This design comes from an exercise in tuning for small area on the open sky130 flow, not from production work. Where RTL was checked, it was by simulation tests only, not by an equivalence proof against the original. Not every run is shown, and edits may drop behaviour that the tests do not exercise. Function not checked in run 3: the RTL went through the layout flow alone.

==> design/flow/design.v <==
module  multiply_cell#(
    parameter WIDTH_multiplicand = 16,
    parameter WIDTH_multiplier = 16
)
(
    input   clk,
    input   rst,
    input   valid,
    input   [WIDTH_multiplicand + WIDTH_multiplier-1:0]       multiplicand,
    input   [WIDTH_multiplier-1:0]                          multiplier,
    input   [WIDTH_multiplicand + WIDTH_multiplier-1:0]       product_in,
    output  reg ready,
    output  reg [WIDTH_multiplicand + WIDTH_multiplier-1:0]   multiplicand_shift,
    output  reg [WIDTH_multiplier-1:0]                      multiplier_shift,
    output  reg [WIDTH_multiplicand + WIDTH_multiplier-1:0]   product_out   
);
always @(posedge clk)begin
    if(!rst)begin
        ready <= 0;
        multiplicand_shift  <= {(WIDTH_multiplicand + WIDTH_multiplier){1'd0}};
        multiplier_shift <= {WIDTH_multiplier{1'd0}};
        product_out <=  {(WIDTH_multiplicand + WIDTH_multiplier){1'd0}};
    end
    else if(valid)begin
        ready <= 1;
        multiplicand_shift <= (multiplicand<<1);
        multiplier_shift <= (multiplier>>1);
        if(multiplier[0])begin
            product_out <= product_in  + multiplicand;
        end
        else begin
            product_out <= product_in;
        end
    end
    else begin
        ready <= 0;
        multiplicand_shift  <= {(WIDTH_multiplicand + WIDTH_multiplier){1'd0}};
        multiplier_shift <= {WIDTH_multiplier{1'd0}};
        product_out <=  {(WIDTH_multiplicand + WIDTH_multiplier){1'd0}};
    end
end
endmodule
module FIX_unsigned_pipline_MUL #(
    parameter WIDTH_multiplicand = 16,
    parameter WIDTH_multiplier = 16
)
(
    input   clk,
    input   rst,
    input   valid,
    input   [WIDTH_multiplicand-1:0]       multiplicand,
    input   [WIDTH_multiplier-1:0]         multiplier,
    output  wire ready,
    output  wire [WIDTH_multiplicand + WIDTH_multiplier-1:0] product                      
);
wire     [WIDTH_multiplicand + WIDTH_multiplier-1:0]     multiplicand_shift [WIDTH_multiplier-1:0];
wire     [WIDTH_multiplier-1:0]                          multiplier_shift   [WIDTH_multiplier-1:0];
wire     [WIDTH_multiplier-1:0]                          valid_array;
wire     [WIDTH_multiplicand + WIDTH_multiplier-1:0]     product_array[WIDTH_multiplier-1:0];
assign  ready = valid_array[WIDTH_multiplier-1];
assign  product = product_array[WIDTH_multiplier-1];
    multiply_cell # (
        .WIDTH_multiplicand         (WIDTH_multiplicand),
        .WIDTH_multiplier           (WIDTH_multiplier)
    ) multiply_cell0(
        .clk                        (clk),
        .rst                        (rst),
        .valid                      (valid),
        .multiplicand               ({{WIDTH_multiplier{1'd0}},multiplicand}),
        .multiplier                 (multiplier),
        .product_in                 ({(WIDTH_multiplicand + WIDTH_multiplier){1'd0}}),
        .ready                      (valid_array[0]),
        .multiplicand_shift         (multiplicand_shift[0]),
        .multiplier_shift           (multiplier_shift[0]),
        .product_out                (product_array[0])
    );
generate
    genvar i;
    for(i=1;i<WIDTH_multiplier;i=i+1)begin:multiply_cellx
        multiply_cell # (
            .WIDTH_multiplicand             (WIDTH_multiplicand),
            .WIDTH_multiplier               (WIDTH_multiplier)
        ) multiply_cellx(
            .clk                            (clk),
            .rst                            (rst),
            .valid                          (valid_array[i-1]),
            .multiplicand                   (multiplicand_shift[i-1]),
            .multiplier                     (multiplier_shift[i-1]),
            .product_in                     (product_array[i-1]),
            .ready                          (valid_array[i]),
            .multiplicand_shift             (multiplicand_shift[i]),
            .multiplier_shift               (multiplier_shift[i]),
            .product_out                    (product_array[i])
        );
    end
    endgenerate
endmodule
module shift_register  #(
    parameter   WIDTH_in  = 16,
    parameter   WIDTH_out  = 16,
    parameter   DEEP      =   128 ,
    parameter   PTR_SIZE  =   10
)(
    input   wire   clk,
    input   wire   rst,
    input   wire   shift_en,
    input   wire   [WIDTH_in-1:0]    shift_in,
    output  wire   [WIDTH_out-1:0]    shift_out
);
reg     [WIDTH_in-1:0] SHIFT_BUFF   [0:DEEP-1];  
reg     [PTR_SIZE-1:0]  cnt;       
integer  i;
assign shift_out = (cnt==DEEP)?{{(WIDTH_out-WIDTH_in){1'd0}},SHIFT_BUFF[DEEP-1]}:0;
always@(posedge  clk)begin
    if(!rst)begin
        cnt <= 0; 
    end
    else  begin
        for(i=0;i<DEEP-1;i=i+1)begin
            SHIFT_BUFF[i+1] <= SHIFT_BUFF[i];
        end
        if(cnt==DEEP)begin
            cnt <= cnt;
        end
        else begin
            cnt <= cnt + 1;
        end
        if(shift_en)
            SHIFT_BUFF[0] <= shift_in;
        else
            SHIFT_BUFF[0] <= 0;
    end
end
endmodule
module pulse_arrays_pe  #(
    parameter   WIDTH_left     =   8,
    parameter   WIDTH_up       =   8,
    parameter   WIDTH_out      =   8
)(
    input   wire    clk,
    input   wire    rst,
    input   wire    [1:0]mode,            
    input   wire    [WIDTH_out-1:0]  left,
    input   wire    [WIDTH_up-1:0]  up,
    output  reg     [WIDTH_out-1:0]  right,
    output  reg     [WIDTH_up-1:0]  down,
    output  reg     [WIDTH_out-1:0]  out_data
);
wire    [WIDTH_out-1:0]  temp_data;
always@(posedge  clk)begin
    if(!rst)begin
        right   <=  0;
        down   <=  0;
        out_data <=  0;
    end
    else begin
        if(mode==0)begin
            right<= left; 
            down     <=  up;
            out_data <=  temp_data+out_data;
        end
        else if(mode==2)begin                  
            right    <=  out_data;
            out_data <=  0;
        end
        else
            right    <=  left;
    end
end
    FIX_unsigned_pipline_MUL  #(.WIDTH_multiplicand(WIDTH_left), .WIDTH_multiplier(WIDTH_up))
    uut
    (
        .clk               (clk),
        .rst               (rst),
        .valid             (1'd1),
        .multiplicand      (left[WIDTH_left-1:0]),
        .multiplier        (up),
        .ready             (),
        .product           (temp_data)
    );
endmodule
module pulse_arrays  #(
    parameter   WIDTH_left     =   8,
    parameter   WIDTH_up       =   8,
    parameter   WIDTH_out      =   16,
    parameter   Mritx_M   =   4, 
    parameter   Mritx_N   =   4,
    parameter   Mritx_L   =   4, 
    parameter   Mritx_LOG2_size  =   10  
)(
    input   clk,
    input   rst,
    input   wire    valid_left,
    input   wire    valid_up,
    input   wire  [Mritx_M*WIDTH_left-1:0]   left,
    input   wire  [Mritx_L*WIDTH_up-1:0]     up,
    output  reg     ready,                           
    output  wire  [WIDTH_out*Mritx_M-1:0]    product 
);
    localparam  idl      = 4'd0;
    localparam  state_in = 4'd1;
    localparam  state_out= 4'd2;
    reg [3:0] state;
    wire    [WIDTH_out-1:0]          left_temp [Mritx_M*Mritx_L-1:0];    
    wire    [WIDTH_up-1:0]           up_temp   [Mritx_M*Mritx_L-1:0];    
    reg     star,export_f,finish; 
    reg     [Mritx_LOG2_size-1:0]      cnt_flow1;
    reg     [Mritx_LOG2_size-1:0]      cnt_flow2;
    reg     [2*Mritx_L-1:0]      mode_control;
    wire    [WIDTH_out-1:0] out_data[Mritx_M*Mritx_L-1:0];  
assign left_temp[0] = valid_left?{{(WIDTH_out-WIDTH_left){1'd0}},left[WIDTH_left-1:0]}:0;
assign up_temp[0]   = valid_up?up[WIDTH_up-1:0]:0;
always @(posedge clk ) begin
    if(!rst)begin
        state <= idl;
        star  <= 0;
        export_f<= 0;
        ready <= 0;
        finish<= 0;
        cnt_flow1 <= 0;
        cnt_flow2 <= 0;
        mode_control   <= 0;
    end
    else begin
        case (state)
        idl :begin
            ready     <= 1;
            star      <= 0;
            export_f  <= 0;
            finish    <= 0;
            cnt_flow1 <= 0;
            cnt_flow2 <= 0;
            mode_control <= 0;
            if(valid_left&valid_up)
                state <= state_in;
            else
                state <= idl;
        end 
        state_in :begin
            ready     <= 0;
            star      <= 1;
            export_f  <= 0;
            finish    <= 0;
            cnt_flow1 <= cnt_flow1 + 1;
            cnt_flow2 <= 0;
            if(cnt_flow1==Mritx_M+Mritx_N+Mritx_L-2+WIDTH_up-1)begin
                state <= state_out;
                mode_control <= {Mritx_L{2'd2}};
            end
            else
                state <= state_in;
        end 
        state_out:begin
            ready     <= 0;
            star      <= 0;
            cnt_flow1 <= 0;
            cnt_flow2 <= cnt_flow2 + 1;
            if(cnt_flow2==0)
                mode_control <= {Mritx_L{2'd1}}<<2;
            else
                mode_control <= mode_control<<2;
            if(cnt_flow2==Mritx_L) begin
                state <= idl;
                finish<= 1;
                export_f<= 0;
            end
            else begin
                state <= state_out;
                finish<= 0;
                export_f<= 1;
            end
        end 
        default: begin
            ready     <= 0;
            star      <= 0;
            export_f  <= 0;
            finish    <= 0;
            cnt_flow1 <= 0;
            cnt_flow2 <= 0;
            mode_control <= 0;
            state <= idl;
        end
        endcase
    end
end
generate 
    genvar  i,j;
    for(i=0;i<=Mritx_M-1;i=i+1)begin
        for(j=0;j<=Mritx_L-1;j=j+1)begin:pulse_arrays_pex
            if(i==0&&j==0)begin
                pulse_arrays_pe #(
                    .WIDTH_left (WIDTH_left),
                    .WIDTH_up   (WIDTH_up),
                    .WIDTH_out  (WIDTH_out)
                )pulse_arrays_pex(
                    .clk        (clk),
                    .rst        (rst),
                    .mode       (mode_control[(j+1)*2-1:j*2]),
                    .left       (left_temp[0]),
                    .up         (up_temp[0]),
                    .right      (left_temp[i*Mritx_L+j+1]),
                    .down       (up_temp[(i+1)*Mritx_L+j]),
                    .out_data   (out_data[i*Mritx_L+j])
                );
            end
            else if(i==Mritx_M-1&&j==Mritx_L-1)begin
                pulse_arrays_pe #(
                    .WIDTH_left (WIDTH_left),
                    .WIDTH_up   (WIDTH_up),
                    .WIDTH_out  (WIDTH_out)
                )pulse_arrays_pex(
                    .clk        (clk),
                    .rst        (rst),
                    .mode       (mode_control[(j+1)*2-1:j*2]),
                    .left       (left_temp[i*Mritx_L+j]),
                    .up         (up_temp[i*Mritx_L+j]),
                    .right      (product[WIDTH_out*(i+1)-1:WIDTH_out*i]),
                    .down       (),
                    .out_data   (out_data[i*Mritx_L+j])
                );
            end
            else if(i==Mritx_M-1)begin
                pulse_arrays_pe #(
                    .WIDTH_left (WIDTH_left),
                    .WIDTH_up   (WIDTH_up),
                    .WIDTH_out  (WIDTH_out)
                )pulse_arrays_pex(
                    .clk        (clk),
                    .rst        (rst),
                    .mode       (mode_control[(j+1)*2-1:j*2]),
                    .left       (left_temp[i*Mritx_L+j]),
                    .up         (up_temp[i*Mritx_L+j]),
                    .right      (left_temp[i*Mritx_L+j+1]),
                    .down       (),
                    .out_data   (out_data[i*Mritx_L+j])
                );
            end
            else if(j==Mritx_L-1)begin
                pulse_arrays_pe #(
                    .WIDTH_left (WIDTH_left),
                    .WIDTH_up   (WIDTH_up),
                    .WIDTH_out  (WIDTH_out)
                )pulse_arrays_pex(
                    .clk        (clk),
                    .rst        (rst),
                    .mode       (mode_control[(j+1)*2-1:j*2]),
                    .left       (left_temp[i*Mritx_L+j]),
                    .up         (up_temp[i*Mritx_L+j]),
                    .right      (product[WIDTH_out*(i+1)-1:WIDTH_out*i]),
                    .down       (up_temp[(i+1)*Mritx_L+j]),
                    .out_data   (out_data[i*Mritx_L+j])
                );
            end
            else begin
                pulse_arrays_pe #(
                    .WIDTH_left (WIDTH_left),
                    .WIDTH_up   (WIDTH_up),
                    .WIDTH_out  (WIDTH_out)
                )pulse_arrays_pex(
                    .clk        (clk),
                    .rst        (rst),
                    .mode       (mode_control[(j+1)*2-1:j*2]),
                    .left       (left_temp[i*Mritx_L+j]),
                    .up         (up_temp[i*Mritx_L+j]),
                    .right      (left_temp[i*Mritx_L+j+1]),
                    .down       (up_temp[(i+1)*Mritx_L+j]),
                    .out_data   (out_data[i*Mritx_L+j])
                );
            end
        end
    end
endgenerate
generate
    genvar m,n;
        for(m=1;m<Mritx_M;m=m+1)begin:shift_register_left
            shift_register #(
                .WIDTH_in(WIDTH_left),
                .WIDTH_out(WIDTH_out),
                .DEEP(m),
                .PTR_SIZE(Mritx_LOG2_size)
            )shift_register_left(
                .clk(clk),
                .rst(rst),
                .shift_en(valid_left),
                .shift_in(left[(m+1)*WIDTH_left-1:(m)*WIDTH_left]),
                .shift_out(left_temp[m*Mritx_L])
            );
        end
        for(n=1;n<Mritx_L;n=n+1)begin:shift_register_up
            shift_register #(
                .WIDTH_in(WIDTH_up),
                .WIDTH_out(WIDTH_up),
                .DEEP(n),
                .PTR_SIZE(Mritx_LOG2_size)
            )shift_register_up(
                .clk(clk),
                .rst(rst),
                .shift_en(valid_up),
                .shift_in(up[(n+1)*WIDTH_up-1:n*WIDTH_up]),
                .shift_out(up_temp[n])
            );
        end
endgenerate
endmodule
==> design/flow/run.sh <==
#!/bin/bash
# synth_recipe.tcl (not shown) runs the flow's synth.tcl, then flattens the netlist and writes it again
# the make line also repeats each setting of config.mk as NAME=value (left out here)
make -C /OpenROAD-flow-scripts/flow DESIGN_CONFIG=/design/flow/config.mk WORK_HOME=/design/flow/orfs CLKGATE_MAP_FILE= SYNTH_SCRIPT=/design/flow/synth_recipe.tcl finish
==> design/flow/config.mk <==
export PLATFORM = sky130hd
export DESIGN_NAME = pulse_arrays
export DESIGN_NICKNAME = pulse_arrays
export VERILOG_FILES = /design/flow/design.v
export SDC_FILE = /design/flow/constraint.sdc
export NUM_CORES = 4
export LEC_CHECK = 0
export CAP_MARGIN = 20
export CORE_MARGIN = 2
export CORE_UTILIZATION = 40
export PLACE_DENSITY = 0.6
export SLEW_MARGIN = 20
==> design/flow/constraint.sdc <==
create_clock -name core_clock -period 5.0 [get_ports {clk}]
set_input_delay 1.0000 -clock core_clock [delete_from_list [all_inputs] [get_ports {clk}]]
set_output_delay 1.0000 -clock core_clock [all_outputs]
set_load 0.01 [all_outputs]
run_1/pdn.png
Scale bar: 200 µm. Pins as bars on the die edge. Tap cells in grey.
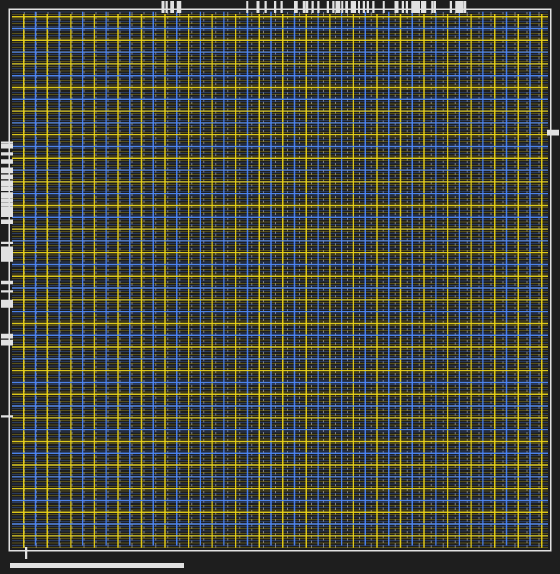
- VDD: blue
- VSS: yellow
- met5 straps: 45
- rows: 227
chip width: 622 µm
die height: 622 µm
core area: 381000 µm²

run_1/cell_classes.png
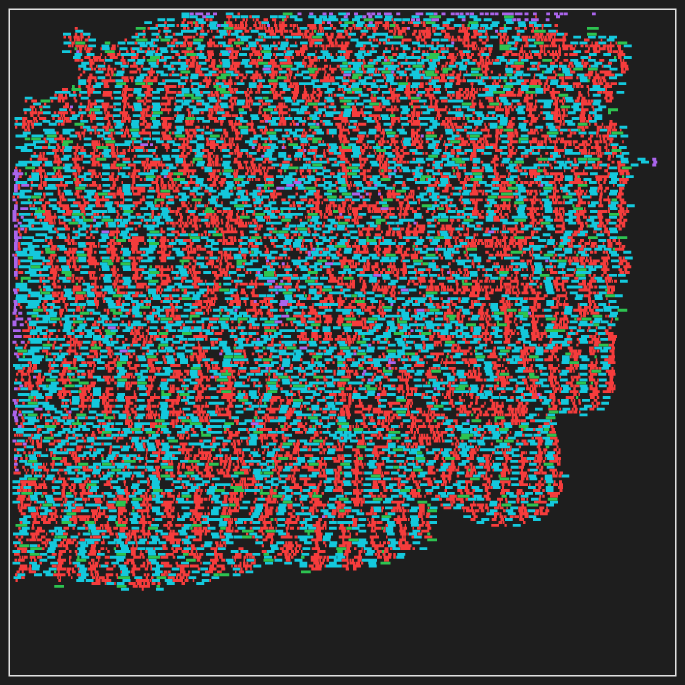
- all other logic: red (cells 10561; share of their area 45%)
- other buffers and delay cells: purple (cells 230; share of their area 1.4%)
- flops: cyan (cells 3729; share of their area 46%)
- clock drivers and dummy loads: green (cells 710; share of their area 8.0%)
Cell Rows: 227
fin area: 172000 µm²
final core utilization: 45.1%
sequential cell area share: 44.0%

run_1/clock_map.png
Scale bar: 200 µm.
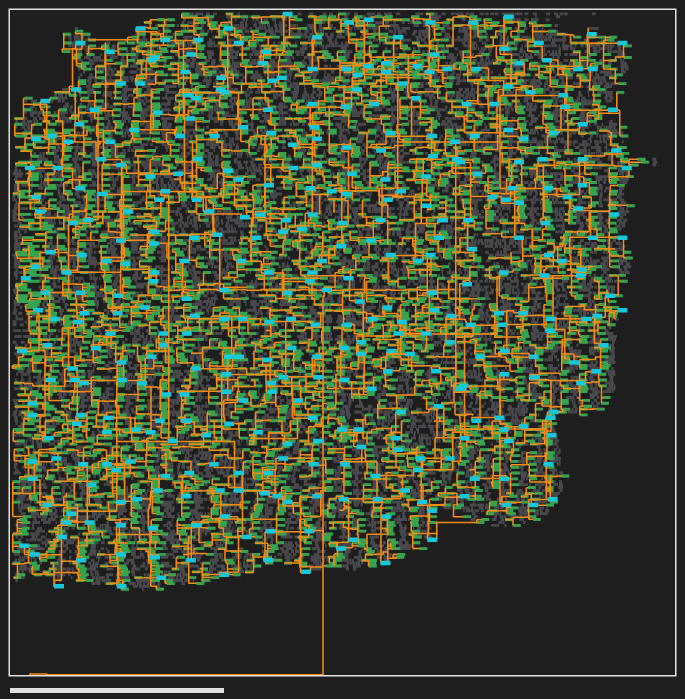
- cells driving clock nets: cyan (count 387)
- flip-flops: green (count 3729)
- clock wires: orange (length 43.6 mm)
- flops lie: widely spread
- routed clock nets: 388
skew final: 47.9 ps
clock latency on the worst-skew pair: 940 ps

run_1/metal_stack.png
Two of the layers only.
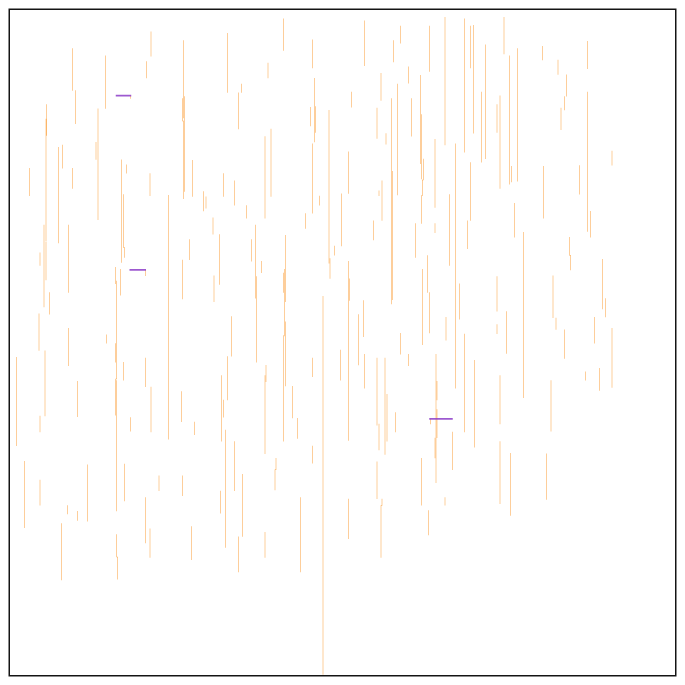
- met4: orange (wire length 10100 µm)
- met5: purple (wire length 46.9 µm)
WL/cell: 19.2 µm
final WL: 389000 µm
All-Layer GR Usage: 19.6%
via count: 103000

==> metrics.md, run 1 <==
| Metric | Value |
|---|---|
| #FFs+latches synth | 3729 |
| Status | complete, no violations |
| Post-Syn Area per Cell | between 10 and 15 µm² |
| Fmax | between 300 and 400 MHz |
| Worst r2r path cells | 9 |
| Dpl ws | roughly 1700 ps |
| Predominant post-synthesis flop cell | dfxtp_1 |
| WL met3 | about 17000 µm |
| Clk root buf | clkbuf_16 |
| Clkbuf count | ~550 |
| First-pass GRT wire length | between 500000 and 600000 µm |
| Routing usage on met1 | between 20% and 30% |
| Sequential area share after synthesis | between 40% and 50% |
| Area contributors post-synth | dfxtp_1, ha_1, and3_1 |
| Crit-path cells | clkdlybuf4s50_1 |
| Port bufs | 132 |
| Area added between synthesis and finish | 12.5% |
| Syn nets | 16400 |
| Placed cell areas | about 160000 µm² |
| Critical path class | reg -> out |
| R2R setup slack | slightly below 2000 ps |
| Slew @ Worst Pin | ~1100 ps |
| Critical Path End | product[3] |
| Final setup margin | a little under 2000 ps |
| Commonest non-fill, non-tap cells in the layout | dfxtp_1, and3_1, nor2_1 |
| Wl on met1 | around 190000 µm |
| Footprint of the multi-input gates | roughly 73000 µm² |
| Number of CTS-inserted buffers | a little under 400 |
| Inst Count DP | about 20000 |
| Most common cell after layout, fill and taps aside | dfxtp_1 |
| Synth Area in Adders | 11.0% |
| Setup TNS | 0 ps |
| Leading cell kind | registers |
| Most frequent cell after synthesis | dfxtp_1 |
| Clk sinks | between 3000 and 4000 |
| Slowest CP cell | clkdlybuf4s50_1 |
| GP Congestion | approximately 0.87 |
| Tightest Hold Check Type | reg -> reg |
| YS warnings | 16 |
| Register Area | around 76000 µm² |
| Non-clock buffer count | 230 |
| Top Usage Layer GRT | met2 |
| Postcts setup bufs | 0 |
| Unrepaired setup endpoints after global routing | no |
| Fin. Hold Viols | 0 |
| Worst hold stages | 0 |
| Layout filler cell count | approximately 36000 |
| Net count, final | 16200 |
| Commonest cells in the netlist | dfxtp_1, and3_1, nor2_1, ha_1, nand2_1 |
| Non-clk invs | ~420 |
| Met2 Use GR | between 30% and 40% |
| Simple-Gate Fraction of Synth Area | between 10% and 20% |
| Hold_ws | roughly 420 ps |
| Ys async rst share | 0% |
| Worst path depth | 1 |
| CP endpoint kind | output port |
| Data required time of the worst path | about 4000 ps |
| CP peak stage delay | roughly 670 ps |
| Initial DRC Count | 6377 |
| Synth area leader | dfxtp_1 |
| CTS H-Tree Depth | 5 |
| Slew Viols, Final | 0 |
| Vias per cell | approximately 5.1 |
| Slew HR | 26.2% |
| Post-Synthesis Cells | roughly 15000 |
| Number of global-route vias before repair | 102000 |
| Synth Area in XOR/XNOR | about 5.1% |
| Buf+Inv Stages, Crit Path | 1 |
| Clk tree area frac | 7.67% |
| Die Area | around 390000 µm² |
| EDFF count, synth | 96 |
| DRC Markers | 0 |
| Dpl hpwl | 275000 µm |
| Diode count | 21 |
| Top Family by Delay on Critical Path | buffers and inverters |
| Yosys cell types | 76 |
| Fraction of area in multi-input gates | about 42% |
| GR Overflow Total | 0 |
| Top routing layer used | met5 |
| CTS clock-pin slew for the worst setup and hold paths | approximately 60 ps |
| Starting Density | ~40% |
| Post-synthesis mux area share | between 5 and 6% |
| CTS tree | yes |
| Largest net degree at the start of global routing | 270 |
| Multi-input gates | a little over 10000 |
| Main combinational cell family by area after synthesis | simple AND/OR/NAND/NOR gates |
| Final period util | 60.8% |
| Count of final setup violators | 0 |
| CP Max Fanout | 1 |
| Post-CTS sizing | 0 |
| Final ANT Viol Nets | 0 |
| First-pass iteration count of the detailed router | 6 |
| Layout cells sized above 1 | 5.33% |
| Initial antenna violation count | 43 |
| CTS hold repair buffers | 0 |
| Startpoint Class | register |
| Met3 usage | slightly above 2% |
| Post-synthesis compound-gate area fraction | a little over a tenth |
| # IOs | 133 |
| Non-clock buffer share | between 1 and 1.5% |
| Max Cap Viol | 0 |
| CTS Buffer Depth | 4 |
| CP arrival | 2040 ps |
| Number of well taps | slightly above 5000 |
| Seq cells | 3729 |
| Min Clock Period, post-route | about 3000 ps |
| Post-Layout Cell Count | 20300 |
| WL met2 | roughly 180000 µm |
| Mapped cell area | around 150000 µm² |
| Top cell type's share of synthesized area | between 40% and 50% |
run_1/cts_layout.png
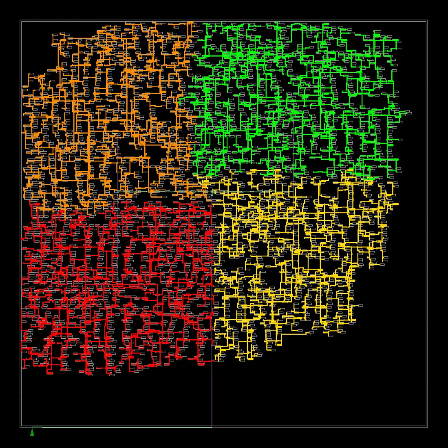

==> inputs of run 2 (changes only) <==
==> design/flow/design.v (replaced) <==
module pulse_arrays_pe (
    input  wire        clk,
    input  wire        load,
    input  wire [7:0]  a_in,
    input  wire [7:0]  b,
    input  wire        first,
    input  wire        last,
    output wire [15:0] out_data
);
reg  [7:0]  a0, a1, a2, a3;
reg  [15:0] acc;
reg  [15:0] r0, r1, r2;
wire [15:0] sum = (first ? 16'd0 : acc) + a2 * b;
always @(posedge clk) begin
    a0  <= load ? a_in : a3;
    a1  <= a0;
    a2  <= a1;
    a3  <= a2;
    acc <= sum;
    r0  <= last ? sum : r2;
    r1  <= r0;
    r2  <= r1;
end
assign out_data = r0;
endmodule
module pulse_arrays #(
    parameter   WIDTH_left     =   8,
    parameter   WIDTH_up       =   8,
    parameter   WIDTH_out      =   16,
    parameter   Mritx_M   =   4,
    parameter   Mritx_N   =   4,
    parameter   Mritx_L   =   4,
    parameter   Mritx_LOG2_size  =   10
)(
    input   clk,
    input   rst,
    input   wire    valid_left,
    input   wire    valid_up,
    input   wire  [31:0]   left,
    input   wire  [31:0]   up,
    output  reg     ready,
    output  wire  [63:0]   product
);
reg  [4:0] cnt;      
always @(posedge clk) begin
    if (!rst) begin
        cnt   <= 5'd0;
        ready <= 1'b0;
    end else if (cnt == 5'd0) begin
        ready <= 1'b1;
        if (valid_left & valid_up)
            cnt <= 5'd1;
    end else begin
        ready <= (cnt == 5'd24);
        cnt   <= (cnt == 5'd24) ? 5'd0 : cnt + 5'd1;
    end
end
wire first = (cnt[1:0] == 2'd3);    
wire last  = (cnt[1:0] == 2'd2);    
reg  [7:0] b [0:15];
integer n;
always @(posedge clk) begin
    for (n = 1; n < 16; n = n + 1)
        if (n % 4 != 0) b[n] <= b[n-1];
    b[0]  <= valid_up ? up[7:0]   : b[15];
    b[4]  <= valid_up ? up[15:8]  : b[3];
    b[8]  <= valid_up ? up[23:16] : b[7];
    b[12] <= valid_up ? up[31:24] : b[11];
end
wire [7:0] b_tap = b[2];
genvar i;
generate
    for (i = 0; i < 4; i = i + 1) begin : row
        pulse_arrays_pe pe (
            .clk     (clk),
            .load    (valid_left),
            .a_in    (left[8*i +: 8]),
            .b       (b_tap),
            .first   (first),
            .last    (last),
            .out_data(product[16*i +: 16])
        );
    end
endgenerate
endmodule
run_2/cts_layout.png
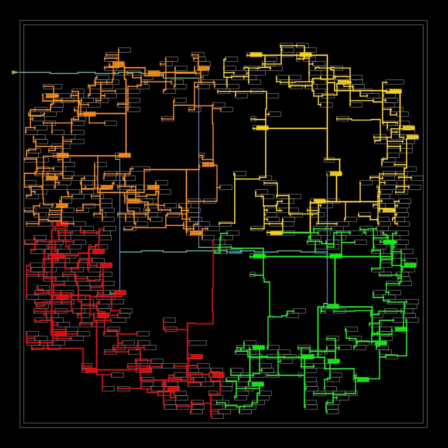
CTS H-Tree Depth: 2
Seq cells: 518
number of CTS-inserted buffers: 51
clk root buf: clkbuf_16
clk sinks: 518

run_2/pdn.png
Scale bar: 50 µm. Pins as bars on the die edge. Tap cells in grey.
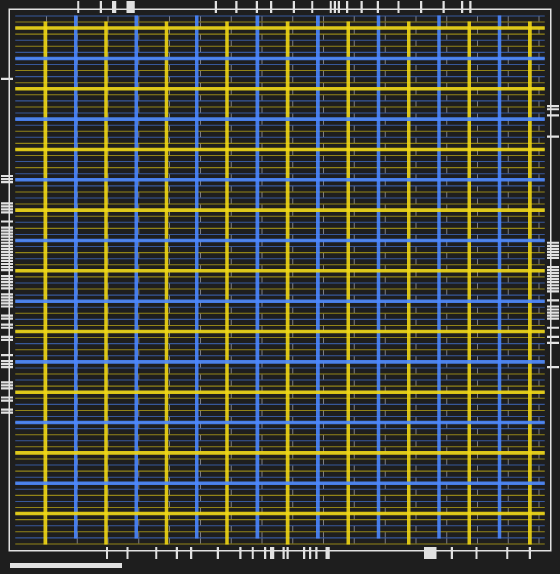
- VDD: blue
- VSS: yellow
- signal pins: 133
- rows: 87
- met4 straps: 17
die height: 242 µm
core area: 56200 µm²

run_2/clock_map.png
Scale bar: 50 µm.
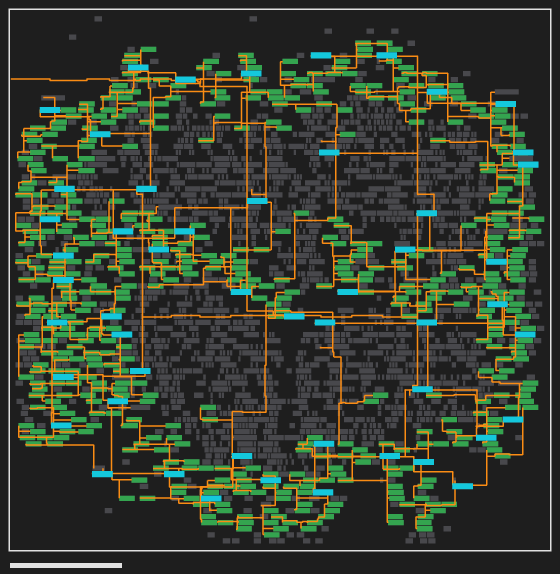
- clock wires: orange (length 6300 µm)
- flip-flops: green (count 518)
- cells driving clock nets: cyan (count 51)
- flops lie: widely spread
skew final: 26.9 ps
clock latency on the worst-skew pair: 600 ps

==> run 2 against run 1 <==
  * Clock skew is 21 ps lower
  * Fmax is 36% lower
  * Sequential share of layout area is 5.4 points lower
  * Flip-flop and latch count is 3211 lower
  * Synthesized cell count is 87% lower
  * Largest cell class is now multi-input combinational cells
==> metrics.md, run 2 <==
| Metric | Value |
|---|---|
| Final period util | 95.4% (+35 points) |
| Layout filler cell count | 5154 (-86%) |
| Min Clock Period, post-route | 4770 ps (+1730 ps) |
| Via count | 13400 (-87%) |
| Area added between synthesis and finish | 18.9% |
| Worst Hold End | b[1][1] |
| Met3 usage | 4.40% (+2.4 points) |
| Biggest register | b |
| Sequential cell area share | 38.5% (-5.4 points) |
| Top routing layer used | met5 |
| Initial DRC Count | 474 (-93%) |
| EDFF count, synth | 0 (-100%) |
| Most common cell after layout, fill and taps aside | dfxtp_1 |
| Dpl hpwl | 31000 µm (-89%) |
| Setup TNS | 0 ps (unchanged) |
| CTS Buffer Depth | 3 (-1) |
| Fmax | 210 MHz (-36%) |
| Final WL | 43400 µm (-89%) |
| Multi-input gates | 1067 (-89%) |
| Die Area | 58600 µm² (-85%) |
| Area contributors post-synth | dfxtp_1, fa_1, ha_1 |
| DRC Markers | 0 (unchanged) |
| Worst R2R Start | cnt[1] |
| CTS hold repair buffers | 0 (unchanged) |
| Mapped cell area | 22700 µm² (-85%) |
| Unrepaired setup endpoints after global routing | no |
| CP Max Fanout | 19 (+18) |
| Worst reg2reg endpoint | row[2].pe.r0[15] |
| Top Family by Delay on Critical Path | adder cells |
| Non-clock buffer count | 151 (-34%) |
| Fin area | 26900 µm² (-84%) |
| WL met3 | 2630 µm (-84%) |
| Max Cap Viol | 0 (unchanged) |
| Clkbuf count | 63 (-88%) |
| Fin. Hold Viols | 0 (unchanged) |
| Post-Synthesis Cells | 1990 (-87%) |
| Syn nets | 2401 (-85%) |
| Number of well taps | 756 (-85%) |
| Leading cell kind | multi-input combinational cells |
| Non-clock buffer share | 5.82% (+4.4 points) |
| Largest net degree at the start of global routing | 41 (-85%) |
| Buf+Inv Stages, Crit Path | 4 (+3) |
| Routing usage on met1 | 19.7% (-7.6 points) |
| CTS clock-pin slew for the worst setup and hold paths | 60 ps (about the same) |
| Most frequent CP cell | fa_1 |
| Port bufs | 132 (unchanged) |
| Post-synthesis compound-gate area fraction | 3.95% (-6.7 points) |
| Main combinational cell family by area after synthesis | adder cells |
| Fraction of area in multi-input gates | 40.2% (-2.1 points) |
| WL/cell | 14.8 µm (-23%) |
| Worst r2r path cells | 17 (+8) |
| Synth Area in Adders | 25.6% (+15 points) |
| Data required time of the worst path | 5470 ps (+1470 ps) |
| Yosys cell types | 60 (-21%) |
| Crit-path cells | ha_4 > buf_12 > nand2b_1 > fa_1 > inv_1 > fa_1 > inv_1 > fa_1 > fa_1 > inv_1 > ha_1 > o21a_1 > o31a_1 > o31ai_2 > a41oi_2 > xnor2_1 > mux2_2 |
| Ys async rst share | 0% (unchanged) |
| Placed cell areas | 25000 µm² (-84%) |
| Post-Layout Cell Count | 2939 (-86%) |
| GP Congestion | 0.839 (-3.6%) |
| Max reg flops | 128 |
| Net count, final | 2554 (-84%) |
| Final core utilization | 48.0% (+2.8 points) |
| Footprint of the multi-input gates | 10800 µm² (-85%) |
| Status | complete, no violations |
| Postcts setup bufs | 0 (unchanged) |
| Final setup margin | 229 ps (-1730 ps) |
| Top cell type's share of synthesized area | 45.8% (-1.8 points) |
| Critical Path End | row[2].pe.r0[15] |
| Slowest CP cell | fa_1 |
| CTS tree | yes |
| Top Usage Layer GRT | met2 |
| CP endpoint kind | register |
| Final ANT Viol Nets | 0 (unchanged) |
| Startpoint Class | register |
| WL met2 | 19900 µm (-89%) |
| Starting Density | 40.3% (+0.24 points) |
| #FFs+latches synth | 518 (-86%) |
| R2R setup slack | 230 ps (-1760 ps) |
| Commonest non-fill, non-tap cells in the layout | dfxtp_1, inv_1, fa_1 |
| Worst path depth | 17 (+16) |
| Number of global-route vias before repair | 14600 (-86%) |
| Chip width | 242 µm (-61%) |
| # IOs | 133 (unchanged) |
| Sequential area share after synthesis | 45.8% (-3.7 points) |
| Most frequent cell after synthesis | dfxtp_1 |
| Hold_ws | 319 ps (-97.3 ps) |
| Post-synthesis mux area share | 6.17% (+0.88 points) |
| Commonest cells in the netlist | dfxtp_1, inv_1, fa_1, and2_1, ha_1 |
| All-Layer GR Usage | 15.4% (-4.2 points) |
| Register Area | 10400 µm² (-86%) |
| Synth area leader | dfxtp_1 |
| Predominant post-synthesis flop cell | dfxtp_1 |
| Met2 Use GR | 25.4% (-7.0 points) |
| Initial antenna violation count | 5 (-88%) |
| CP arrival | 5240 ps (+3200 ps) |
| Slew Viols, Final | 0 (unchanged) |
| Non-clk invs | 354 (-15%) |
| GR Overflow Total | 0 (unchanged) |
| Tightest Hold Check Type | reg -> reg |
| First-pass iteration count of the detailed router | 4 (-2) |
| YS warnings | 3 (-13) |
| Worst hold stages | 0 (unchanged) |
| Cell Rows | 87 (-62%) |
| Critical Path Start | cnt[1] |
| Wl on met1 | 19900 µm (-89%) |
| Simple-Gate Fraction of Synth Area | 9.91% (-5.6 points) |
| Diode count | 2 (-90%) |
| Inst Count DP | 2845 (-85%) |
| Slew HR | 32.6% (+6.3 points) |
| Clk tree area frac | 6.94% (-0.73 points) |
| Count of final setup violators | 0 (unchanged) |
| Slew @ Worst Pin | 1010 ps (-95.2 ps) |
| Synth Area in XOR/XNOR | 1.93% (-3.2 points) |
| Worst Hold Launch | b[0][1] |
| Dpl ws | 10.1 ps (-1640 ps) |
| CP peak stage delay | 540 ps (-130 ps) |
| First-pass GRT wire length | 73700 µm (-88%) |
| Post-Syn Area per Cell | 11.4 µm² (+12%) |
| Post-CTS sizing | 0 (unchanged) |
| Vias per cell | 4.56 (-10%) |
| Layout cells sized above 1 | 11.8% (+6.5 points) |
| Critical path class | reg -> reg |
## Run 3: files that changed since run 2, shown whole
==> design/flow/design.v <==
module pulse_arrays_fa (input wire a, input wire b, input wire c, output wire s, output wire co);
    assign {co, s} = a + b + c;
endmodule
module pulse_arrays_hai (input wire a, input wire b, output wire s, output wire co);
    assign s  = ~(a ^ b);
    assign co = a | b;
endmodule
module pulse_arrays_mac (
    input  wire [7:0]  a,
    input  wire [7:0]  b,
    input  wire [15:0] acc,
    input  wire        first,
    output wire [15:0] y
);
    wire ppn_0_0 = ~(a[0] & b[0]);
    wire ppn_0_1 = ~(a[0] & b[1]);
    wire ppn_0_2 = ~(a[0] & b[2]);
    wire ppn_0_3 = ~(a[0] & b[3]);
    wire ppn_0_4 = ~(a[0] & b[4]);
    wire ppn_0_5 = ~(a[0] & b[5]);
    wire ppn_0_6 = ~(a[0] & b[6]);
    wire ppn_0_7 = ~(a[0] & b[7]);
    wire ppn_1_0 = ~(a[1] & b[0]);
    wire ppn_1_1 = ~(a[1] & b[1]);
    wire ppn_1_2 = ~(a[1] & b[2]);
    wire ppn_1_3 = ~(a[1] & b[3]);
    wire ppn_1_4 = ~(a[1] & b[4]);
    wire ppn_1_5 = ~(a[1] & b[5]);
    wire ppn_1_6 = ~(a[1] & b[6]);
    wire ppn_1_7 = ~(a[1] & b[7]);
    wire ppn_2_0 = ~(a[2] & b[0]);
    wire ppn_2_1 = ~(a[2] & b[1]);
    wire ppn_2_2 = ~(a[2] & b[2]);
    wire ppn_2_3 = ~(a[2] & b[3]);
    wire ppn_2_4 = ~(a[2] & b[4]);
    wire ppn_2_5 = ~(a[2] & b[5]);
    wire ppn_2_6 = ~(a[2] & b[6]);
    wire ppn_2_7 = ~(a[2] & b[7]);
    wire ppn_3_0 = ~(a[3] & b[0]);
    wire ppn_3_1 = ~(a[3] & b[1]);
    wire ppn_3_2 = ~(a[3] & b[2]);
    wire ppn_3_3 = ~(a[3] & b[3]);
    wire ppn_3_4 = ~(a[3] & b[4]);
    wire ppn_3_5 = ~(a[3] & b[5]);
    wire ppn_3_6 = ~(a[3] & b[6]);
    wire ppn_3_7 = ~(a[3] & b[7]);
    wire ppn_4_0 = ~(a[4] & b[0]);
    wire ppn_4_1 = ~(a[4] & b[1]);
    wire ppn_4_2 = ~(a[4] & b[2]);
    wire ppn_4_3 = ~(a[4] & b[3]);
    wire ppn_4_4 = ~(a[4] & b[4]);
    wire ppn_4_5 = ~(a[4] & b[5]);
    wire ppn_4_6 = ~(a[4] & b[6]);
    wire ppn_4_7 = ~(a[4] & b[7]);
    wire ppn_5_0 = ~(a[5] & b[0]);
    wire ppn_5_1 = ~(a[5] & b[1]);
    wire ppn_5_2 = ~(a[5] & b[2]);
    wire ppn_5_3 = ~(a[5] & b[3]);
    wire ppn_5_4 = ~(a[5] & b[4]);
    wire ppn_5_5 = ~(a[5] & b[5]);
    wire ppn_5_6 = ~(a[5] & b[6]);
    wire ppn_5_7 = ~(a[5] & b[7]);
    wire ppn_6_0 = ~(a[6] & b[0]);
    wire ppn_6_1 = ~(a[6] & b[1]);
    wire ppn_6_2 = ~(a[6] & b[2]);
    wire ppn_6_3 = ~(a[6] & b[3]);
    wire ppn_6_4 = ~(a[6] & b[4]);
    wire ppn_6_5 = ~(a[6] & b[5]);
    wire ppn_6_6 = ~(a[6] & b[6]);
    wire ppn_6_7 = ~(a[6] & b[7]);
    wire ppn_7_0 = ~(a[7] & b[0]);
    wire ppn_7_1 = ~(a[7] & b[1]);
    wire ppn_7_2 = ~(a[7] & b[2]);
    wire ppn_7_3 = ~(a[7] & b[3]);
    wire ppn_7_4 = ~(a[7] & b[4]);
    wire ppn_7_5 = ~(a[7] & b[5]);
    wire ppn_7_6 = ~(a[7] & b[6]);
    wire ppn_7_7 = ~(a[7] & b[7]);
    wire [15:0] accn = ~(acc & {16{~first}});
    wire s0, c0;
    pulse_arrays_hai u1 (.a(accn[0]), .b(ppn_0_0), .s(s0), .co(c0));
    wire s1, c1;
    pulse_arrays_fa u2 (.a(accn[1]), .b(ppn_0_1), .c(ppn_1_0), .s(s1), .co(c1));
    wire s2, c2;
    pulse_arrays_hai u3 (.a(c0), .b(s1), .s(s2), .co(c2));
    wire s3, c3;
    pulse_arrays_fa u4 (.a(accn[2]), .b(ppn_0_2), .c(ppn_1_1), .s(s3), .co(c3));
    wire s4, c4;
    pulse_arrays_fa u5 (.a(ppn_2_0), .b(c1), .c(s3), .s(s4), .co(c4));
    wire s5, c5;
    pulse_arrays_hai u6 (.a(c2), .b(s4), .s(s5), .co(c5));
    wire s6, c6;
    pulse_arrays_fa u7 (.a(accn[3]), .b(ppn_0_3), .c(ppn_1_2), .s(s6), .co(c6));
    wire s7, c7;
    pulse_arrays_fa u8 (.a(ppn_2_1), .b(ppn_3_0), .c(c3), .s(s7), .co(c7));
    wire s8, c8;
    pulse_arrays_fa u9 (.a(s6), .b(c4), .c(s7), .s(s8), .co(c8));
    wire s9, c9;
    pulse_arrays_hai u10 (.a(c5), .b(s8), .s(s9), .co(c9));
    wire s10, c10;
    pulse_arrays_fa u11 (.a(accn[4]), .b(ppn_0_4), .c(ppn_1_3), .s(s10), .co(c10));
    wire s11, c11;
    pulse_arrays_fa u12 (.a(ppn_2_2), .b(ppn_3_1), .c(ppn_4_0), .s(s11), .co(c11));
    wire s12, c12;
    pulse_arrays_fa u13 (.a(c6), .b(s10), .c(s11), .s(s12), .co(c12));
    wire s13, c13;
    pulse_arrays_fa u14 (.a(c7), .b(s12), .c(c8), .s(s13), .co(c13));
    wire s14, c14;
    pulse_arrays_fa u15 (.a(accn[5]), .b(ppn_0_5), .c(ppn_1_4), .s(s14), .co(c14));
    wire s15, c15;
    pulse_arrays_fa u16 (.a(ppn_2_3), .b(ppn_3_2), .c(ppn_4_1), .s(s15), .co(c15));
    wire s16, c16;
    pulse_arrays_fa u17 (.a(ppn_5_0), .b(c10), .c(c11), .s(s16), .co(c16));
    wire s17, c17;
    pulse_arrays_fa u18 (.a(s14), .b(s15), .c(c12), .s(s17), .co(c17));
    wire s18, c18;
    pulse_arrays_hai u19 (.a(s16), .b(s17), .s(s18), .co(c18));
    wire s19, c19;
    pulse_arrays_fa u20 (.a(accn[6]), .b(ppn_0_6), .c(ppn_1_5), .s(s19), .co(c19));
    wire s20, c20;
    pulse_arrays_fa u21 (.a(ppn_2_4), .b(ppn_3_3), .c(ppn_4_2), .s(s20), .co(c20));
    wire s21, c21;
    pulse_arrays_fa u22 (.a(ppn_5_1), .b(ppn_6_0), .c(c14), .s(s21), .co(c21));
    wire s22, c22;
    pulse_arrays_fa u23 (.a(c15), .b(s19), .c(s20), .s(s22), .co(c22));
    wire s23, c23;
    pulse_arrays_fa u24 (.a(c16), .b(s21), .c(s22), .s(s23), .co(c23));
    wire s24, c24;
    pulse_arrays_hai u25 (.a(c17), .b(s23), .s(s24), .co(c24));
    wire s25, c25;
    pulse_arrays_fa u26 (.a(accn[7]), .b(ppn_0_7), .c(ppn_1_6), .s(s25), .co(c25));
    wire s26, c26;
    pulse_arrays_fa u27 (.a(ppn_2_5), .b(ppn_3_4), .c(ppn_4_3), .s(s26), .co(c26));
    wire s27, c27;
    pulse_arrays_fa u28 (.a(ppn_5_2), .b(ppn_6_1), .c(ppn_7_0), .s(s27), .co(c27));
    wire s28, c28;
    pulse_arrays_fa u29 (.a(c19), .b(c20), .c(s25), .s(s28), .co(c28));
    wire s29, c29;
    pulse_arrays_fa u30 (.a(s26), .b(s27), .c(c21), .s(s29), .co(c29));
    wire s30, c30;
    pulse_arrays_fa u31 (.a(c22), .b(s28), .c(s29), .s(s30), .co(c30));
    wire s31, c31;
    pulse_arrays_hai u32 (.a(c23), .b(c24), .s(s31), .co(c31));
    wire s32, c32;
    pulse_arrays_fa u33 (.a(accn[8]), .b(ppn_1_7), .c(ppn_2_6), .s(s32), .co(c32));
    wire s33, c33;
    pulse_arrays_fa u34 (.a(ppn_3_5), .b(ppn_4_4), .c(ppn_5_3), .s(s33), .co(c33));
    wire s34, c34;
    pulse_arrays_fa u35 (.a(ppn_6_2), .b(ppn_7_1), .c(c25), .s(s34), .co(c34));
    wire s35, c35;
    pulse_arrays_fa u36 (.a(c26), .b(c27), .c(s32), .s(s35), .co(c35));
    wire s36, c36;
    pulse_arrays_fa u37 (.a(s33), .b(c28), .c(s34), .s(s36), .co(c36));
    wire s37, c37;
    pulse_arrays_fa u38 (.a(s35), .b(c29), .c(s36), .s(s37), .co(c37));
    wire s38, c38;
    pulse_arrays_hai u39 (.a(c30), .b(s37), .s(s38), .co(c38));
    wire s39, c39;
    pulse_arrays_fa u40 (.a(accn[9]), .b(ppn_2_7), .c(ppn_3_6), .s(s39), .co(c39));
    wire s40, c40;
    pulse_arrays_fa u41 (.a(ppn_4_5), .b(ppn_5_4), .c(ppn_6_3), .s(s40), .co(c40));
    wire s41, c41;
    pulse_arrays_fa u42 (.a(ppn_7_2), .b(c32), .c(c33), .s(s41), .co(c41));
    wire s42, c42;
    pulse_arrays_fa u43 (.a(s39), .b(s40), .c(c34), .s(s42), .co(c42));
    wire s43, c43;
    pulse_arrays_fa u44 (.a(c35), .b(s41), .c(s42), .s(s43), .co(c43));
    wire s44, c44;
    pulse_arrays_fa u45 (.a(c36), .b(c37), .c(s43), .s(s44), .co(c44));
    wire s45, c45;
    pulse_arrays_fa u46 (.a(accn[10]), .b(ppn_3_7), .c(ppn_4_6), .s(s45), .co(c45));
    wire s46, c46;
    pulse_arrays_fa u47 (.a(ppn_5_5), .b(ppn_6_4), .c(ppn_7_3), .s(s46), .co(c46));
    wire s47, c47;
    pulse_arrays_fa u48 (.a(c39), .b(c40), .c(s45), .s(s47), .co(c47));
    wire s48, c48;
    pulse_arrays_fa u49 (.a(s46), .b(c41), .c(s47), .s(s48), .co(c48));
    wire s49, c49;
    pulse_arrays_fa u50 (.a(c42), .b(s48), .c(c43), .s(s49), .co(c49));
    wire s50, c50;
    pulse_arrays_fa u51 (.a(accn[11]), .b(ppn_4_7), .c(ppn_5_6), .s(s50), .co(c50));
    wire s51, c51;
    pulse_arrays_fa u52 (.a(ppn_6_5), .b(ppn_7_4), .c(c45), .s(s51), .co(c51));
    wire s52, c52;
    pulse_arrays_fa u53 (.a(c46), .b(s50), .c(c47), .s(s52), .co(c52));
    wire s53, c53;
    pulse_arrays_fa u54 (.a(s51), .b(c48), .c(s52), .s(s53), .co(c53));
    wire s54, c54;
    pulse_arrays_fa u55 (.a(accn[12]), .b(ppn_5_7), .c(ppn_6_6), .s(s54), .co(c54));
    wire s55, c55;
    pulse_arrays_fa u56 (.a(ppn_7_5), .b(c50), .c(s54), .s(s55), .co(c55));
    wire s56, c56;
    pulse_arrays_fa u57 (.a(c51), .b(s55), .c(c52), .s(s56), .co(c56));
    wire s57, c57;
    pulse_arrays_fa u58 (.a(accn[13]), .b(ppn_6_7), .c(ppn_7_6), .s(s57), .co(c57));
    wire s58, c58;
    pulse_arrays_fa u59 (.a(c54), .b(s57), .c(c55), .s(s58), .co(c58));
    wire s59, c59;
    pulse_arrays_fa u60 (.a(accn[14]), .b(ppn_7_7), .c(c57), .s(s59), .co(c59));
    wire [15:0] r0n = {accn[15], s59, s58, c53, s53, c44, c38, c31, s30, c18, s18, c9, s9, s5, s2, s0};
    wire [15:0] r1n = {c59, c58, c56, s56, c49, s49, s44, s38, s31, s24, c13, s13, 1'b1, 1'b1, 1'b1, 1'b1};
    assign y = ~r0n + ~r1n;
endmodule
module pulse_arrays #(
    parameter   WIDTH_left     =   8,
    parameter   WIDTH_up       =   8,
    parameter   WIDTH_out      =   16,
    parameter   Mritx_M   =   4,
    parameter   Mritx_N   =   4,
    parameter   Mritx_L   =   4,
    parameter   Mritx_LOG2_size  =   10
)(
    input   clk,
    input   rst,
    input   wire    valid_left,
    input   wire    valid_up,
    input   wire  [31:0]   left,
    input   wire  [31:0]   up,
    output  reg     ready,
    output  wire  [63:0]   product
);
reg  [4:0] cnt;      
always @(posedge clk) begin
    if (!rst) begin
        cnt   <= 5'd0;
        ready <= 1'b0;
    end else if (cnt == 5'd0) begin
        ready <= 1'b1;
        if (valid_left & valid_up)
            cnt <= 5'd1;
    end else begin
        ready <= (cnt == 5'd24);
        cnt   <= (cnt == 5'd24) ? 5'd0 : cnt + 5'd1;
    end
end
wire first = (cnt[1:0] == 2'd3);    
wire last  = (cnt[1:0] == 2'd2);    
reg  [7:0] b [0:15];
integer n;
always @(posedge clk) begin
    for (n = 1; n < 16; n = n + 1)
        if (n % 4 != 0) b[n] <= b[n-1];
    b[0]  <= valid_up ? up[7:0]   : b[15];
    b[4]  <= valid_up ? up[15:8]  : b[3];
    b[8]  <= valid_up ? up[23:16] : b[7];
    b[12] <= valid_up ? up[31:24] : b[11];
end
reg  [7:0]  a0 [0:3], a1 [0:3], a2 [0:3], a3 [0:3];
reg  [15:0] acc [0:3];
reg  [15:0] r0 [0:3], r1 [0:3], r2 [0:3];
wire [15:0] sum [0:3];
genvar i;
generate
    for (i = 0; i < 4; i = i + 1) begin : row
        pulse_arrays_mac mac (
            .a   (a2[i]),
            .b   (b[2]),
            .acc (acc[i]),
            .first(first),
            .y   (sum[i])
        );
        always @(posedge clk) begin
            a0[i]  <= valid_left ? left[8*i +: 8] : a3[i];
            a1[i]  <= a0[i];
            a2[i]  <= a1[i];
            a3[i]  <= a2[i];
            acc[i] <= sum[i];
            r0[i]  <= last ? sum[i] : r2[i];
            r1[i]  <= r0[i];
            r2[i]  <= r1[i];
        end
        assign product[16*i +: 16] = r0[i];
    end
endgenerate
endmodule
==> design/flow/config.mk <==
export PLATFORM = sky130hd
export DESIGN_NAME = pulse_arrays
export DESIGN_NICKNAME = pulse_arrays
export VERILOG_FILES = /design/flow/design.v
export SDC_FILE = /design/flow/constraint.sdc
export NUM_CORES = 4
export LEC_CHECK = 0
export CAP_MARGIN = 20
export CORE_MARGIN = 2
export CORE_UTILIZATION = 40
export PLACE_DENSITY = 0.6
export SLEW_MARGIN = 20
export SYNTH_HIERARCHICAL = 1
run_3/cts_layout.png
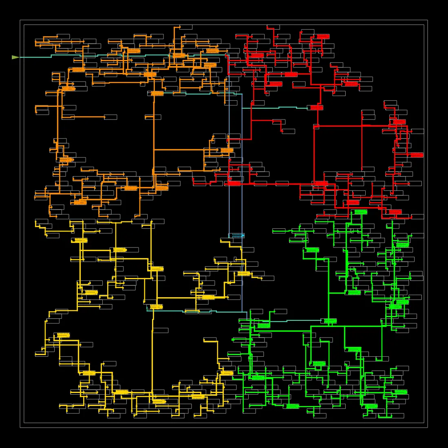
number of CTS-inserted buffers: 53

run_3/metal_stack.png
Two of the layers only.
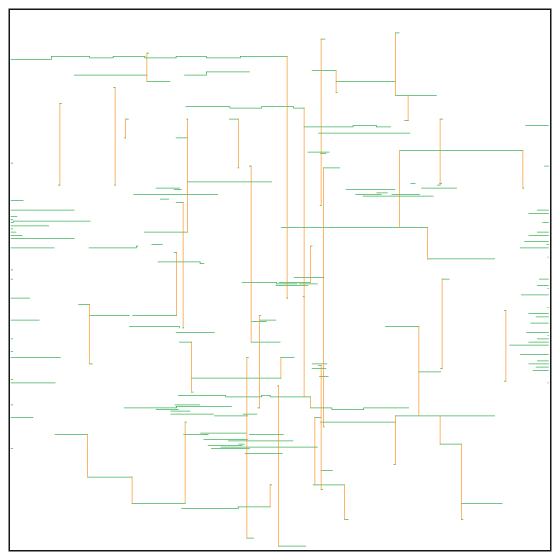
- met3: green (wire length 2140 µm)
- met4: orange (wire length 1490 µm)
All-Layer GR Usage: 16.1%
via count: 12100

run_3/pdn.png
Scale bar: 50 µm. Pins as bars on the die edge. Tap cells in grey.
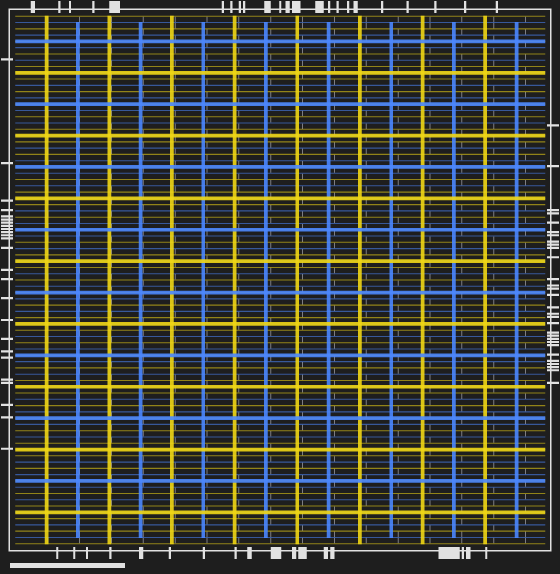
- VSS: yellow
- VDD: blue
- met4 straps: 16
- met5 straps: 16
- tap cells: 688
- rows: 84
- signal pins: 133
core area: 52400 µm²
chip width: 234 µm
die height: 234 µm

==> run 3 against run 2 <==
  * Synthesized cell count down 10%
  * Critical endpoint is now r0[2][12]
  * Global-route usage up 0.67 points
  * Critical path type unchanged
  * Via count down 9.8%
  * Clock skew down 11 ps
  * Highest routed layer is now met4
==> metrics.md, run 3 <==
| Metric | Value |
|---|---|
| Clk root buf | clkbuf_16 |
| Diode count | 2 (unchanged) |
| Post-Syn Area per Cell | 11.8 µm² (+4.0%) |
| Top Usage Layer GRT | met2 |
| WL met2 | 19700 µm (-1.2%) |
| Initial antenna violation count | 2 (-3) |
| Post-synthesis compound-gate area fraction | 3.35% (-0.60 points) |
| Starting Density | 40.3% (about the same) |
| Cell Rows | 84 (-3.4%) |
| Slew @ Worst Pin | 547 ps (-465 ps) |
| CTS Buffer Depth | 3 (unchanged) |
| Number of well taps | 688 (-9.0%) |
| Slowest CP cell | fa_1 |
| Met3 usage | 3.70% (-0.70 points) |
| Number of global-route vias before repair | 13300 (-8.9%) |
| Slew HR | 63.6% (+31 points) |
| CP arrival | 5320 ps (+80 ps) |
| Final WL | 42200 µm (-2.8%) |
| Largest net degree at the start of global routing | 65 (+59%) |
| Synth area leader | dfxtp_1 |
| First-pass GRT wire length | 68600 µm (-6.9%) |
| Hold_ws | 320 ps (+0.550 ps) |
| Setup TNS | 0 ps (unchanged) |
| Seq cells | 518 (unchanged) |
| Leading cell kind | registers |
| Most frequent CP cell | fa_1 |
| Fmax | 206 MHz (-1.5%) |
| #FFs+latches synth | 518 (unchanged) |
| Slew Viols, Final | 0 (unchanged) |
| Dpl ws | 18.2 ps (+8.05 ps) |
| DRC Markers | 0 (unchanged) |
| Min Clock Period, post-route | 4840 ps (+74.5 ps) |
| Clkbuf count | 75 (+19%) |
| Initial DRC Count | 452 (-4.6%) |
| Buf+Inv Stages, Crit Path | 2 (-2) |
| Routing usage on met1 | 20.7% (+1.0 points) |
| Max Cap Viol | 0 (unchanged) |
| Area added between synthesis and finish | 19.9% |
| CTS clock-pin slew for the worst setup and hold paths | 60 ps (about the same) |
| Fraction of area in multi-input gates | 38.4% (-1.9 points) |
| Post-Synthesis Cells | 1786 (-10%) |
| WL met3 | 2140 µm (-19%) |
| Worst R2R Start | cnt[0] |
| Startpoint Class | register |
| Commonest non-fill, non-tap cells in the layout | dfxtp_1, nand2_1, inv_1 |
| Non-clock buffer count | 172 (+14%) |
| Crit-path cells | ha_4 > buf_12 > nand2b_1 > fa_1 > fa_1 > fa_1 > fa_1 > inv_1 > ha_1 > fa_1 > a211oi_2 > o21bai_1 > a2111oi_2 > nor3_1 > xor2_1 > mux2_2 |
| Count of final setup violators | 0 (unchanged) |
| CTS hold repair buffers | 0 (unchanged) |
| Tightest Hold Check Type | reg -> reg |
| Worst Hold Launch | b[1][0] |
| Die Area | 54700 µm² (-6.6%) |
| Worst hold stages | 0 (unchanged) |
| Worst path depth | 16 (-1) |
| GR Overflow Total | 0 (unchanged) |
| Syn nets | 2145 (-11%) |
| Predominant post-synthesis flop cell | dfxtp_1 |
| Vias per cell | 4.55 (-0.31%) |
| Top Family by Delay on Critical Path | adder cells |
| Critical path class | reg -> reg |
| Most frequent cell after synthesis | dfxtp_1 |
| Final period util | 96.9% (+1.5 points) |
| Simple-Gate Fraction of Synth Area | 8.28% (-1.6 points) |
| Status | complete, no violations |
| Synth Area in XOR/XNOR | 1.91% (-0.021 points) |
| CTS H-Tree Depth | 2 (unchanged) |
| Synth Area in Adders | 24.7% (-0.82 points) |
| Critical Path End | r0[2][12] |
| Post-synthesis mux area share | 6.86% (+0.69 points) |
| First-pass iteration count of the detailed router | 4 (unchanged) |
| Non-clock buffer share | 6.90% (+1.1 points) |
| Register Area | 10400 µm² (about the same) |
| Fin area | 25400 µm² (-5.8%) |
| CP endpoint kind | register |
| CTS tree | yes |
| Worst r2r path cells | 16 (-1) |
| Met2 Use GR | 26.3% (+0.86 points) |
| Top routing layer used | met4 |
| Max reg flops | 128 (unchanged) |
| Final ANT Viol Nets | 0 (unchanged) |
| Non-clk invs | 236 (-33%) |
| Critical Path Start | cnt[0] |
| Sequential area share after synthesis | 49.0% (+3.3 points) |
| Layout filler cell count | 4667 (-9.4%) |
| Clock latency on the worst-skew pair | 600 ps (about the same) |
| Clk sinks | 518 (unchanged) |
| Port bufs | 132 (unchanged) |
| Worst reg2reg endpoint | r0[2][12] |
| Top cell type's share of synthesized area | 49.0% (+3.3 points) |
| CP peak stage delay | 510 ps (-30 ps) |
| Mapped cell area | 21100 µm² (-6.7%) |
| WL/cell | 15.9 µm (+7.4%) |
| # IOs | 133 (unchanged) |
| Inst Count DP | 2551 (-10%) |
| Most common cell after layout, fill and taps aside | dfxtp_1 |
| Wl on met1 | 18900 µm (-5.1%) |
| Footprint of the multi-input gates | 9730 µm² (-10%) |
| Sequential cell area share | 40.9% (+2.4 points) |
==> run 4: a larger rewrite; changed files in full <==
==> design/flow/design.v <==
module pulse_arrays_fa (input wire a, input wire b, input wire c, output wire s, output wire co);
    assign {co, s} = a + b + c;
endmodule
module pulse_arrays_ha (input wire a, input wire b, output wire s, output wire co);
    assign {co, s} = a + b;
endmodule
module pulse_arrays_mac (
    input  wire [7:0]  a,
    input  wire [7:0]  b,
    input  wire [15:0] acc,
    output wire [15:0] y
);
    wire pp_0_0 = a[0] & b[0];
    wire pp_0_1 = a[0] & b[1];
    wire pp_0_2 = a[0] & b[2];
    wire pp_0_3 = a[0] & b[3];
    wire pp_0_4 = a[0] & b[4];
    wire pp_0_5 = a[0] & b[5];
    wire pp_0_6 = a[0] & b[6];
    wire pp_0_7 = a[0] & b[7];
    wire pp_1_0 = a[1] & b[0];
    wire pp_1_1 = a[1] & b[1];
    wire pp_1_2 = a[1] & b[2];
    wire pp_1_3 = a[1] & b[3];
    wire pp_1_4 = a[1] & b[4];
    wire pp_1_5 = a[1] & b[5];
    wire pp_1_6 = a[1] & b[6];
    wire pp_1_7 = a[1] & b[7];
    wire pp_2_0 = a[2] & b[0];
    wire pp_2_1 = a[2] & b[1];
    wire pp_2_2 = a[2] & b[2];
    wire pp_2_3 = a[2] & b[3];
    wire pp_2_4 = a[2] & b[4];
    wire pp_2_5 = a[2] & b[5];
    wire pp_2_6 = a[2] & b[6];
    wire pp_2_7 = a[2] & b[7];
    wire pp_3_0 = a[3] & b[0];
    wire pp_3_1 = a[3] & b[1];
    wire pp_3_2 = a[3] & b[2];
    wire pp_3_3 = a[3] & b[3];
    wire pp_3_4 = a[3] & b[4];
    wire pp_3_5 = a[3] & b[5];
    wire pp_3_6 = a[3] & b[6];
    wire pp_3_7 = a[3] & b[7];
    wire pp_4_0 = a[4] & b[0];
    wire pp_4_1 = a[4] & b[1];
    wire pp_4_2 = a[4] & b[2];
    wire pp_4_3 = a[4] & b[3];
    wire pp_4_4 = a[4] & b[4];
    wire pp_4_5 = a[4] & b[5];
    wire pp_4_6 = a[4] & b[6];
    wire pp_4_7 = a[4] & b[7];
    wire pp_5_0 = a[5] & b[0];
    wire pp_5_1 = a[5] & b[1];
    wire pp_5_2 = a[5] & b[2];
    wire pp_5_3 = a[5] & b[3];
    wire pp_5_4 = a[5] & b[4];
    wire pp_5_5 = a[5] & b[5];
    wire pp_5_6 = a[5] & b[6];
    wire pp_5_7 = a[5] & b[7];
    wire pp_6_0 = a[6] & b[0];
    wire pp_6_1 = a[6] & b[1];
    wire pp_6_2 = a[6] & b[2];
    wire pp_6_3 = a[6] & b[3];
    wire pp_6_4 = a[6] & b[4];
    wire pp_6_5 = a[6] & b[5];
    wire pp_6_6 = a[6] & b[6];
    wire pp_6_7 = a[6] & b[7];
    wire pp_7_0 = a[7] & b[0];
    wire pp_7_1 = a[7] & b[1];
    wire pp_7_2 = a[7] & b[2];
    wire pp_7_3 = a[7] & b[3];
    wire pp_7_4 = a[7] & b[4];
    wire pp_7_5 = a[7] & b[5];
    wire pp_7_6 = a[7] & b[6];
    wire pp_7_7 = a[7] & b[7];
    wire s0, c0;
    pulse_arrays_ha u1 (.a(acc[0]), .b(pp_0_0), .s(s0), .co(c0));
    wire s1, c1;
    pulse_arrays_fa u2 (.a(acc[1]), .b(pp_0_1), .c(pp_1_0), .s(s1), .co(c1));
    wire s2, c2;
    pulse_arrays_ha u3 (.a(c0), .b(s1), .s(s2), .co(c2));
    wire s3, c3;
    pulse_arrays_fa u4 (.a(acc[2]), .b(pp_0_2), .c(pp_1_1), .s(s3), .co(c3));
    wire s4, c4;
    pulse_arrays_fa u5 (.a(pp_2_0), .b(c1), .c(s3), .s(s4), .co(c4));
    wire s5, c5;
    pulse_arrays_ha u6 (.a(c2), .b(s4), .s(s5), .co(c5));
    wire s6, c6;
    pulse_arrays_fa u7 (.a(acc[3]), .b(pp_0_3), .c(pp_1_2), .s(s6), .co(c6));
    wire s7, c7;
    pulse_arrays_fa u8 (.a(pp_2_1), .b(pp_3_0), .c(c3), .s(s7), .co(c7));
    wire s8, c8;
    pulse_arrays_fa u9 (.a(s6), .b(c4), .c(s7), .s(s8), .co(c8));
    wire s9, c9;
    pulse_arrays_ha u10 (.a(c5), .b(s8), .s(s9), .co(c9));
    wire s10, c10;
    pulse_arrays_fa u11 (.a(acc[4]), .b(pp_0_4), .c(pp_1_3), .s(s10), .co(c10));
    wire s11, c11;
    pulse_arrays_fa u12 (.a(pp_2_2), .b(pp_3_1), .c(pp_4_0), .s(s11), .co(c11));
    wire s12, c12;
    pulse_arrays_fa u13 (.a(c6), .b(s10), .c(s11), .s(s12), .co(c12));
    wire s13, c13;
    pulse_arrays_fa u14 (.a(c7), .b(s12), .c(c8), .s(s13), .co(c13));
    wire s14, c14;
    pulse_arrays_fa u15 (.a(acc[5]), .b(pp_0_5), .c(pp_1_4), .s(s14), .co(c14));
    wire s15, c15;
    pulse_arrays_fa u16 (.a(pp_2_3), .b(pp_3_2), .c(pp_4_1), .s(s15), .co(c15));
    wire s16, c16;
    pulse_arrays_fa u17 (.a(pp_5_0), .b(c10), .c(c11), .s(s16), .co(c16));
    wire s17, c17;
    pulse_arrays_fa u18 (.a(s14), .b(s15), .c(c12), .s(s17), .co(c17));
    wire s18, c18;
    pulse_arrays_ha u19 (.a(s16), .b(s17), .s(s18), .co(c18));
    wire s19, c19;
    pulse_arrays_fa u20 (.a(acc[6]), .b(pp_0_6), .c(pp_1_5), .s(s19), .co(c19));
    wire s20, c20;
    pulse_arrays_fa u21 (.a(pp_2_4), .b(pp_3_3), .c(pp_4_2), .s(s20), .co(c20));
    wire s21, c21;
    pulse_arrays_fa u22 (.a(pp_5_1), .b(pp_6_0), .c(c14), .s(s21), .co(c21));
    wire s22, c22;
    pulse_arrays_fa u23 (.a(c15), .b(s19), .c(s20), .s(s22), .co(c22));
    wire s23, c23;
    pulse_arrays_fa u24 (.a(c16), .b(s21), .c(s22), .s(s23), .co(c23));
    wire s24, c24;
    pulse_arrays_ha u25 (.a(c17), .b(s23), .s(s24), .co(c24));
    wire s25, c25;
    pulse_arrays_fa u26 (.a(acc[7]), .b(pp_0_7), .c(pp_1_6), .s(s25), .co(c25));
    wire s26, c26;
    pulse_arrays_fa u27 (.a(pp_2_5), .b(pp_3_4), .c(pp_4_3), .s(s26), .co(c26));
    wire s27, c27;
    pulse_arrays_fa u28 (.a(pp_5_2), .b(pp_6_1), .c(pp_7_0), .s(s27), .co(c27));
    wire s28, c28;
    pulse_arrays_fa u29 (.a(c19), .b(c20), .c(s25), .s(s28), .co(c28));
    wire s29, c29;
    pulse_arrays_fa u30 (.a(s26), .b(s27), .c(c21), .s(s29), .co(c29));
    wire s30, c30;
    pulse_arrays_fa u31 (.a(c22), .b(s28), .c(s29), .s(s30), .co(c30));
    wire s31, c31;
    pulse_arrays_ha u32 (.a(c23), .b(c24), .s(s31), .co(c31));
    wire s32, c32;
    pulse_arrays_fa u33 (.a(acc[8]), .b(pp_1_7), .c(pp_2_6), .s(s32), .co(c32));
    wire s33, c33;
    pulse_arrays_fa u34 (.a(pp_3_5), .b(pp_4_4), .c(pp_5_3), .s(s33), .co(c33));
    wire s34, c34;
    pulse_arrays_fa u35 (.a(pp_6_2), .b(pp_7_1), .c(c25), .s(s34), .co(c34));
    wire s35, c35;
    pulse_arrays_fa u36 (.a(c26), .b(c27), .c(s32), .s(s35), .co(c35));
    wire s36, c36;
    pulse_arrays_fa u37 (.a(s33), .b(c28), .c(s34), .s(s36), .co(c36));
    wire s37, c37;
    pulse_arrays_fa u38 (.a(s35), .b(c29), .c(s36), .s(s37), .co(c37));
    wire s38, c38;
    pulse_arrays_ha u39 (.a(c30), .b(s37), .s(s38), .co(c38));
    wire s39, c39;
    pulse_arrays_fa u40 (.a(acc[9]), .b(pp_2_7), .c(pp_3_6), .s(s39), .co(c39));
    wire s40, c40;
    pulse_arrays_fa u41 (.a(pp_4_5), .b(pp_5_4), .c(pp_6_3), .s(s40), .co(c40));
    wire s41, c41;
    pulse_arrays_fa u42 (.a(pp_7_2), .b(c32), .c(c33), .s(s41), .co(c41));
    wire s42, c42;
    pulse_arrays_fa u43 (.a(s39), .b(s40), .c(c34), .s(s42), .co(c42));
    wire s43, c43;
    pulse_arrays_fa u44 (.a(c35), .b(s41), .c(s42), .s(s43), .co(c43));
    wire s44, c44;
    pulse_arrays_fa u45 (.a(c36), .b(c37), .c(s43), .s(s44), .co(c44));
    wire s45, c45;
    pulse_arrays_fa u46 (.a(acc[10]), .b(pp_3_7), .c(pp_4_6), .s(s45), .co(c45));
    wire s46, c46;
    pulse_arrays_fa u47 (.a(pp_5_5), .b(pp_6_4), .c(pp_7_3), .s(s46), .co(c46));
    wire s47, c47;
    pulse_arrays_fa u48 (.a(c39), .b(c40), .c(s45), .s(s47), .co(c47));
    wire s48, c48;
    pulse_arrays_fa u49 (.a(s46), .b(c41), .c(s47), .s(s48), .co(c48));
    wire s49, c49;
    pulse_arrays_fa u50 (.a(c42), .b(s48), .c(c43), .s(s49), .co(c49));
    wire s50, c50;
    pulse_arrays_fa u51 (.a(acc[11]), .b(pp_4_7), .c(pp_5_6), .s(s50), .co(c50));
    wire s51, c51;
    pulse_arrays_fa u52 (.a(pp_6_5), .b(pp_7_4), .c(c45), .s(s51), .co(c51));
    wire s52, c52;
    pulse_arrays_fa u53 (.a(c46), .b(s50), .c(c47), .s(s52), .co(c52));
    wire s53, c53;
    pulse_arrays_fa u54 (.a(s51), .b(c48), .c(s52), .s(s53), .co(c53));
    wire s54, c54;
    pulse_arrays_fa u55 (.a(acc[12]), .b(pp_5_7), .c(pp_6_6), .s(s54), .co(c54));
    wire s55, c55;
    pulse_arrays_fa u56 (.a(pp_7_5), .b(c50), .c(s54), .s(s55), .co(c55));
    wire s56, c56;
    pulse_arrays_fa u57 (.a(c51), .b(s55), .c(c52), .s(s56), .co(c56));
    wire s57, c57;
    pulse_arrays_fa u58 (.a(acc[13]), .b(pp_6_7), .c(pp_7_6), .s(s57), .co(c57));
    wire s58, c58;
    pulse_arrays_fa u59 (.a(c54), .b(s57), .c(c55), .s(s58), .co(c58));
    wire s59, c59;
    pulse_arrays_fa u60 (.a(acc[14]), .b(pp_7_7), .c(c57), .s(s59), .co(c59));
    wire [11:0] hi0 = {acc[15], s59, s58, c53, s53, c44, c38, c31, s30, c18, s18, c9};
    wire [11:0] hi1 = {c59, c58, c56, s56, c49, s49, s44, s38, s31, s24, c13, s13};
    assign y = {hi0 + hi1, s9, s5, s2, s0};
endmodule
module pulse_arrays #(
    parameter   WIDTH_left     =   8,
    parameter   WIDTH_up       =   8,
    parameter   WIDTH_out      =   16,
    parameter   Mritx_M   =   4,
    parameter   Mritx_N   =   4,
    parameter   Mritx_L   =   4,
    parameter   Mritx_LOG2_size  =   10
)(
    input   clk,
    input   rst,
    input   wire    valid_left,
    input   wire    valid_up,
    input   wire  [31:0]   left,
    input   wire  [31:0]   up,
    output  reg     ready,
    output  wire  [63:0]   product
);
reg  [4:0] cnt;      
always @(posedge clk) begin
    if (!rst) begin
        cnt   <= 5'd0;
        ready <= 1'b0;
    end else if (cnt == 5'd0) begin
        ready <= 1'b1;
        if (valid_left & valid_up)
            cnt <= 5'd1;
    end else begin
        ready <= (cnt == 5'd24);
        cnt   <= (cnt == 5'd24) ? 5'd0 : cnt + 5'd1;
    end
end
wire first = (cnt[1:0] == 2'd3);    
wire last  = (cnt[1:0] == 2'd2);    
reg  [7:0] b [0:15];
integer n;
always @(posedge clk) begin
    for (n = 1; n < 16; n = n + 1)
        if (n % 4 != 0) b[n] <= b[n-1];
    b[0]  <= valid_up ? up[7:0]   : b[15];
    b[4]  <= valid_up ? up[15:8]  : b[3];
    b[8]  <= valid_up ? up[23:16] : b[7];
    b[12] <= valid_up ? up[31:24] : b[11];
end
reg  [7:0]  a0 [0:3], a1 [0:3], a2 [0:3], a3 [0:3];
reg  [15:0] acc [0:3];
reg  [15:0] r0 [0:3], r1 [0:3], r2 [0:3];
wire [15:0] sum [0:3];
genvar i;
generate
    for (i = 0; i < 4; i = i + 1) begin : row
        pulse_arrays_mac mac (
            .a   (a2[i]),
            .b   (b[2]),
            .acc (first ? 16'd0 : acc[i]),
            .y   (sum[i])
        );
        always @(posedge clk) begin
            a0[i]  <= valid_left ? left[8*i +: 8] : a3[i];
            a1[i]  <= a0[i];
            a2[i]  <= a1[i];
            a3[i]  <= a2[i];
            acc[i] <= sum[i];
            r0[i]  <= last ? sum[i] : r2[i];
            r1[i]  <= r0[i];
            r2[i]  <= r1[i];
        end
        assign product[16*i +: 16] = r0[i];
    end
endgenerate
endmodule
==> design/flow/config.mk <==
export PLATFORM = sky130hd
export DESIGN_NAME = pulse_arrays
export DESIGN_NICKNAME = pulse_arrays
export VERILOG_FILES = /design/flow/design.v
export SDC_FILE = /design/flow/constraint.sdc
export NUM_CORES = 4
export LEC_CHECK = 0
export CAP_MARGIN = 20
export CORE_MARGIN = 2
export CORE_UTILIZATION = 40
export CTS_BUF_LIST = sky130_fd_sc_hd__clkbuf_4
export PLACE_DENSITY = 0.6
export SLEW_MARGIN = 20
export SYNTH_HIERARCHICAL = 1
run_4/metal_stack.png
Two of the layers only.
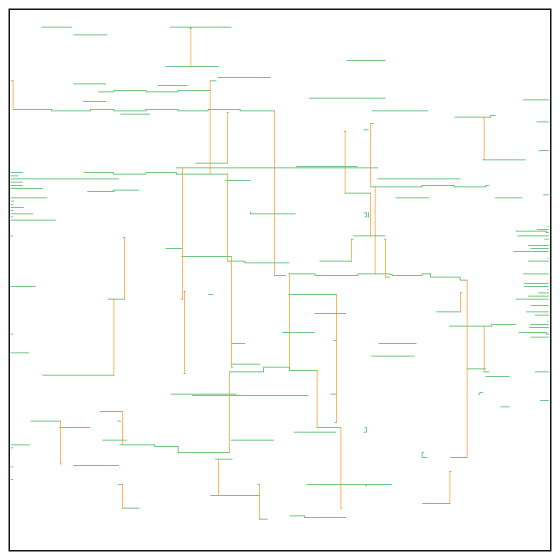
- met4: orange (wire length 931 µm)
- met3: green (wire length 1980 µm)
final WL: 41900 µm
WL/cell: 16.5 µm

run_4/cts_layout.png
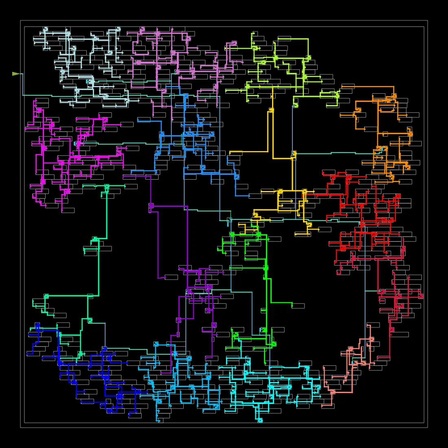
number of CTS-inserted buffers: 135
CTS H-Tree Depth: 4

run_4/pdn.png
Scale bar: 50 µm. Pins as bars on the die edge. Tap cells in grey.
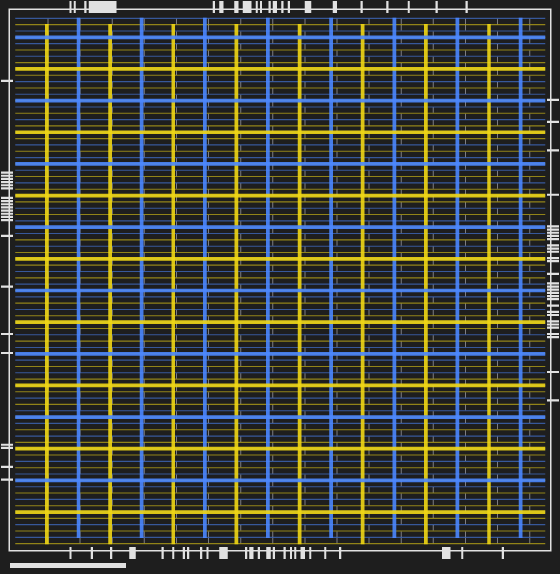
- VDD: blue
- VSS: yellow
- rows: 83
- tap cells: 680
- met4 straps: 16
die height: 232 µm
core area: 51400 µm²
chip width: 232 µm

==> run 4 against run 3 <==
  * Sequential share of layout area is 0.75 points higher
  * Still clean on timing, DRC and antenna
  * Flip-flop and latch count did not move
  * Synthesized cell count shrank 16%
  * Highest routed layer unchanged
  * Clock-buffer cell count increased by 118
  * Setup slack gained 47 ps
==> metrics.md, run 4 <==
| Metric | Value |
|---|---|
| Startpoint Class | register |
| Synth Area in XOR/XNOR | 1.94% (+0.031 points) |
| Final setup margin | 202 ps |
| Inst Count DP | 2302 (-9.8%) |
| #FFs+latches synth | 518 (unchanged) |
| Diode count | 7 (+5) |
| Worst reg2reg endpoint | r0[1][15] |
| Top routing layer used | met4 |
| Min Clock Period, post-route | 4800 ps (-46.9 ps) |
| Fin area | 24900 µm² (-1.8%) |
| Dpl ws | 3.06 ps (-15.1 ps) |
| # IOs | 133 (unchanged) |
| Largest net degree at the start of global routing | 65 (unchanged) |
| Fraction of area in multi-input gates | 41.1% (+2.8 points) |
| Seq cells | 518 (unchanged) |
| Sequential cell area share | 41.6% (+0.75 points) |
| Sequential area share after synthesis | 49.8% (+0.80 points) |
| Final period util | 96.0% (-0.94 points) |
| CTS tree | yes |
| Area added between synthesis and finish | 19.7% |
| Vias per cell | 4.57 (+0.58%) |
| Top Usage Layer GRT | met2 |
| DRC Markers | 0 (unchanged) |
| Clock latency on the worst-skew pair | 940 ps (+340 ps) |
| Max reg flops | 128 (unchanged) |
| Commonest non-fill, non-tap cells in the layout | dfxtp_1, and2_1, fa_1 |
| Non-clock buffer count | 159 (-7.6%) |
| Fmax | 208 MHz (+0.98%) |
| Critical Path End | r0[1][15] |
| Worst hold stages | 0 (unchanged) |
| Placed cell areas | around 23000 µm² |
| Slowest CP cell | fa_1 |
| Number of global-route vias before repair | 13100 (-1.5%) |
| Max Cap Viol | 0 (unchanged) |
| Ys async rst share | 0% |
| Setup TNS | 0 ps (unchanged) |
| CTS clock-pin slew for the worst setup and hold paths | 60 ps (about the same) |
| Worst path depth | 15 (-1) |
| Top cell type's share of synthesized area | 49.8% (+0.80 points) |
| Worst Hold Launch | r1[2][5] |
| Count of final setup violators | 0 (unchanged) |
| Wl on met1 | 18600 µm (-1.6%) |
| Predominant post-synthesis flop cell | dfxtp_1 |
| Footprint of the multi-input gates | 10200 µm² (+5.4%) |
| Most common cell after layout, fill and taps aside | dfxtp_1 |
| Worst r2r path cells | 15 (-1) |
| Clk root buf | clkbuf_4 |
| Layout filler cell count | 4677 (+0.21%) |
| Starting Density | 40.5% (+0.16 points) |
| Post-synthesis mux area share | 6.98% (+0.11 points) |
| Die Area | 53900 µm² (-1.6%) |
| Leading cell kind | registers |
| Slew HR | 29.4% (-34 points) |
| Most frequent cell after synthesis | dfxtp_1 |
| Yosys cell types | 38 |
| Fin. Hold Viols | 0 |
| Tightest Hold Check Type | reg -> reg |
| Top Family by Delay on Critical Path | adder cells |
| Worst R2R Start | cnt[0] |
| Number of well taps | 680 (-1.2%) |
| Status | complete, no violations |
| Dpl hpwl | about 28000 µm |
| Critical Path Start | cnt[0] |
| Via count | 11600 (-3.7%) |
| Hold_ws | 288 ps (-31.5 ps) |
| Non-clock buffer share | 6.55% (-0.35 points) |
| Routing usage on met1 | 20.6% (-0.086 points) |
| CP peak stage delay | 530 ps (+20 ps) |
| Register Area | 10400 µm² (about the same) |
| Post-Synthesis Cells | 1509 (-16%) |
| Post-Syn Area per Cell | 13.8 µm² (+16%) |
| YS warnings | 25 |
| Met2 Use GR | 26.7% (+0.47 points) |
| Clk sinks | 518 (unchanged) |
| Cell Rows | 83 (-1.2%) |
| CTS hold repair buffers | 0 (unchanged) |
| Final ANT Viol Nets | 0 (unchanged) |
| Initial antenna violation count | 5 (+3) |
| All-Layer GR Usage | 16.5% (+0.45 points) |
| Most frequent CP cell | fa_1 |
| Synth area leader | dfxtp_1 |
| Met3 usage | 4.79% (+1.1 points) |
| Slew Viols, Final | 0 (unchanged) |
| Initial DRC Count | 356 (-21%) |
| WL met3 | 1980 µm (-7.5%) |
| Clkbuf count | 193 (+160%) |
| Syn nets | 1868 (-13%) |
| Critical path class | reg -> reg |
| Port bufs | 132 (unchanged) |
| Slew @ Worst Pin | 1060 ps (+513 ps) |
| Mapped cell area | 20800 µm² (-1.6%) |
| WL met2 | 20400 µm (+3.8%) |
| Net count, final | 2122 |
| CTS Buffer Depth | 3 (unchanged) |
| Clk tree area frac | 7.13% |
| Synth Area in Adders | 25.2% (+0.40 points) |
| Non-clk invs | 4 (-98%) |
| Simple-Gate Fraction of Synth Area | 11.5% (+3.2 points) |
| Crit-path cells | ha_4 > buf_12 > nor2b_1 > fa_1 > fa_1 > fa_1 > fa_1 > ha_1 > ha_1 > and3_4 > a2111oi_4 > a21oi_2 > a41oi_2 > xnor2_1 > mux2_2 |
| Post-synthesis compound-gate area fraction | 3.40% (+0.055 points) |
| Buf+Inv Stages, Crit Path | 1 (-1) |
| First-pass GRT wire length | 68600 µm (about the same) |
| CP endpoint kind | register |
| GR Overflow Total | 0 (unchanged) |
| CP arrival | 5620 ps (+300 ps) |
| First-pass iteration count of the detailed router | 4 (unchanged) |
==> inputs of run 5 (changes only) <==
--- a/design/flow/config.mk
+++ b/design/flow/config.mk
@@ -8,7 +8,7 @@
 export CAP_MARGIN = 20
 export CORE_MARGIN = 2
 export CORE_UTILIZATION = 40
-export CTS_BUF_LIST = sky130_fd_sc_hd__clkbuf_4
+export CTS_BUF_LIST = sky130_fd_sc_hd__clkbuf_8
 export PLACE_DENSITY = 0.6
 export SLEW_MARGIN = 20
 export SYNTH_HIERARCHICAL = 1
==> run 5 against run 4 <==
  * Via count shrank 3.2%
  * Critical path type unchanged
  * Critical endpoint is now r0[3][12]
  * Final cell count shrank 3.5%
  * Still clean
==> metrics.md, run 5 <==
| Metric | Value |
|---|---|
| Port bufs | 132 (unchanged) |
| Tightest Hold Check Type | reg -> reg |
| Count of final setup violators | 0 (unchanged) |
| Area added between synthesis and finish | 20.3% |
| Placed cell areas | 23000 µm² (unchanged) |
| CTS Buffer Depth | 3 (unchanged) |
| Predominant post-synthesis flop cell | dfxtp_1 |
| Crit-path cells | ha_4 > buf_12 > nor2b_1 > fa_1 > fa_1 > fa_1 > fa_1 > ha_1 > fa_1 > a211oi_2 > o21bai_1 > a2111oi_1 > nor3_1 > xor2_1 > mux2_2 |
| Leading cell kind | registers |
| Worst r2r path cells | 15 (unchanged) |
| Ys async rst share | 0% (unchanged) |
| Area contributors post-synth | dfxtp_1, fa_1, and2_1 |
| YS warnings | 25 (unchanged) |
| Dpl hpwl | 27700 µm (unchanged) |
| First-pass iteration count of the detailed router | 4 (unchanged) |
| Post-Synthesis Cells | 1509 (unchanged) |
| Layout cells sized above 1 | between 10% and 20% |
| CP peak stage delay | 490 ps (-40 ps) |
| Slew HR | 29.4% (+0.061 points) |
| Post-CTS sizing | 1 |
| Final core utilization | 48.7% |
| CP Max Fanout | 16 |
| Routing usage on met1 | 20.7% (+0.14 points) |
| Commonest cells in the netlist | dfxtp_1, and2_1, fa_1, mux2_2, ha_1 |
| Dpl ws | 3.06 ps (unchanged) |
| Top routing layer used | met4 |
| Clk tree area frac | 7.56% (+0.43 points) |
| CP arrival | 5310 ps (-310 ps) |
| Final period util | 95.5% (-0.46 points) |
| Vias per cell | 4.59 (+0.28%) |
| GP Congestion | between 0.7 and 0.8 |
| Non-clock buffer share | 6.59% (+0.042 points) |
| Max reg flops | 128 (unchanged) |
| Critical path class | reg -> reg |
| Sequential area share after synthesis | 49.8% (unchanged) |
| Worst hold stages | 0 (unchanged) |
| Met3 usage | 3.94% (-0.85 points) |
| Sequential cell area share | 41.5% (-0.18 points) |
| Number of global-route vias before repair | 12700 (-3.1%) |
| Most frequent CP cell | fa_1 |
| #FFs+latches synth | 518 (unchanged) |
| Worst Hold End | a2[3][6] |
| Diode count | 0 (-7) |
| Syn nets | 1868 (unchanged) |
| First-pass GRT wire length | 67500 µm (-1.6%) |
| Worst R2R Start | cnt[1] |
| Buf+Inv Stages, Crit Path | 1 (unchanged) |
| Fmax | 209 MHz (+0.48%) |
| Chip width | 232 µm (unchanged) |
| # IOs | 133 (unchanged) |
| Top Family by Delay on Critical Path | adder cells |
| Seq cells | 518 (unchanged) |
| Slew @ Worst Pin | 1060 ps (-0.910 ps) |
| Initial DRC Count | 360 (+1.1%) |
| Core area | 51400 µm² (unchanged) |
| Slowest CP cell | fa_1 |
| Most frequent cell after synthesis | dfxtp_1 |
| Synth Area in XOR/XNOR | 1.94% (unchanged) |
| CTS clock-pin slew for the worst setup and hold paths | 60 ps (about the same) |
| Post-synthesis mux area share | 6.98% (unchanged) |
| Number of well taps | 680 (unchanged) |
| R2R setup slack | around 220 ps |
| Post-Syn Area per Cell | 13.8 µm² (unchanged) |
| Final setup margin | 225 ps (+22.8 ps) |
| Yosys cell types | 38 (unchanged) |
| Initial antenna violation count | 2 (-3) |
| Worst Hold Launch | a1[3][6] |
| Clk sinks | 518 (unchanged) |
| Wl on met1 | 18900 µm (+1.5%) |
| Startpoint Class | register |
| Multi-input gates | approximately 950 |
| Final ANT Viol Nets | 0 (unchanged) |
| EDFF count, synth | 0 |
| CP endpoint kind | register |
| WL met3 | 1560 µm (-22%) |
| Footprint of the multi-input gates | 10200 µm² (about the same) |
| Worst reg2reg endpoint | r0[3][12] |
| DRC Markers | 0 (unchanged) |
| Final WL | 41600 µm (-0.87%) |
| Main combinational cell family by area after synthesis | adder cells |
| Starting Density | 40.5% (unchanged) |
| Non-clock buffer count | 159 (unchanged) |
| Met2 Use GR | 26.3% (-0.39 points) |
| Clkbuf count | 105 (-46%) |
| Net count, final | 2073 (-2.3%) |
| Fin. Hold Viols | 0 (unchanged) |
| CTS hold repair buffers | 0 (unchanged) |
| Non-clk invs | 4 (unchanged) |
| Biggest register | b |
| Mapped cell area | 20800 µm² (unchanged) |
| Synth area leader | dfxtp_1 |
| Most common cell after layout, fill and taps aside | dfxtp_1 |
| Post-Layout Cell Count | around 2500 |
| Fin area | 25000 µm² (+0.44%) |
| WL met2 | 20200 µm (-1.1%) |
| Register Area | 10400 µm² (about the same) |
| Setup TNS | 0 ps (unchanged) |
| WL/cell | 16.9 µm (+2.7%) |
| Largest net degree at the start of global routing | 65 (unchanged) |
| Min Clock Period, post-route | 4780 ps (-22.8 ps) |
| Critical Path Start | cnt[1] |
| Top cell type's share of synthesized area | 49.8% (unchanged) |
| Max Cap Viol | 0 (unchanged) |
| Inst Count DP | 2302 (unchanged) |
| Cell Rows | 83 (unchanged) |
| Simple-Gate Fraction of Synth Area | 11.5% (unchanged) |
| Post-synthesis compound-gate area fraction | 3.40% (unchanged) |
| Die height | 232 µm (unchanged) |
| Postcts setup bufs | 0 |
| Fraction of area in multi-input gates | 40.9% (-0.21 points) |
| Data required time of the worst path | roughly 5500 ps |
| Slew Viols, Final | 0 (unchanged) |
| Skew final | between 30 and 40 ps |
| Commonest non-fill, non-tap cells in the layout | dfxtp_1, and2_1, fa_1 |
| Critical Path End | r0[3][12] |
| CTS tree | yes |
| Die Area | 53900 µm² (unchanged) |
| Status | complete, no violations |
| Hold_ws | 307 ps (+18.5 ps) |
| Worst path depth | 15 (unchanged) |
| Layout filler cell count | 4593 (-1.8%) |
| GR Overflow Total | 0 (unchanged) |
| Synth Area in Adders | 25.2% (unchanged) |
| Top Usage Layer GRT | met2 |
run_5/cts_layout.png
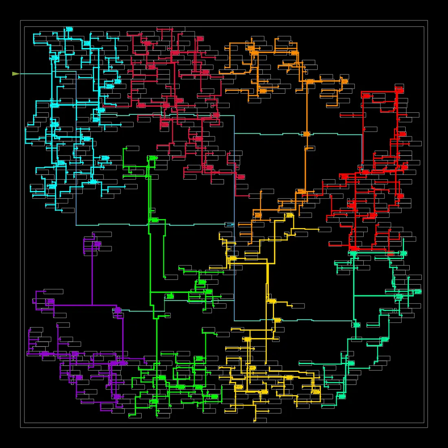
number of CTS-inserted buffers: 86
CTS H-Tree Depth: 3
clk root buf: clkbuf_8

run_5/metal_stack.png
Two of the layers only.
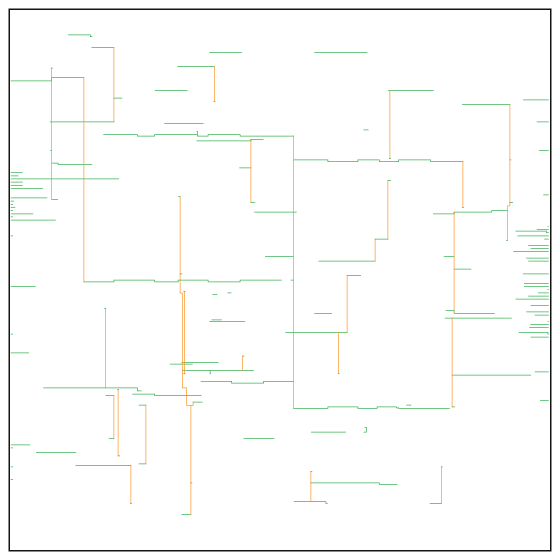
- met3: green (wire length 1560 µm)
- met4: orange (wire length 937 µm)
All-Layer GR Usage: 16.1%
via count: 11300

run_5/clock_map.png
Scale bar: 50 µm.
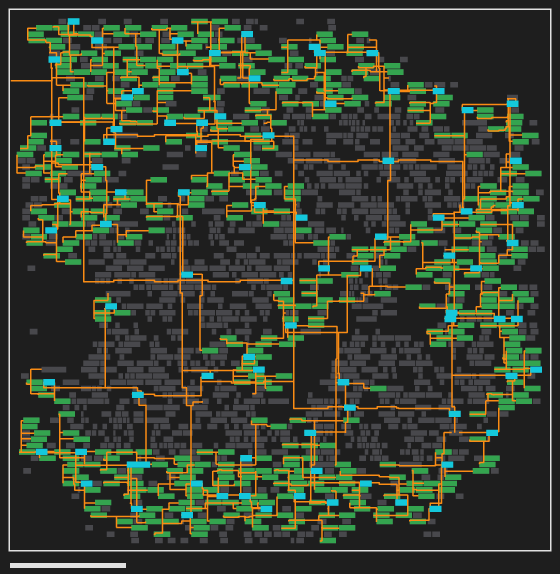
- flip-flops: green (count 518)
- cells driving clock nets: cyan (count 86)
- clock wires: orange (length 6590 µm)
- routed clock nets: 87
clock latency on the worst-skew pair: 660 ps

==> inputs of run 6 (changes only) <==
--- a/design/flow/config.mk
+++ b/design/flow/config.mk
@@ -9,6 +9,8 @@
 export CORE_MARGIN = 2
 export CORE_UTILIZATION = 40
 export CTS_BUF_LIST = sky130_fd_sc_hd__clkbuf_8
+export CTS_CLUSTER_DIAMETER = 60
+export CTS_CLUSTER_SIZE = 16
 export PLACE_DENSITY = 0.6
 export SLEW_MARGIN = 20
 export SYNTH_HIERARCHICAL = 1
run_6/clock_map.png
Scale bar: 50 µm.
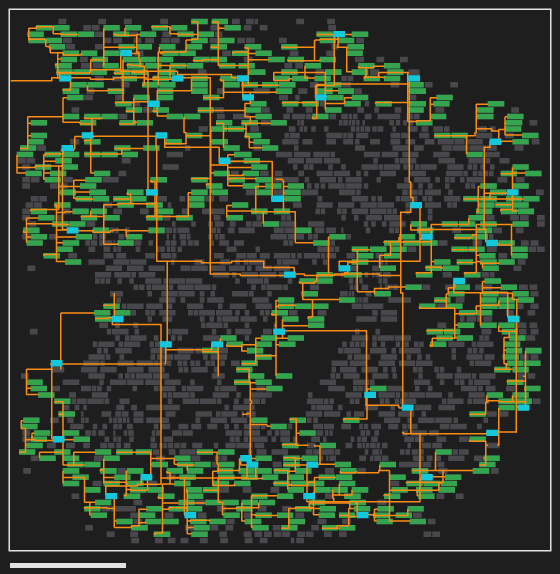
- clock wires: orange (length 5680 µm)
- cells driving clock nets: cyan (count 44)
- flip-flops: green (count 518)
- flops lie: widely spread
- routed clock nets: 45
skew final: 23.0 ps
clock latency on the worst-skew pair: 630 ps

run_6/metal_stack.png
Two of the layers only.
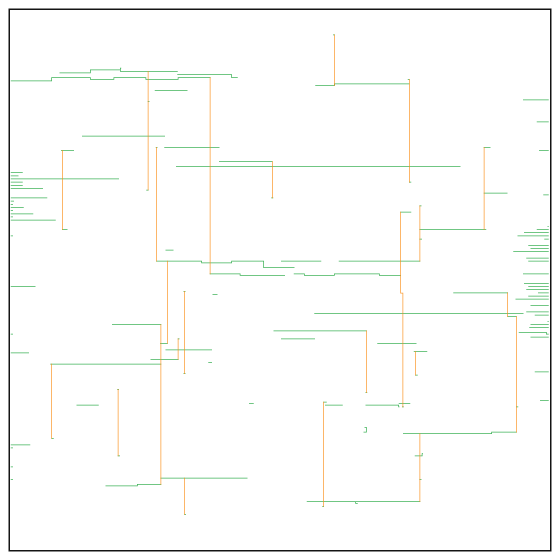
- met3: green (wire length 1590 µm)
- met4: orange (wire length 839 µm)
All-Layer GR Usage: 15.6%
WL/cell: 17.0 µm

run_6/cts_layout.png
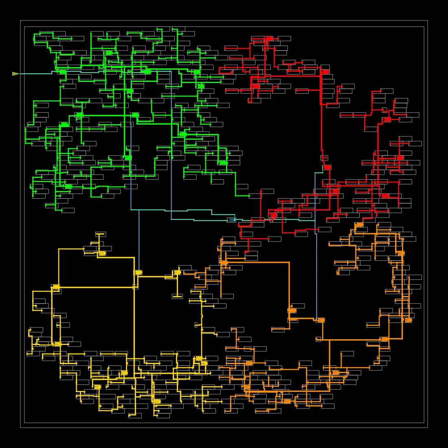
number of CTS-inserted buffers: 44
CTS H-Tree Depth: 2

==> run 6 against run 5 <==
  * Global-route usage decreased by 0.46 points
  * Setup slack improved by 6.1 ps
  * Routed wire length shrank 3.1%
  * First-iteration DRC count down 3.6%
  * Via count decreased by 2.5%
  * Clock skew decreased by 8.6 ps
  * Critical path type unchanged
  * Highest routed layer unchanged
==> metrics.md, run 6 <==
| Metric | Value |
|---|---|
| Status | complete, no violations |
| # IOs | 133 (unchanged) |
| EDFF count, synth | 0 (unchanged) |
| Non-clock buffer count | 160 (+0.63%) |
| Commonest cells in the netlist | dfxtp_1, and2_1, fa_1, mux2_2, ha_1 |
| Number of well taps | 680 (unchanged) |
| Clk tree area frac | 3.49% (-4.1 points) |
| First-pass GRT wire length | 66000 µm (-2.3%) |
| Worst Hold Launch | r1[2][15] |
| Non-clock buffer share | 6.92% (+0.33 points) |
| Count of final setup violators | 0 (unchanged) |
| Largest net degree at the start of global routing | 65 (unchanged) |
| Clk root buf | clkbuf_8 |
| Main combinational cell family by area after synthesis | adder cells |
| WL met2 | 19500 µm (-3.4%) |
| Met2 Use GR | 26.0% (-0.30 points) |
| Vias per cell | 4.64 (+1.2%) |
| Startpoint Class | register |
| Biggest register | b |
| Worst path depth | 15 (unchanged) |
| Synth area leader | dfxtp_1 |
| Sequential area share after synthesis | 49.8% (unchanged) |
| Top Family by Delay on Critical Path | adder cells |
| Critical Path Start | cnt[1] |
| Leading cell kind | registers |
| Critical path class | reg -> reg |
| Hold_ws | 324 ps (+17.3 ps) |
| Synth Area in XOR/XNOR | 1.94% (unchanged) |
| Commonest non-fill, non-tap cells in the layout | dfxtp_1, and2_1, fa_1 |
| CP Max Fanout | 16 (unchanged) |
| Starting Density | 40.5% (unchanged) |
| Met3 usage | 2.66% (-1.3 points) |
| Register Area | 10400 µm² (about the same) |
| Post-Synthesis Cells | 1509 (unchanged) |
| Diode count | 0 (unchanged) |
| Port bufs | 132 (unchanged) |
| R2R setup slack | 230 ps (about the same) |
| Post-synthesis mux area share | 6.98% (unchanged) |
| CTS Buffer Depth | 3 (unchanged) |
| Post-Syn Area per Cell | 13.8 µm² (unchanged) |
| Data required time of the worst path | 5520 ps (about the same) |
| Syn nets | 1868 (unchanged) |
| Placed cell areas | 23000 µm² (unchanged) |
| Worst hold stages | 0 (unchanged) |
| Top cell type's share of synthesized area | 49.8% (unchanged) |
| Die height | 232 µm (unchanged) |
| Area added between synthesis and finish | 15.3% |
| Initial antenna violation count | 3 (+1) |
| Chip width | 232 µm (unchanged) |
| Via count | 11000 (-2.5%) |
| Ys async rst share | 0% (unchanged) |
| Area contributors post-synth | dfxtp_1, fa_1, and2_1 |
| Final period util | 95.4% (-0.12 points) |
| Min Clock Period, post-route | 4770 ps (-6.12 ps) |
| Worst r2r path cells | 15 (unchanged) |
| Max reg flops | 128 (unchanged) |
| Slew HR | 36.6% (+7.2 points) |
| Most frequent cell after synthesis | dfxtp_1 |
| Layout cells sized above 1 | 14.4% (-3.4 points) |
| Final WL | 40300 µm (-3.1%) |
| #FFs+latches synth | 518 (unchanged) |
==> inputs of run 7 (changes only) <==
--- a/design/flow/config.mk
+++ b/design/flow/config.mk
@@ -8,9 +8,6 @@
 export CAP_MARGIN = 20
 export CORE_MARGIN = 2
 export CORE_UTILIZATION = 40
-export CTS_BUF_LIST = sky130_fd_sc_hd__clkbuf_8
-export CTS_CLUSTER_DIAMETER = 60
-export CTS_CLUSTER_SIZE = 16
 export PLACE_DENSITY = 0.6
 export SLEW_MARGIN = 20
 export SYNTH_HIERARCHICAL = 1
run_7/metal_stack.png
Two of the layers only.
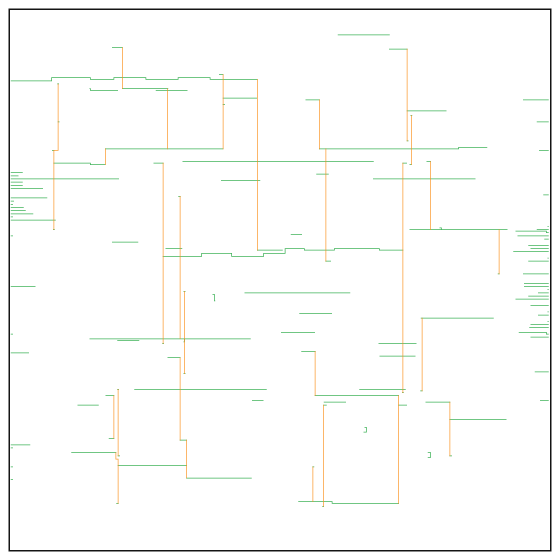
- met4: orange (wire length 970 µm)
- met3: green (wire length 1640 µm)
via count: 11100
final WL: 40800 µm
WL/cell: 17.0 µm

run_7/cts_layout.png
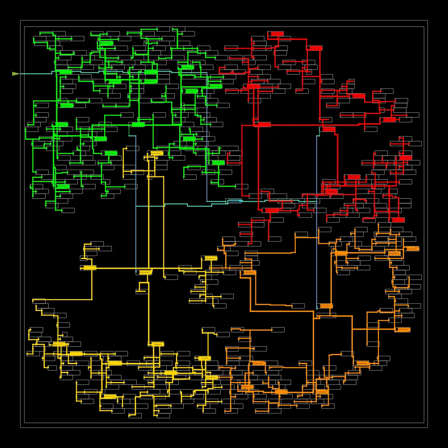
clk root buf: clkbuf_16
number of CTS-inserted buffers: 52

==> run 7 against run 6 <==
  * Setup slack better by 7.6 ps
  * Die area unchanged
  * Via count up 1.2%
  * Final cell count up 1.4%
  * Synthesized area unchanged
  * Clock skew down 1.7 ps
  * Non-clock buffer count down 1
==> metrics.md, run 7 <==
| Metric | Value |
|---|---|
| Hold_ws | 311 ps (-12.7 ps) |
| CTS Buffer Depth | 3 (unchanged) |
| Biggest register | b |
| EDFF count, synth | 0 (unchanged) |
| CTS clock-pin slew for the worst setup and hold paths | 60 ps |
| CTS tree | yes |
| Largest net degree at the start of global routing | 65 (unchanged) |
| Most common cell after layout, fill and taps aside | dfxtp_1 |
| Ys async rst share | 0% (unchanged) |
| Inst Count DP | approximately 2300 |
| Worst R2R Start | cnt[0] |
| Commonest cells in the netlist | dfxtp_1, and2_1, fa_1, mux2_2, ha_1 |
| Slew Viols, Final | 0 |
| Dpl hpwl | between 20000 and 30000 µm |
| Vias per cell | 4.63 (-0.17%) |
| Initial DRC Count | approximately 340 |
| Buf+Inv Stages, Crit Path | 1 |
| YS warnings | 25 |
| CP arrival | between 5000 and 6000 ps |
| Slew @ Worst Pin | ~1100 ps |
| Critical path class | reg -> reg |
| CP endpoint kind | register |
| Final setup margin | between 200 and 250 ps |
| Wl on met1 | about 18000 µm |
| Predominant post-synthesis flop cell | dfxtp_1 |
| Footprint of the multi-input gates | approximately 10000 µm² |
| Setup TNS | 0 ps |
| Cell Rows | 83 |
| R2R setup slack | 240 ps (about the same) |
| Crit-path cells | ha_4 > buf_12 > nor2b_1 > fa_1 > fa_1 > fa_1 > fa_1 > ha_1 > ha_1 > and3_4 > a2111oi_4 > a21oi_2 > a41oi_2 > xnor2_1 > mux2_2 |
| Number of well taps | 680 (unchanged) |
| Layout filler cell count | around 4600 |
| Net count, final | between 2000 and 2500 |
| Non-clock buffer count | 159 (-0.63%) |
| Post-Layout Cell Count | 2401 |
| Postcts setup bufs | 0 |
| Initial antenna violation count | 4 (+1) |
| Clkbuf count | 73 |
| CP Max Fanout | 16 (unchanged) |
| Post-synthesis compound-gate area fraction | roughly 3.4% |
| Diode count | 0 (unchanged) |
| Register Area | 10400 µm² (unchanged) |
| Main combinational cell family by area after synthesis | adder cells |
| Post-CTS sizing | 3 |
| Final ANT Viol Nets | 0 |
| Tightest Hold Check Type | reg -> reg |
| Top routing layer used | met4 |
| Count of final setup violators | 0 (unchanged) |
| Most frequent CP cell | fa_1 |
| # IOs | 133 (unchanged) |
| Yosys cell types | 38 |
| Starting Density | 40.5% (unchanged) |
| CP peak stage delay | between 500 and 600 ps |
| DRC Markers | 0 |
| WL met3 | about 1600 µm |
| Area contributors post-synth | dfxtp_1, fa_1, and2_1 |
| Post-synthesis mux area share | 6.98% (unchanged) |
| Met3 usage | 2.70% (+0.037 points) |
| Fin. Hold Viols | 0 |
| Die height | 232 µm (unchanged) |
| Worst hold stages | 0 (unchanged) |
| Core area | approximately 51000 µm² |
| GR Overflow Total | 0 |
| Non-clock buffer share | 6.55% (-0.37 points) |
| Clk sinks | 518 |
| Commonest non-fill, non-tap cells in the layout | dfxtp_1, and2_1, fa_1 |
| Chip width | 232 µm (unchanged) |
| Post-Synthesis Cells | 1509 (unchanged) |
| Synth area leader | dfxtp_1 |
| GP Congestion | roughly 0.8 |
| Routing usage on met1 | approximately a fifth |
| Met2 Use GR | 26.5% (+0.42 points) |
| Worst path depth | 15 (unchanged) |
| Multi-input gates | 945 |
| Critical Path Start | cnt[0] |
| Final period util | 95.2% (-0.15 points) |
| Fraction of area in multi-input gates | around two fifths |
| Most frequent cell after synthesis | dfxtp_1 |
| Worst reg2reg endpoint | r0[3][15] |
| Sequential cell area share | a little over two fifths |
| First-pass GRT wire length | 66900 µm (+1.3%) |
| Synth Area in XOR/XNOR | 1.94% (unchanged) |
| Max reg flops | 128 (unchanged) |
| Fmax | about 210 MHz |
| Clk tree area frac | 7.21% (+3.7 points) |
| Non-clk invs | 4 |
| Worst Hold Launch | b[14][7] |
| CTS H-Tree Depth | 2 (unchanged) |
| Number of global-route vias before repair | ~12000 |
| Top cell type's share of synthesized area | 49.8% (unchanged) |
| Area added between synthesis and finish | 19.7% |
| Startpoint Class | register |
| Data required time of the worst path | 5490 ps (-30 ps) |
| Syn nets | 1868 (unchanged) |
| First-pass iteration count of the detailed router | 4 |
| Simple-Gate Fraction of Synth Area | a little under an eighth |
| Synth Area in Adders | 25.2% |
| #FFs+latches synth | 518 (unchanged) |
| Worst r2r path cells | 15 (unchanged) |
| Die Area | 53900 µm² |
| Critical Path End | r0[3][15] |
| Port bufs | 132 (unchanged) |
| Slew HR | 29.8% (-6.8 points) |
| Worst Hold End | b[15][7] |
| Mapped cell area | roughly 21000 µm² |
| Sequential area share after synthesis | 49.8% (unchanged) |
| Fin area | ~25000 µm² |
| Post-Syn Area per Cell | 13.8 µm² (unchanged) |
| Layout cells sized above 1 | 15.5% (+1.1 points) |
| Placed cell areas | 23000 µm² (unchanged) |
| Min Clock Period, post-route | 4760 ps (-7.62 ps) |
| Slowest CP cell | fa_1 |
| Status | complete, no violations |
| Top Family by Delay on Critical Path | adder cells |
| Leading cell kind | registers |
| CTS hold repair buffers | 0 |
| WL met2 | 19800 µm (+1.6%) |
| Dpl ws | ~3.1 ps |
| Final core utilization | 48.5% |
| Max Cap Viol | 0 |
| All-Layer GR Usage | 15.8% (+0.22 points) |
| Seq cells | approximately 520 |
| Top Usage Layer GRT | met2 |
run_7/clock_map.png
Scale bar: 50 µm.
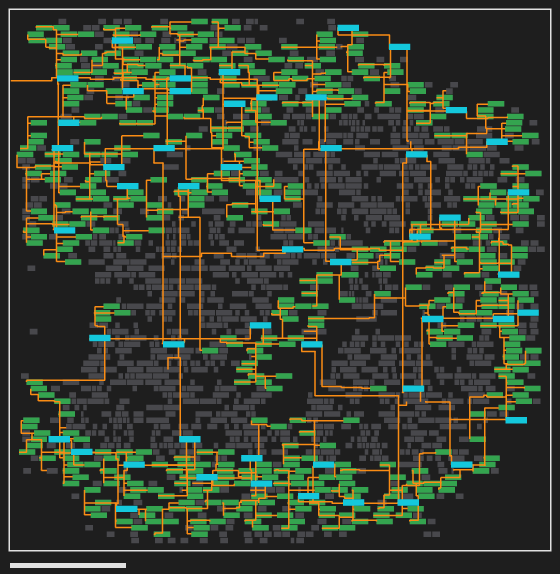
- clock wires: orange (length 6040 µm)
- flip-flops: green (count 518)
- cells driving clock nets: cyan (count 52)
- flops lie: widely spread
- routed clock nets: 53
skew final: 21.3 ps
clock latency on the worst-skew pair: 610 ps

==> inputs of run 8 (changes only) <==
==> design/flow/flow/run.sh (new file) <==
#!/bin/bash
# The standard layout flow, with one change: the buffers that
# buffer_ports puts on every input and output port are the smallest buffer
# cell (buf_1) instead of the cell buffer_ports picks by default.
set -euo pipefail
export BUFFER_PORTS_ARGS="-buffer_cell sky130_fd_sc_hd__buf_1"
bash standard.sh finish > standard.log 2>&1
==> design/flow/standard.sh (new file) <==
#!/bin/bash
# synth_recipe.tcl (not shown) runs the flow's synth.tcl, then flattens the netlist and writes it again
# the make line also repeats each setting of config.mk as NAME=value (left out here)
make -C /OpenROAD-flow-scripts/flow DESIGN_CONFIG=/design/flow/config.mk WORK_HOME=/design/flow/orfs CLKGATE_MAP_FILE= SYNTH_SCRIPT=/design/flow/synth_recipe.tcl "${@:-finish}"
--- a/design/flow/config.mk
+++ b/design/flow/config.mk
@@ -8,6 +8,9 @@
 export CAP_MARGIN = 20
 export CORE_MARGIN = 2
 export CORE_UTILIZATION = 40
+export CTS_BUF_LIST = sky130_fd_sc_hd__clkbuf_8
+export CTS_CLUSTER_DIAMETER = 60
+export CTS_CLUSTER_SIZE = 16
 export PLACE_DENSITY = 0.6
 export SLEW_MARGIN = 20
 export SYNTH_HIERARCHICAL = 1
removed: design/flow/run.sh
==> run 8 against run 7 <==
  * Critical path depth unchanged
  * First-iteration DRC count up 22%
  * Final area shrank 7.1%
  * Synthesized area unchanged
  * Still clean on timing, DRC and antenna
  * Critical endpoint is now r0[1][15]
  * Routed wire length decreased by 1.6%
  * Sequential share of layout area rose by 3.2 points
  * Via count down 0.87%
==> metrics.md, run 8 <==
| Metric | Value |
|---|---|
| Status | complete, no violations |
| Largest net degree at the start of global routing | 65 (unchanged) |
| Tightest Hold Check Type | reg -> reg |
| Fmax | 210 MHz (-0.17%) |
| #FFs+latches synth | 518 (unchanged) |
| Top Usage Layer GRT | met2 |
| Critical path class | reg -> reg |
| Multi-input gates | 945 (unchanged) |
| WL met3 | 1720 µm (+4.6%) |
| Number of well taps | 680 (unchanged) |
| Post-synthesis compound-gate area fraction | 3.40% (unchanged) |
| CTS tree | yes |
| Skew final | 19.2 ps (-2.04 ps) |
| Diode count | 0 (unchanged) |
| Yosys cell types | 38 (unchanged) |
| DRC Markers | 0 (unchanged) |
| Vias per cell | 4.66 (+0.72%) |
| Slew Viols, Final | 0 (unchanged) |
| Syn nets | 1868 (unchanged) |
| Top cell type's share of synthesized area | 49.8% (unchanged) |
| Routing usage on met1 | 20.7% (-0.16 points) |
| Clk tree area frac | 3.80% (-3.4 points) |
| Number of global-route vias before repair | 12200 (-1.0%) |
| CTS clock-pin slew for the worst setup and hold paths | 100 ps (+40 ps) |
| Main combinational cell family by area after synthesis | adder cells |
| Most common cell after layout, fill and taps aside | dfxtp_1 |
| Critical Path End | r0[1][15] |
| Initial antenna violation count | 3 (-1) |
| Sequential area share after synthesis | 49.8% (unchanged) |
| Hold_ws | 317 ps (+5.82 ps) |
| Register Area | 10400 µm² (about the same) |
| CP peak stage delay | 530 ps (about the same) |
| Final setup margin | 230 ps (-8.10 ps) |
| Final period util | 95.4% (+0.16 points) |
| Ys async rst share | 0% (unchanged) |
| Synth Area in Adders | 25.2% (unchanged) |
| Buf+Inv Stages, Crit Path | 1 (unchanged) |
| Postcts setup bufs | 0 (unchanged) |
| Post-Synthesis Cells | 1509 (unchanged) |
| Via count | 11000 (-0.87%) |
| Clkbuf count | 47 (-36%) |
| Most frequent CP cell | fa_1 |
| Met3 usage | 2.62% (-0.086 points) |
| Leading cell kind | registers |
| Fraction of area in multi-input gates | 44.2% (+3.1 points) |
| Setup TNS | 0 ps (unchanged) |
| Post-CTS sizing | 1 (-2) |
| Most frequent cell after synthesis | dfxtp_1 |
| Dpl hpwl | 28000 µm (+0.89%) |
| Port bufs | 132 (unchanged) |
| # IOs | 133 (unchanged) |
| Met2 Use GR | 26.4% (-0.084 points) |
| Wl on met1 | 18100 µm (-1.6%) |
| Non-clk invs | 4 (unchanged) |
| Biggest register | b |
| CP Max Fanout | 26 (+10) |
| Top routing layer used | met4 |
| Post-Layout Cell Count | 2363 (-1.6%) |
| Layout cells sized above 1 | 14.2% (-1.3 points) |
| Count of final setup violators | 0 (unchanged) |
| GR Overflow Total | 0 (unchanged) |
| Data required time of the worst path | 5530 ps (+40 ps) |
| WL/cell | 17.0 µm (about the same) |
| Worst r2r path cells | 15 (unchanged) |
| Commonest non-fill, non-tap cells in the layout | dfxtp_1, and2_1, fa_1 |
| Area contributors post-synth | dfxtp_1, fa_1, and2_1 |
| Chip width | 232 µm (unchanged) |
| Critical Path Start | cnt[0] |
| Seq cells | 518 (unchanged) |
| CTS hold repair buffers | 0 (unchanged) |
| Worst Hold End | r2[3][10] |
| Clk sinks | 518 (unchanged) |
| All-Layer GR Usage | 15.7% (-0.14 points) |
| Predominant post-synthesis flop cell | dfxtp_1 |
| CTS H-Tree Depth | 2 (unchanged) |
| First-pass iteration count of the detailed router | 4 (unchanged) |
| Net count, final | 2024 (-0.74%) |
| R2R setup slack | 230 ps (about the same) |
| Slew @ Worst Pin | 1060 ps (+9.40 ps) |
| Synth Area in XOR/XNOR | 1.94% (unchanged) |
| Footprint of the multi-input gates | 10200 µm² (about the same) |
| Worst reg2reg endpoint | r0[1][15] |
| Max Cap Viol | 0 (unchanged) |
run_8/cell_classes.png
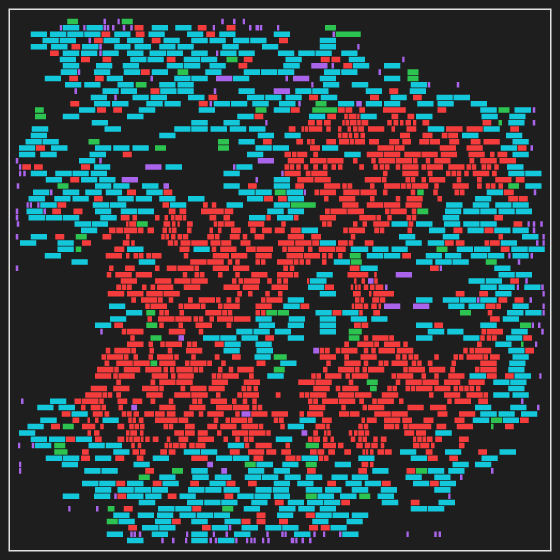
- other buffers and delay cells: purple (cells 152; share of their area 3.5%)
- all other logic: red (cells 949; share of their area 46%)
- flops: cyan (cells 518; share of their area 47%)
- clock drivers and dummy loads: green (cells 64; share of their area 3.9%)
Cell Rows: 83
fin area: 23100 µm²
final core utilization: 45.0%
sequential cell area share: 44.8%

run_8/cts_layout.png
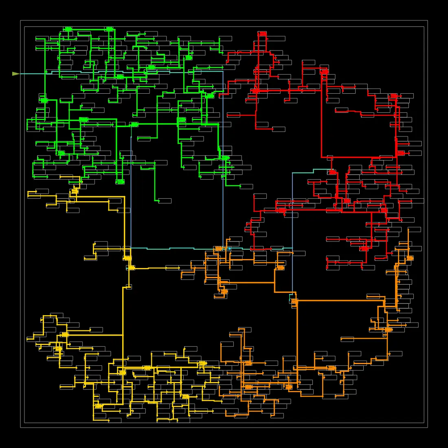
number of CTS-inserted buffers: 44
clk root buf: clkbuf_8

run_8/clock_map.png
Scale bar: 50 µm.
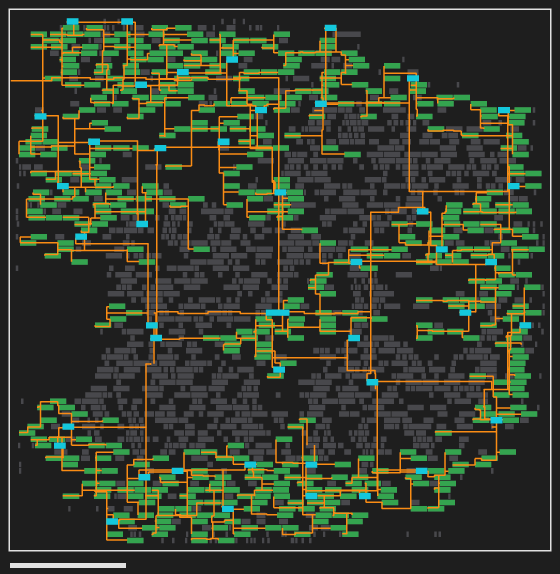
- flip-flops: green (count 518)
- clock wires: orange (length 5790 µm)
- cells driving clock nets: cyan (count 44)
- routed clock nets: 45
- flops lie: widely spread
clock latency on the worst-skew pair: 640 ps


==> screenshots <==
Placement by cell class.
picture 1
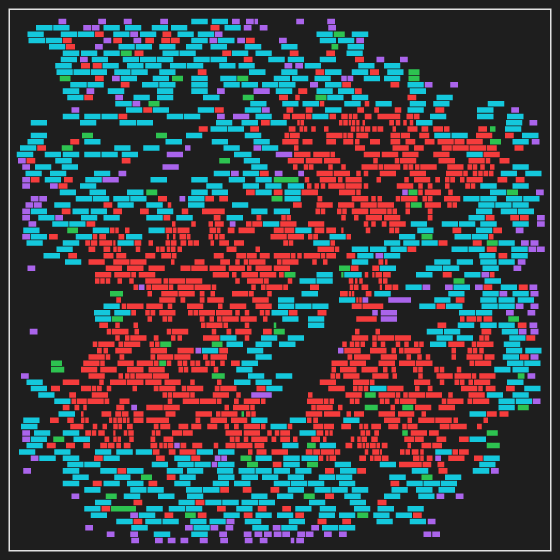
picture 2
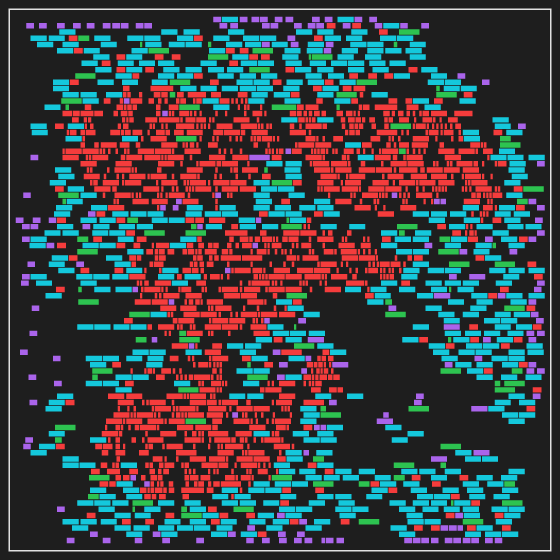
picture 3
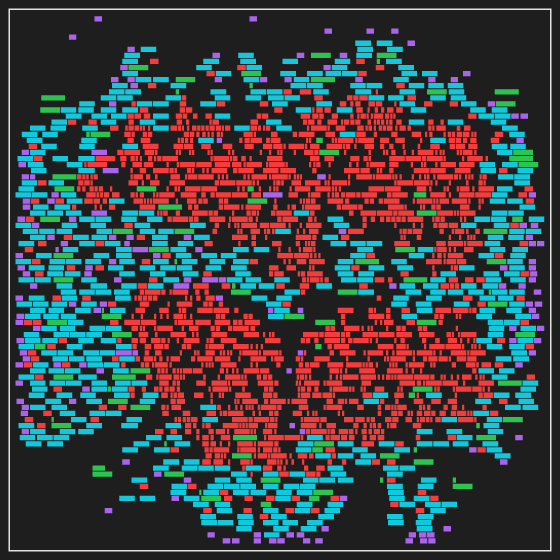
- picture 2 = run 3
- picture 1 = run 6
- picture 3 = run 2

Key to picture 1:
- flops: cyan (cells 518; share of their area 45%)
- all other logic: red (cells 949; share of their area 44%)
- other buffers and delay cells: purple (cells 160; share of their area 7.2%)
- clock drivers and dummy loads: green (cells 62; share of their area 3.6%)

==> port drivers added, routing unchanged <==
The results above use ideal ports. As a check the final layouts listed here were re-extracted and re-timed, cells and wires unchanged.
Step 1: set_driving_cell puts a clkbuf_16 on clk and a buf_2 on each other input, an assumption about the parent block.
Step 2, shift: input delay + t, output delay - t, t = (earliest + latest rising clock arrival at the registers) / 2. This alone moves slack from input paths to output paths.
a / b / c = ideal ports / drivers / drivers and shift; a / b = the first two.
| run | t (ns) | slack for setup (ns) | worst data-port slew with drivers (ns) |
|---|---|---|---|
| run 1 | 1.029 | 1.960 / 1.847 / 1.597 | 0.10 |
| run 2 | 0.642 | 0.229 / 0.229 / 0.229 | 0.09 |
| run 3 | 0.648 | 0.155 / 0.155 / 0.155 | 0.09 |
| run 4 | 0.960 | 0.202 / 0.202 / 0.202 | 0.07 |
| run 5 | 0.703 | 0.225 / 0.225 / 0.225 | 0.07 |
| run 6 | 0.676 | 0.231 / 0.231 / 0.231 | 0.07 |
| run 7 | 0.653 | 0.238 / 0.238 / 0.238 | 0.06 |
| run 8 | 0.678 | 0.230 / 0.230 / 0.230 | 0.07 |
After both steps setup and hold are still met in every run listed. For run 1, which loses most, drivers alone change the setup slack by -0.113 ns; drivers and shift together by -0.363 ns.
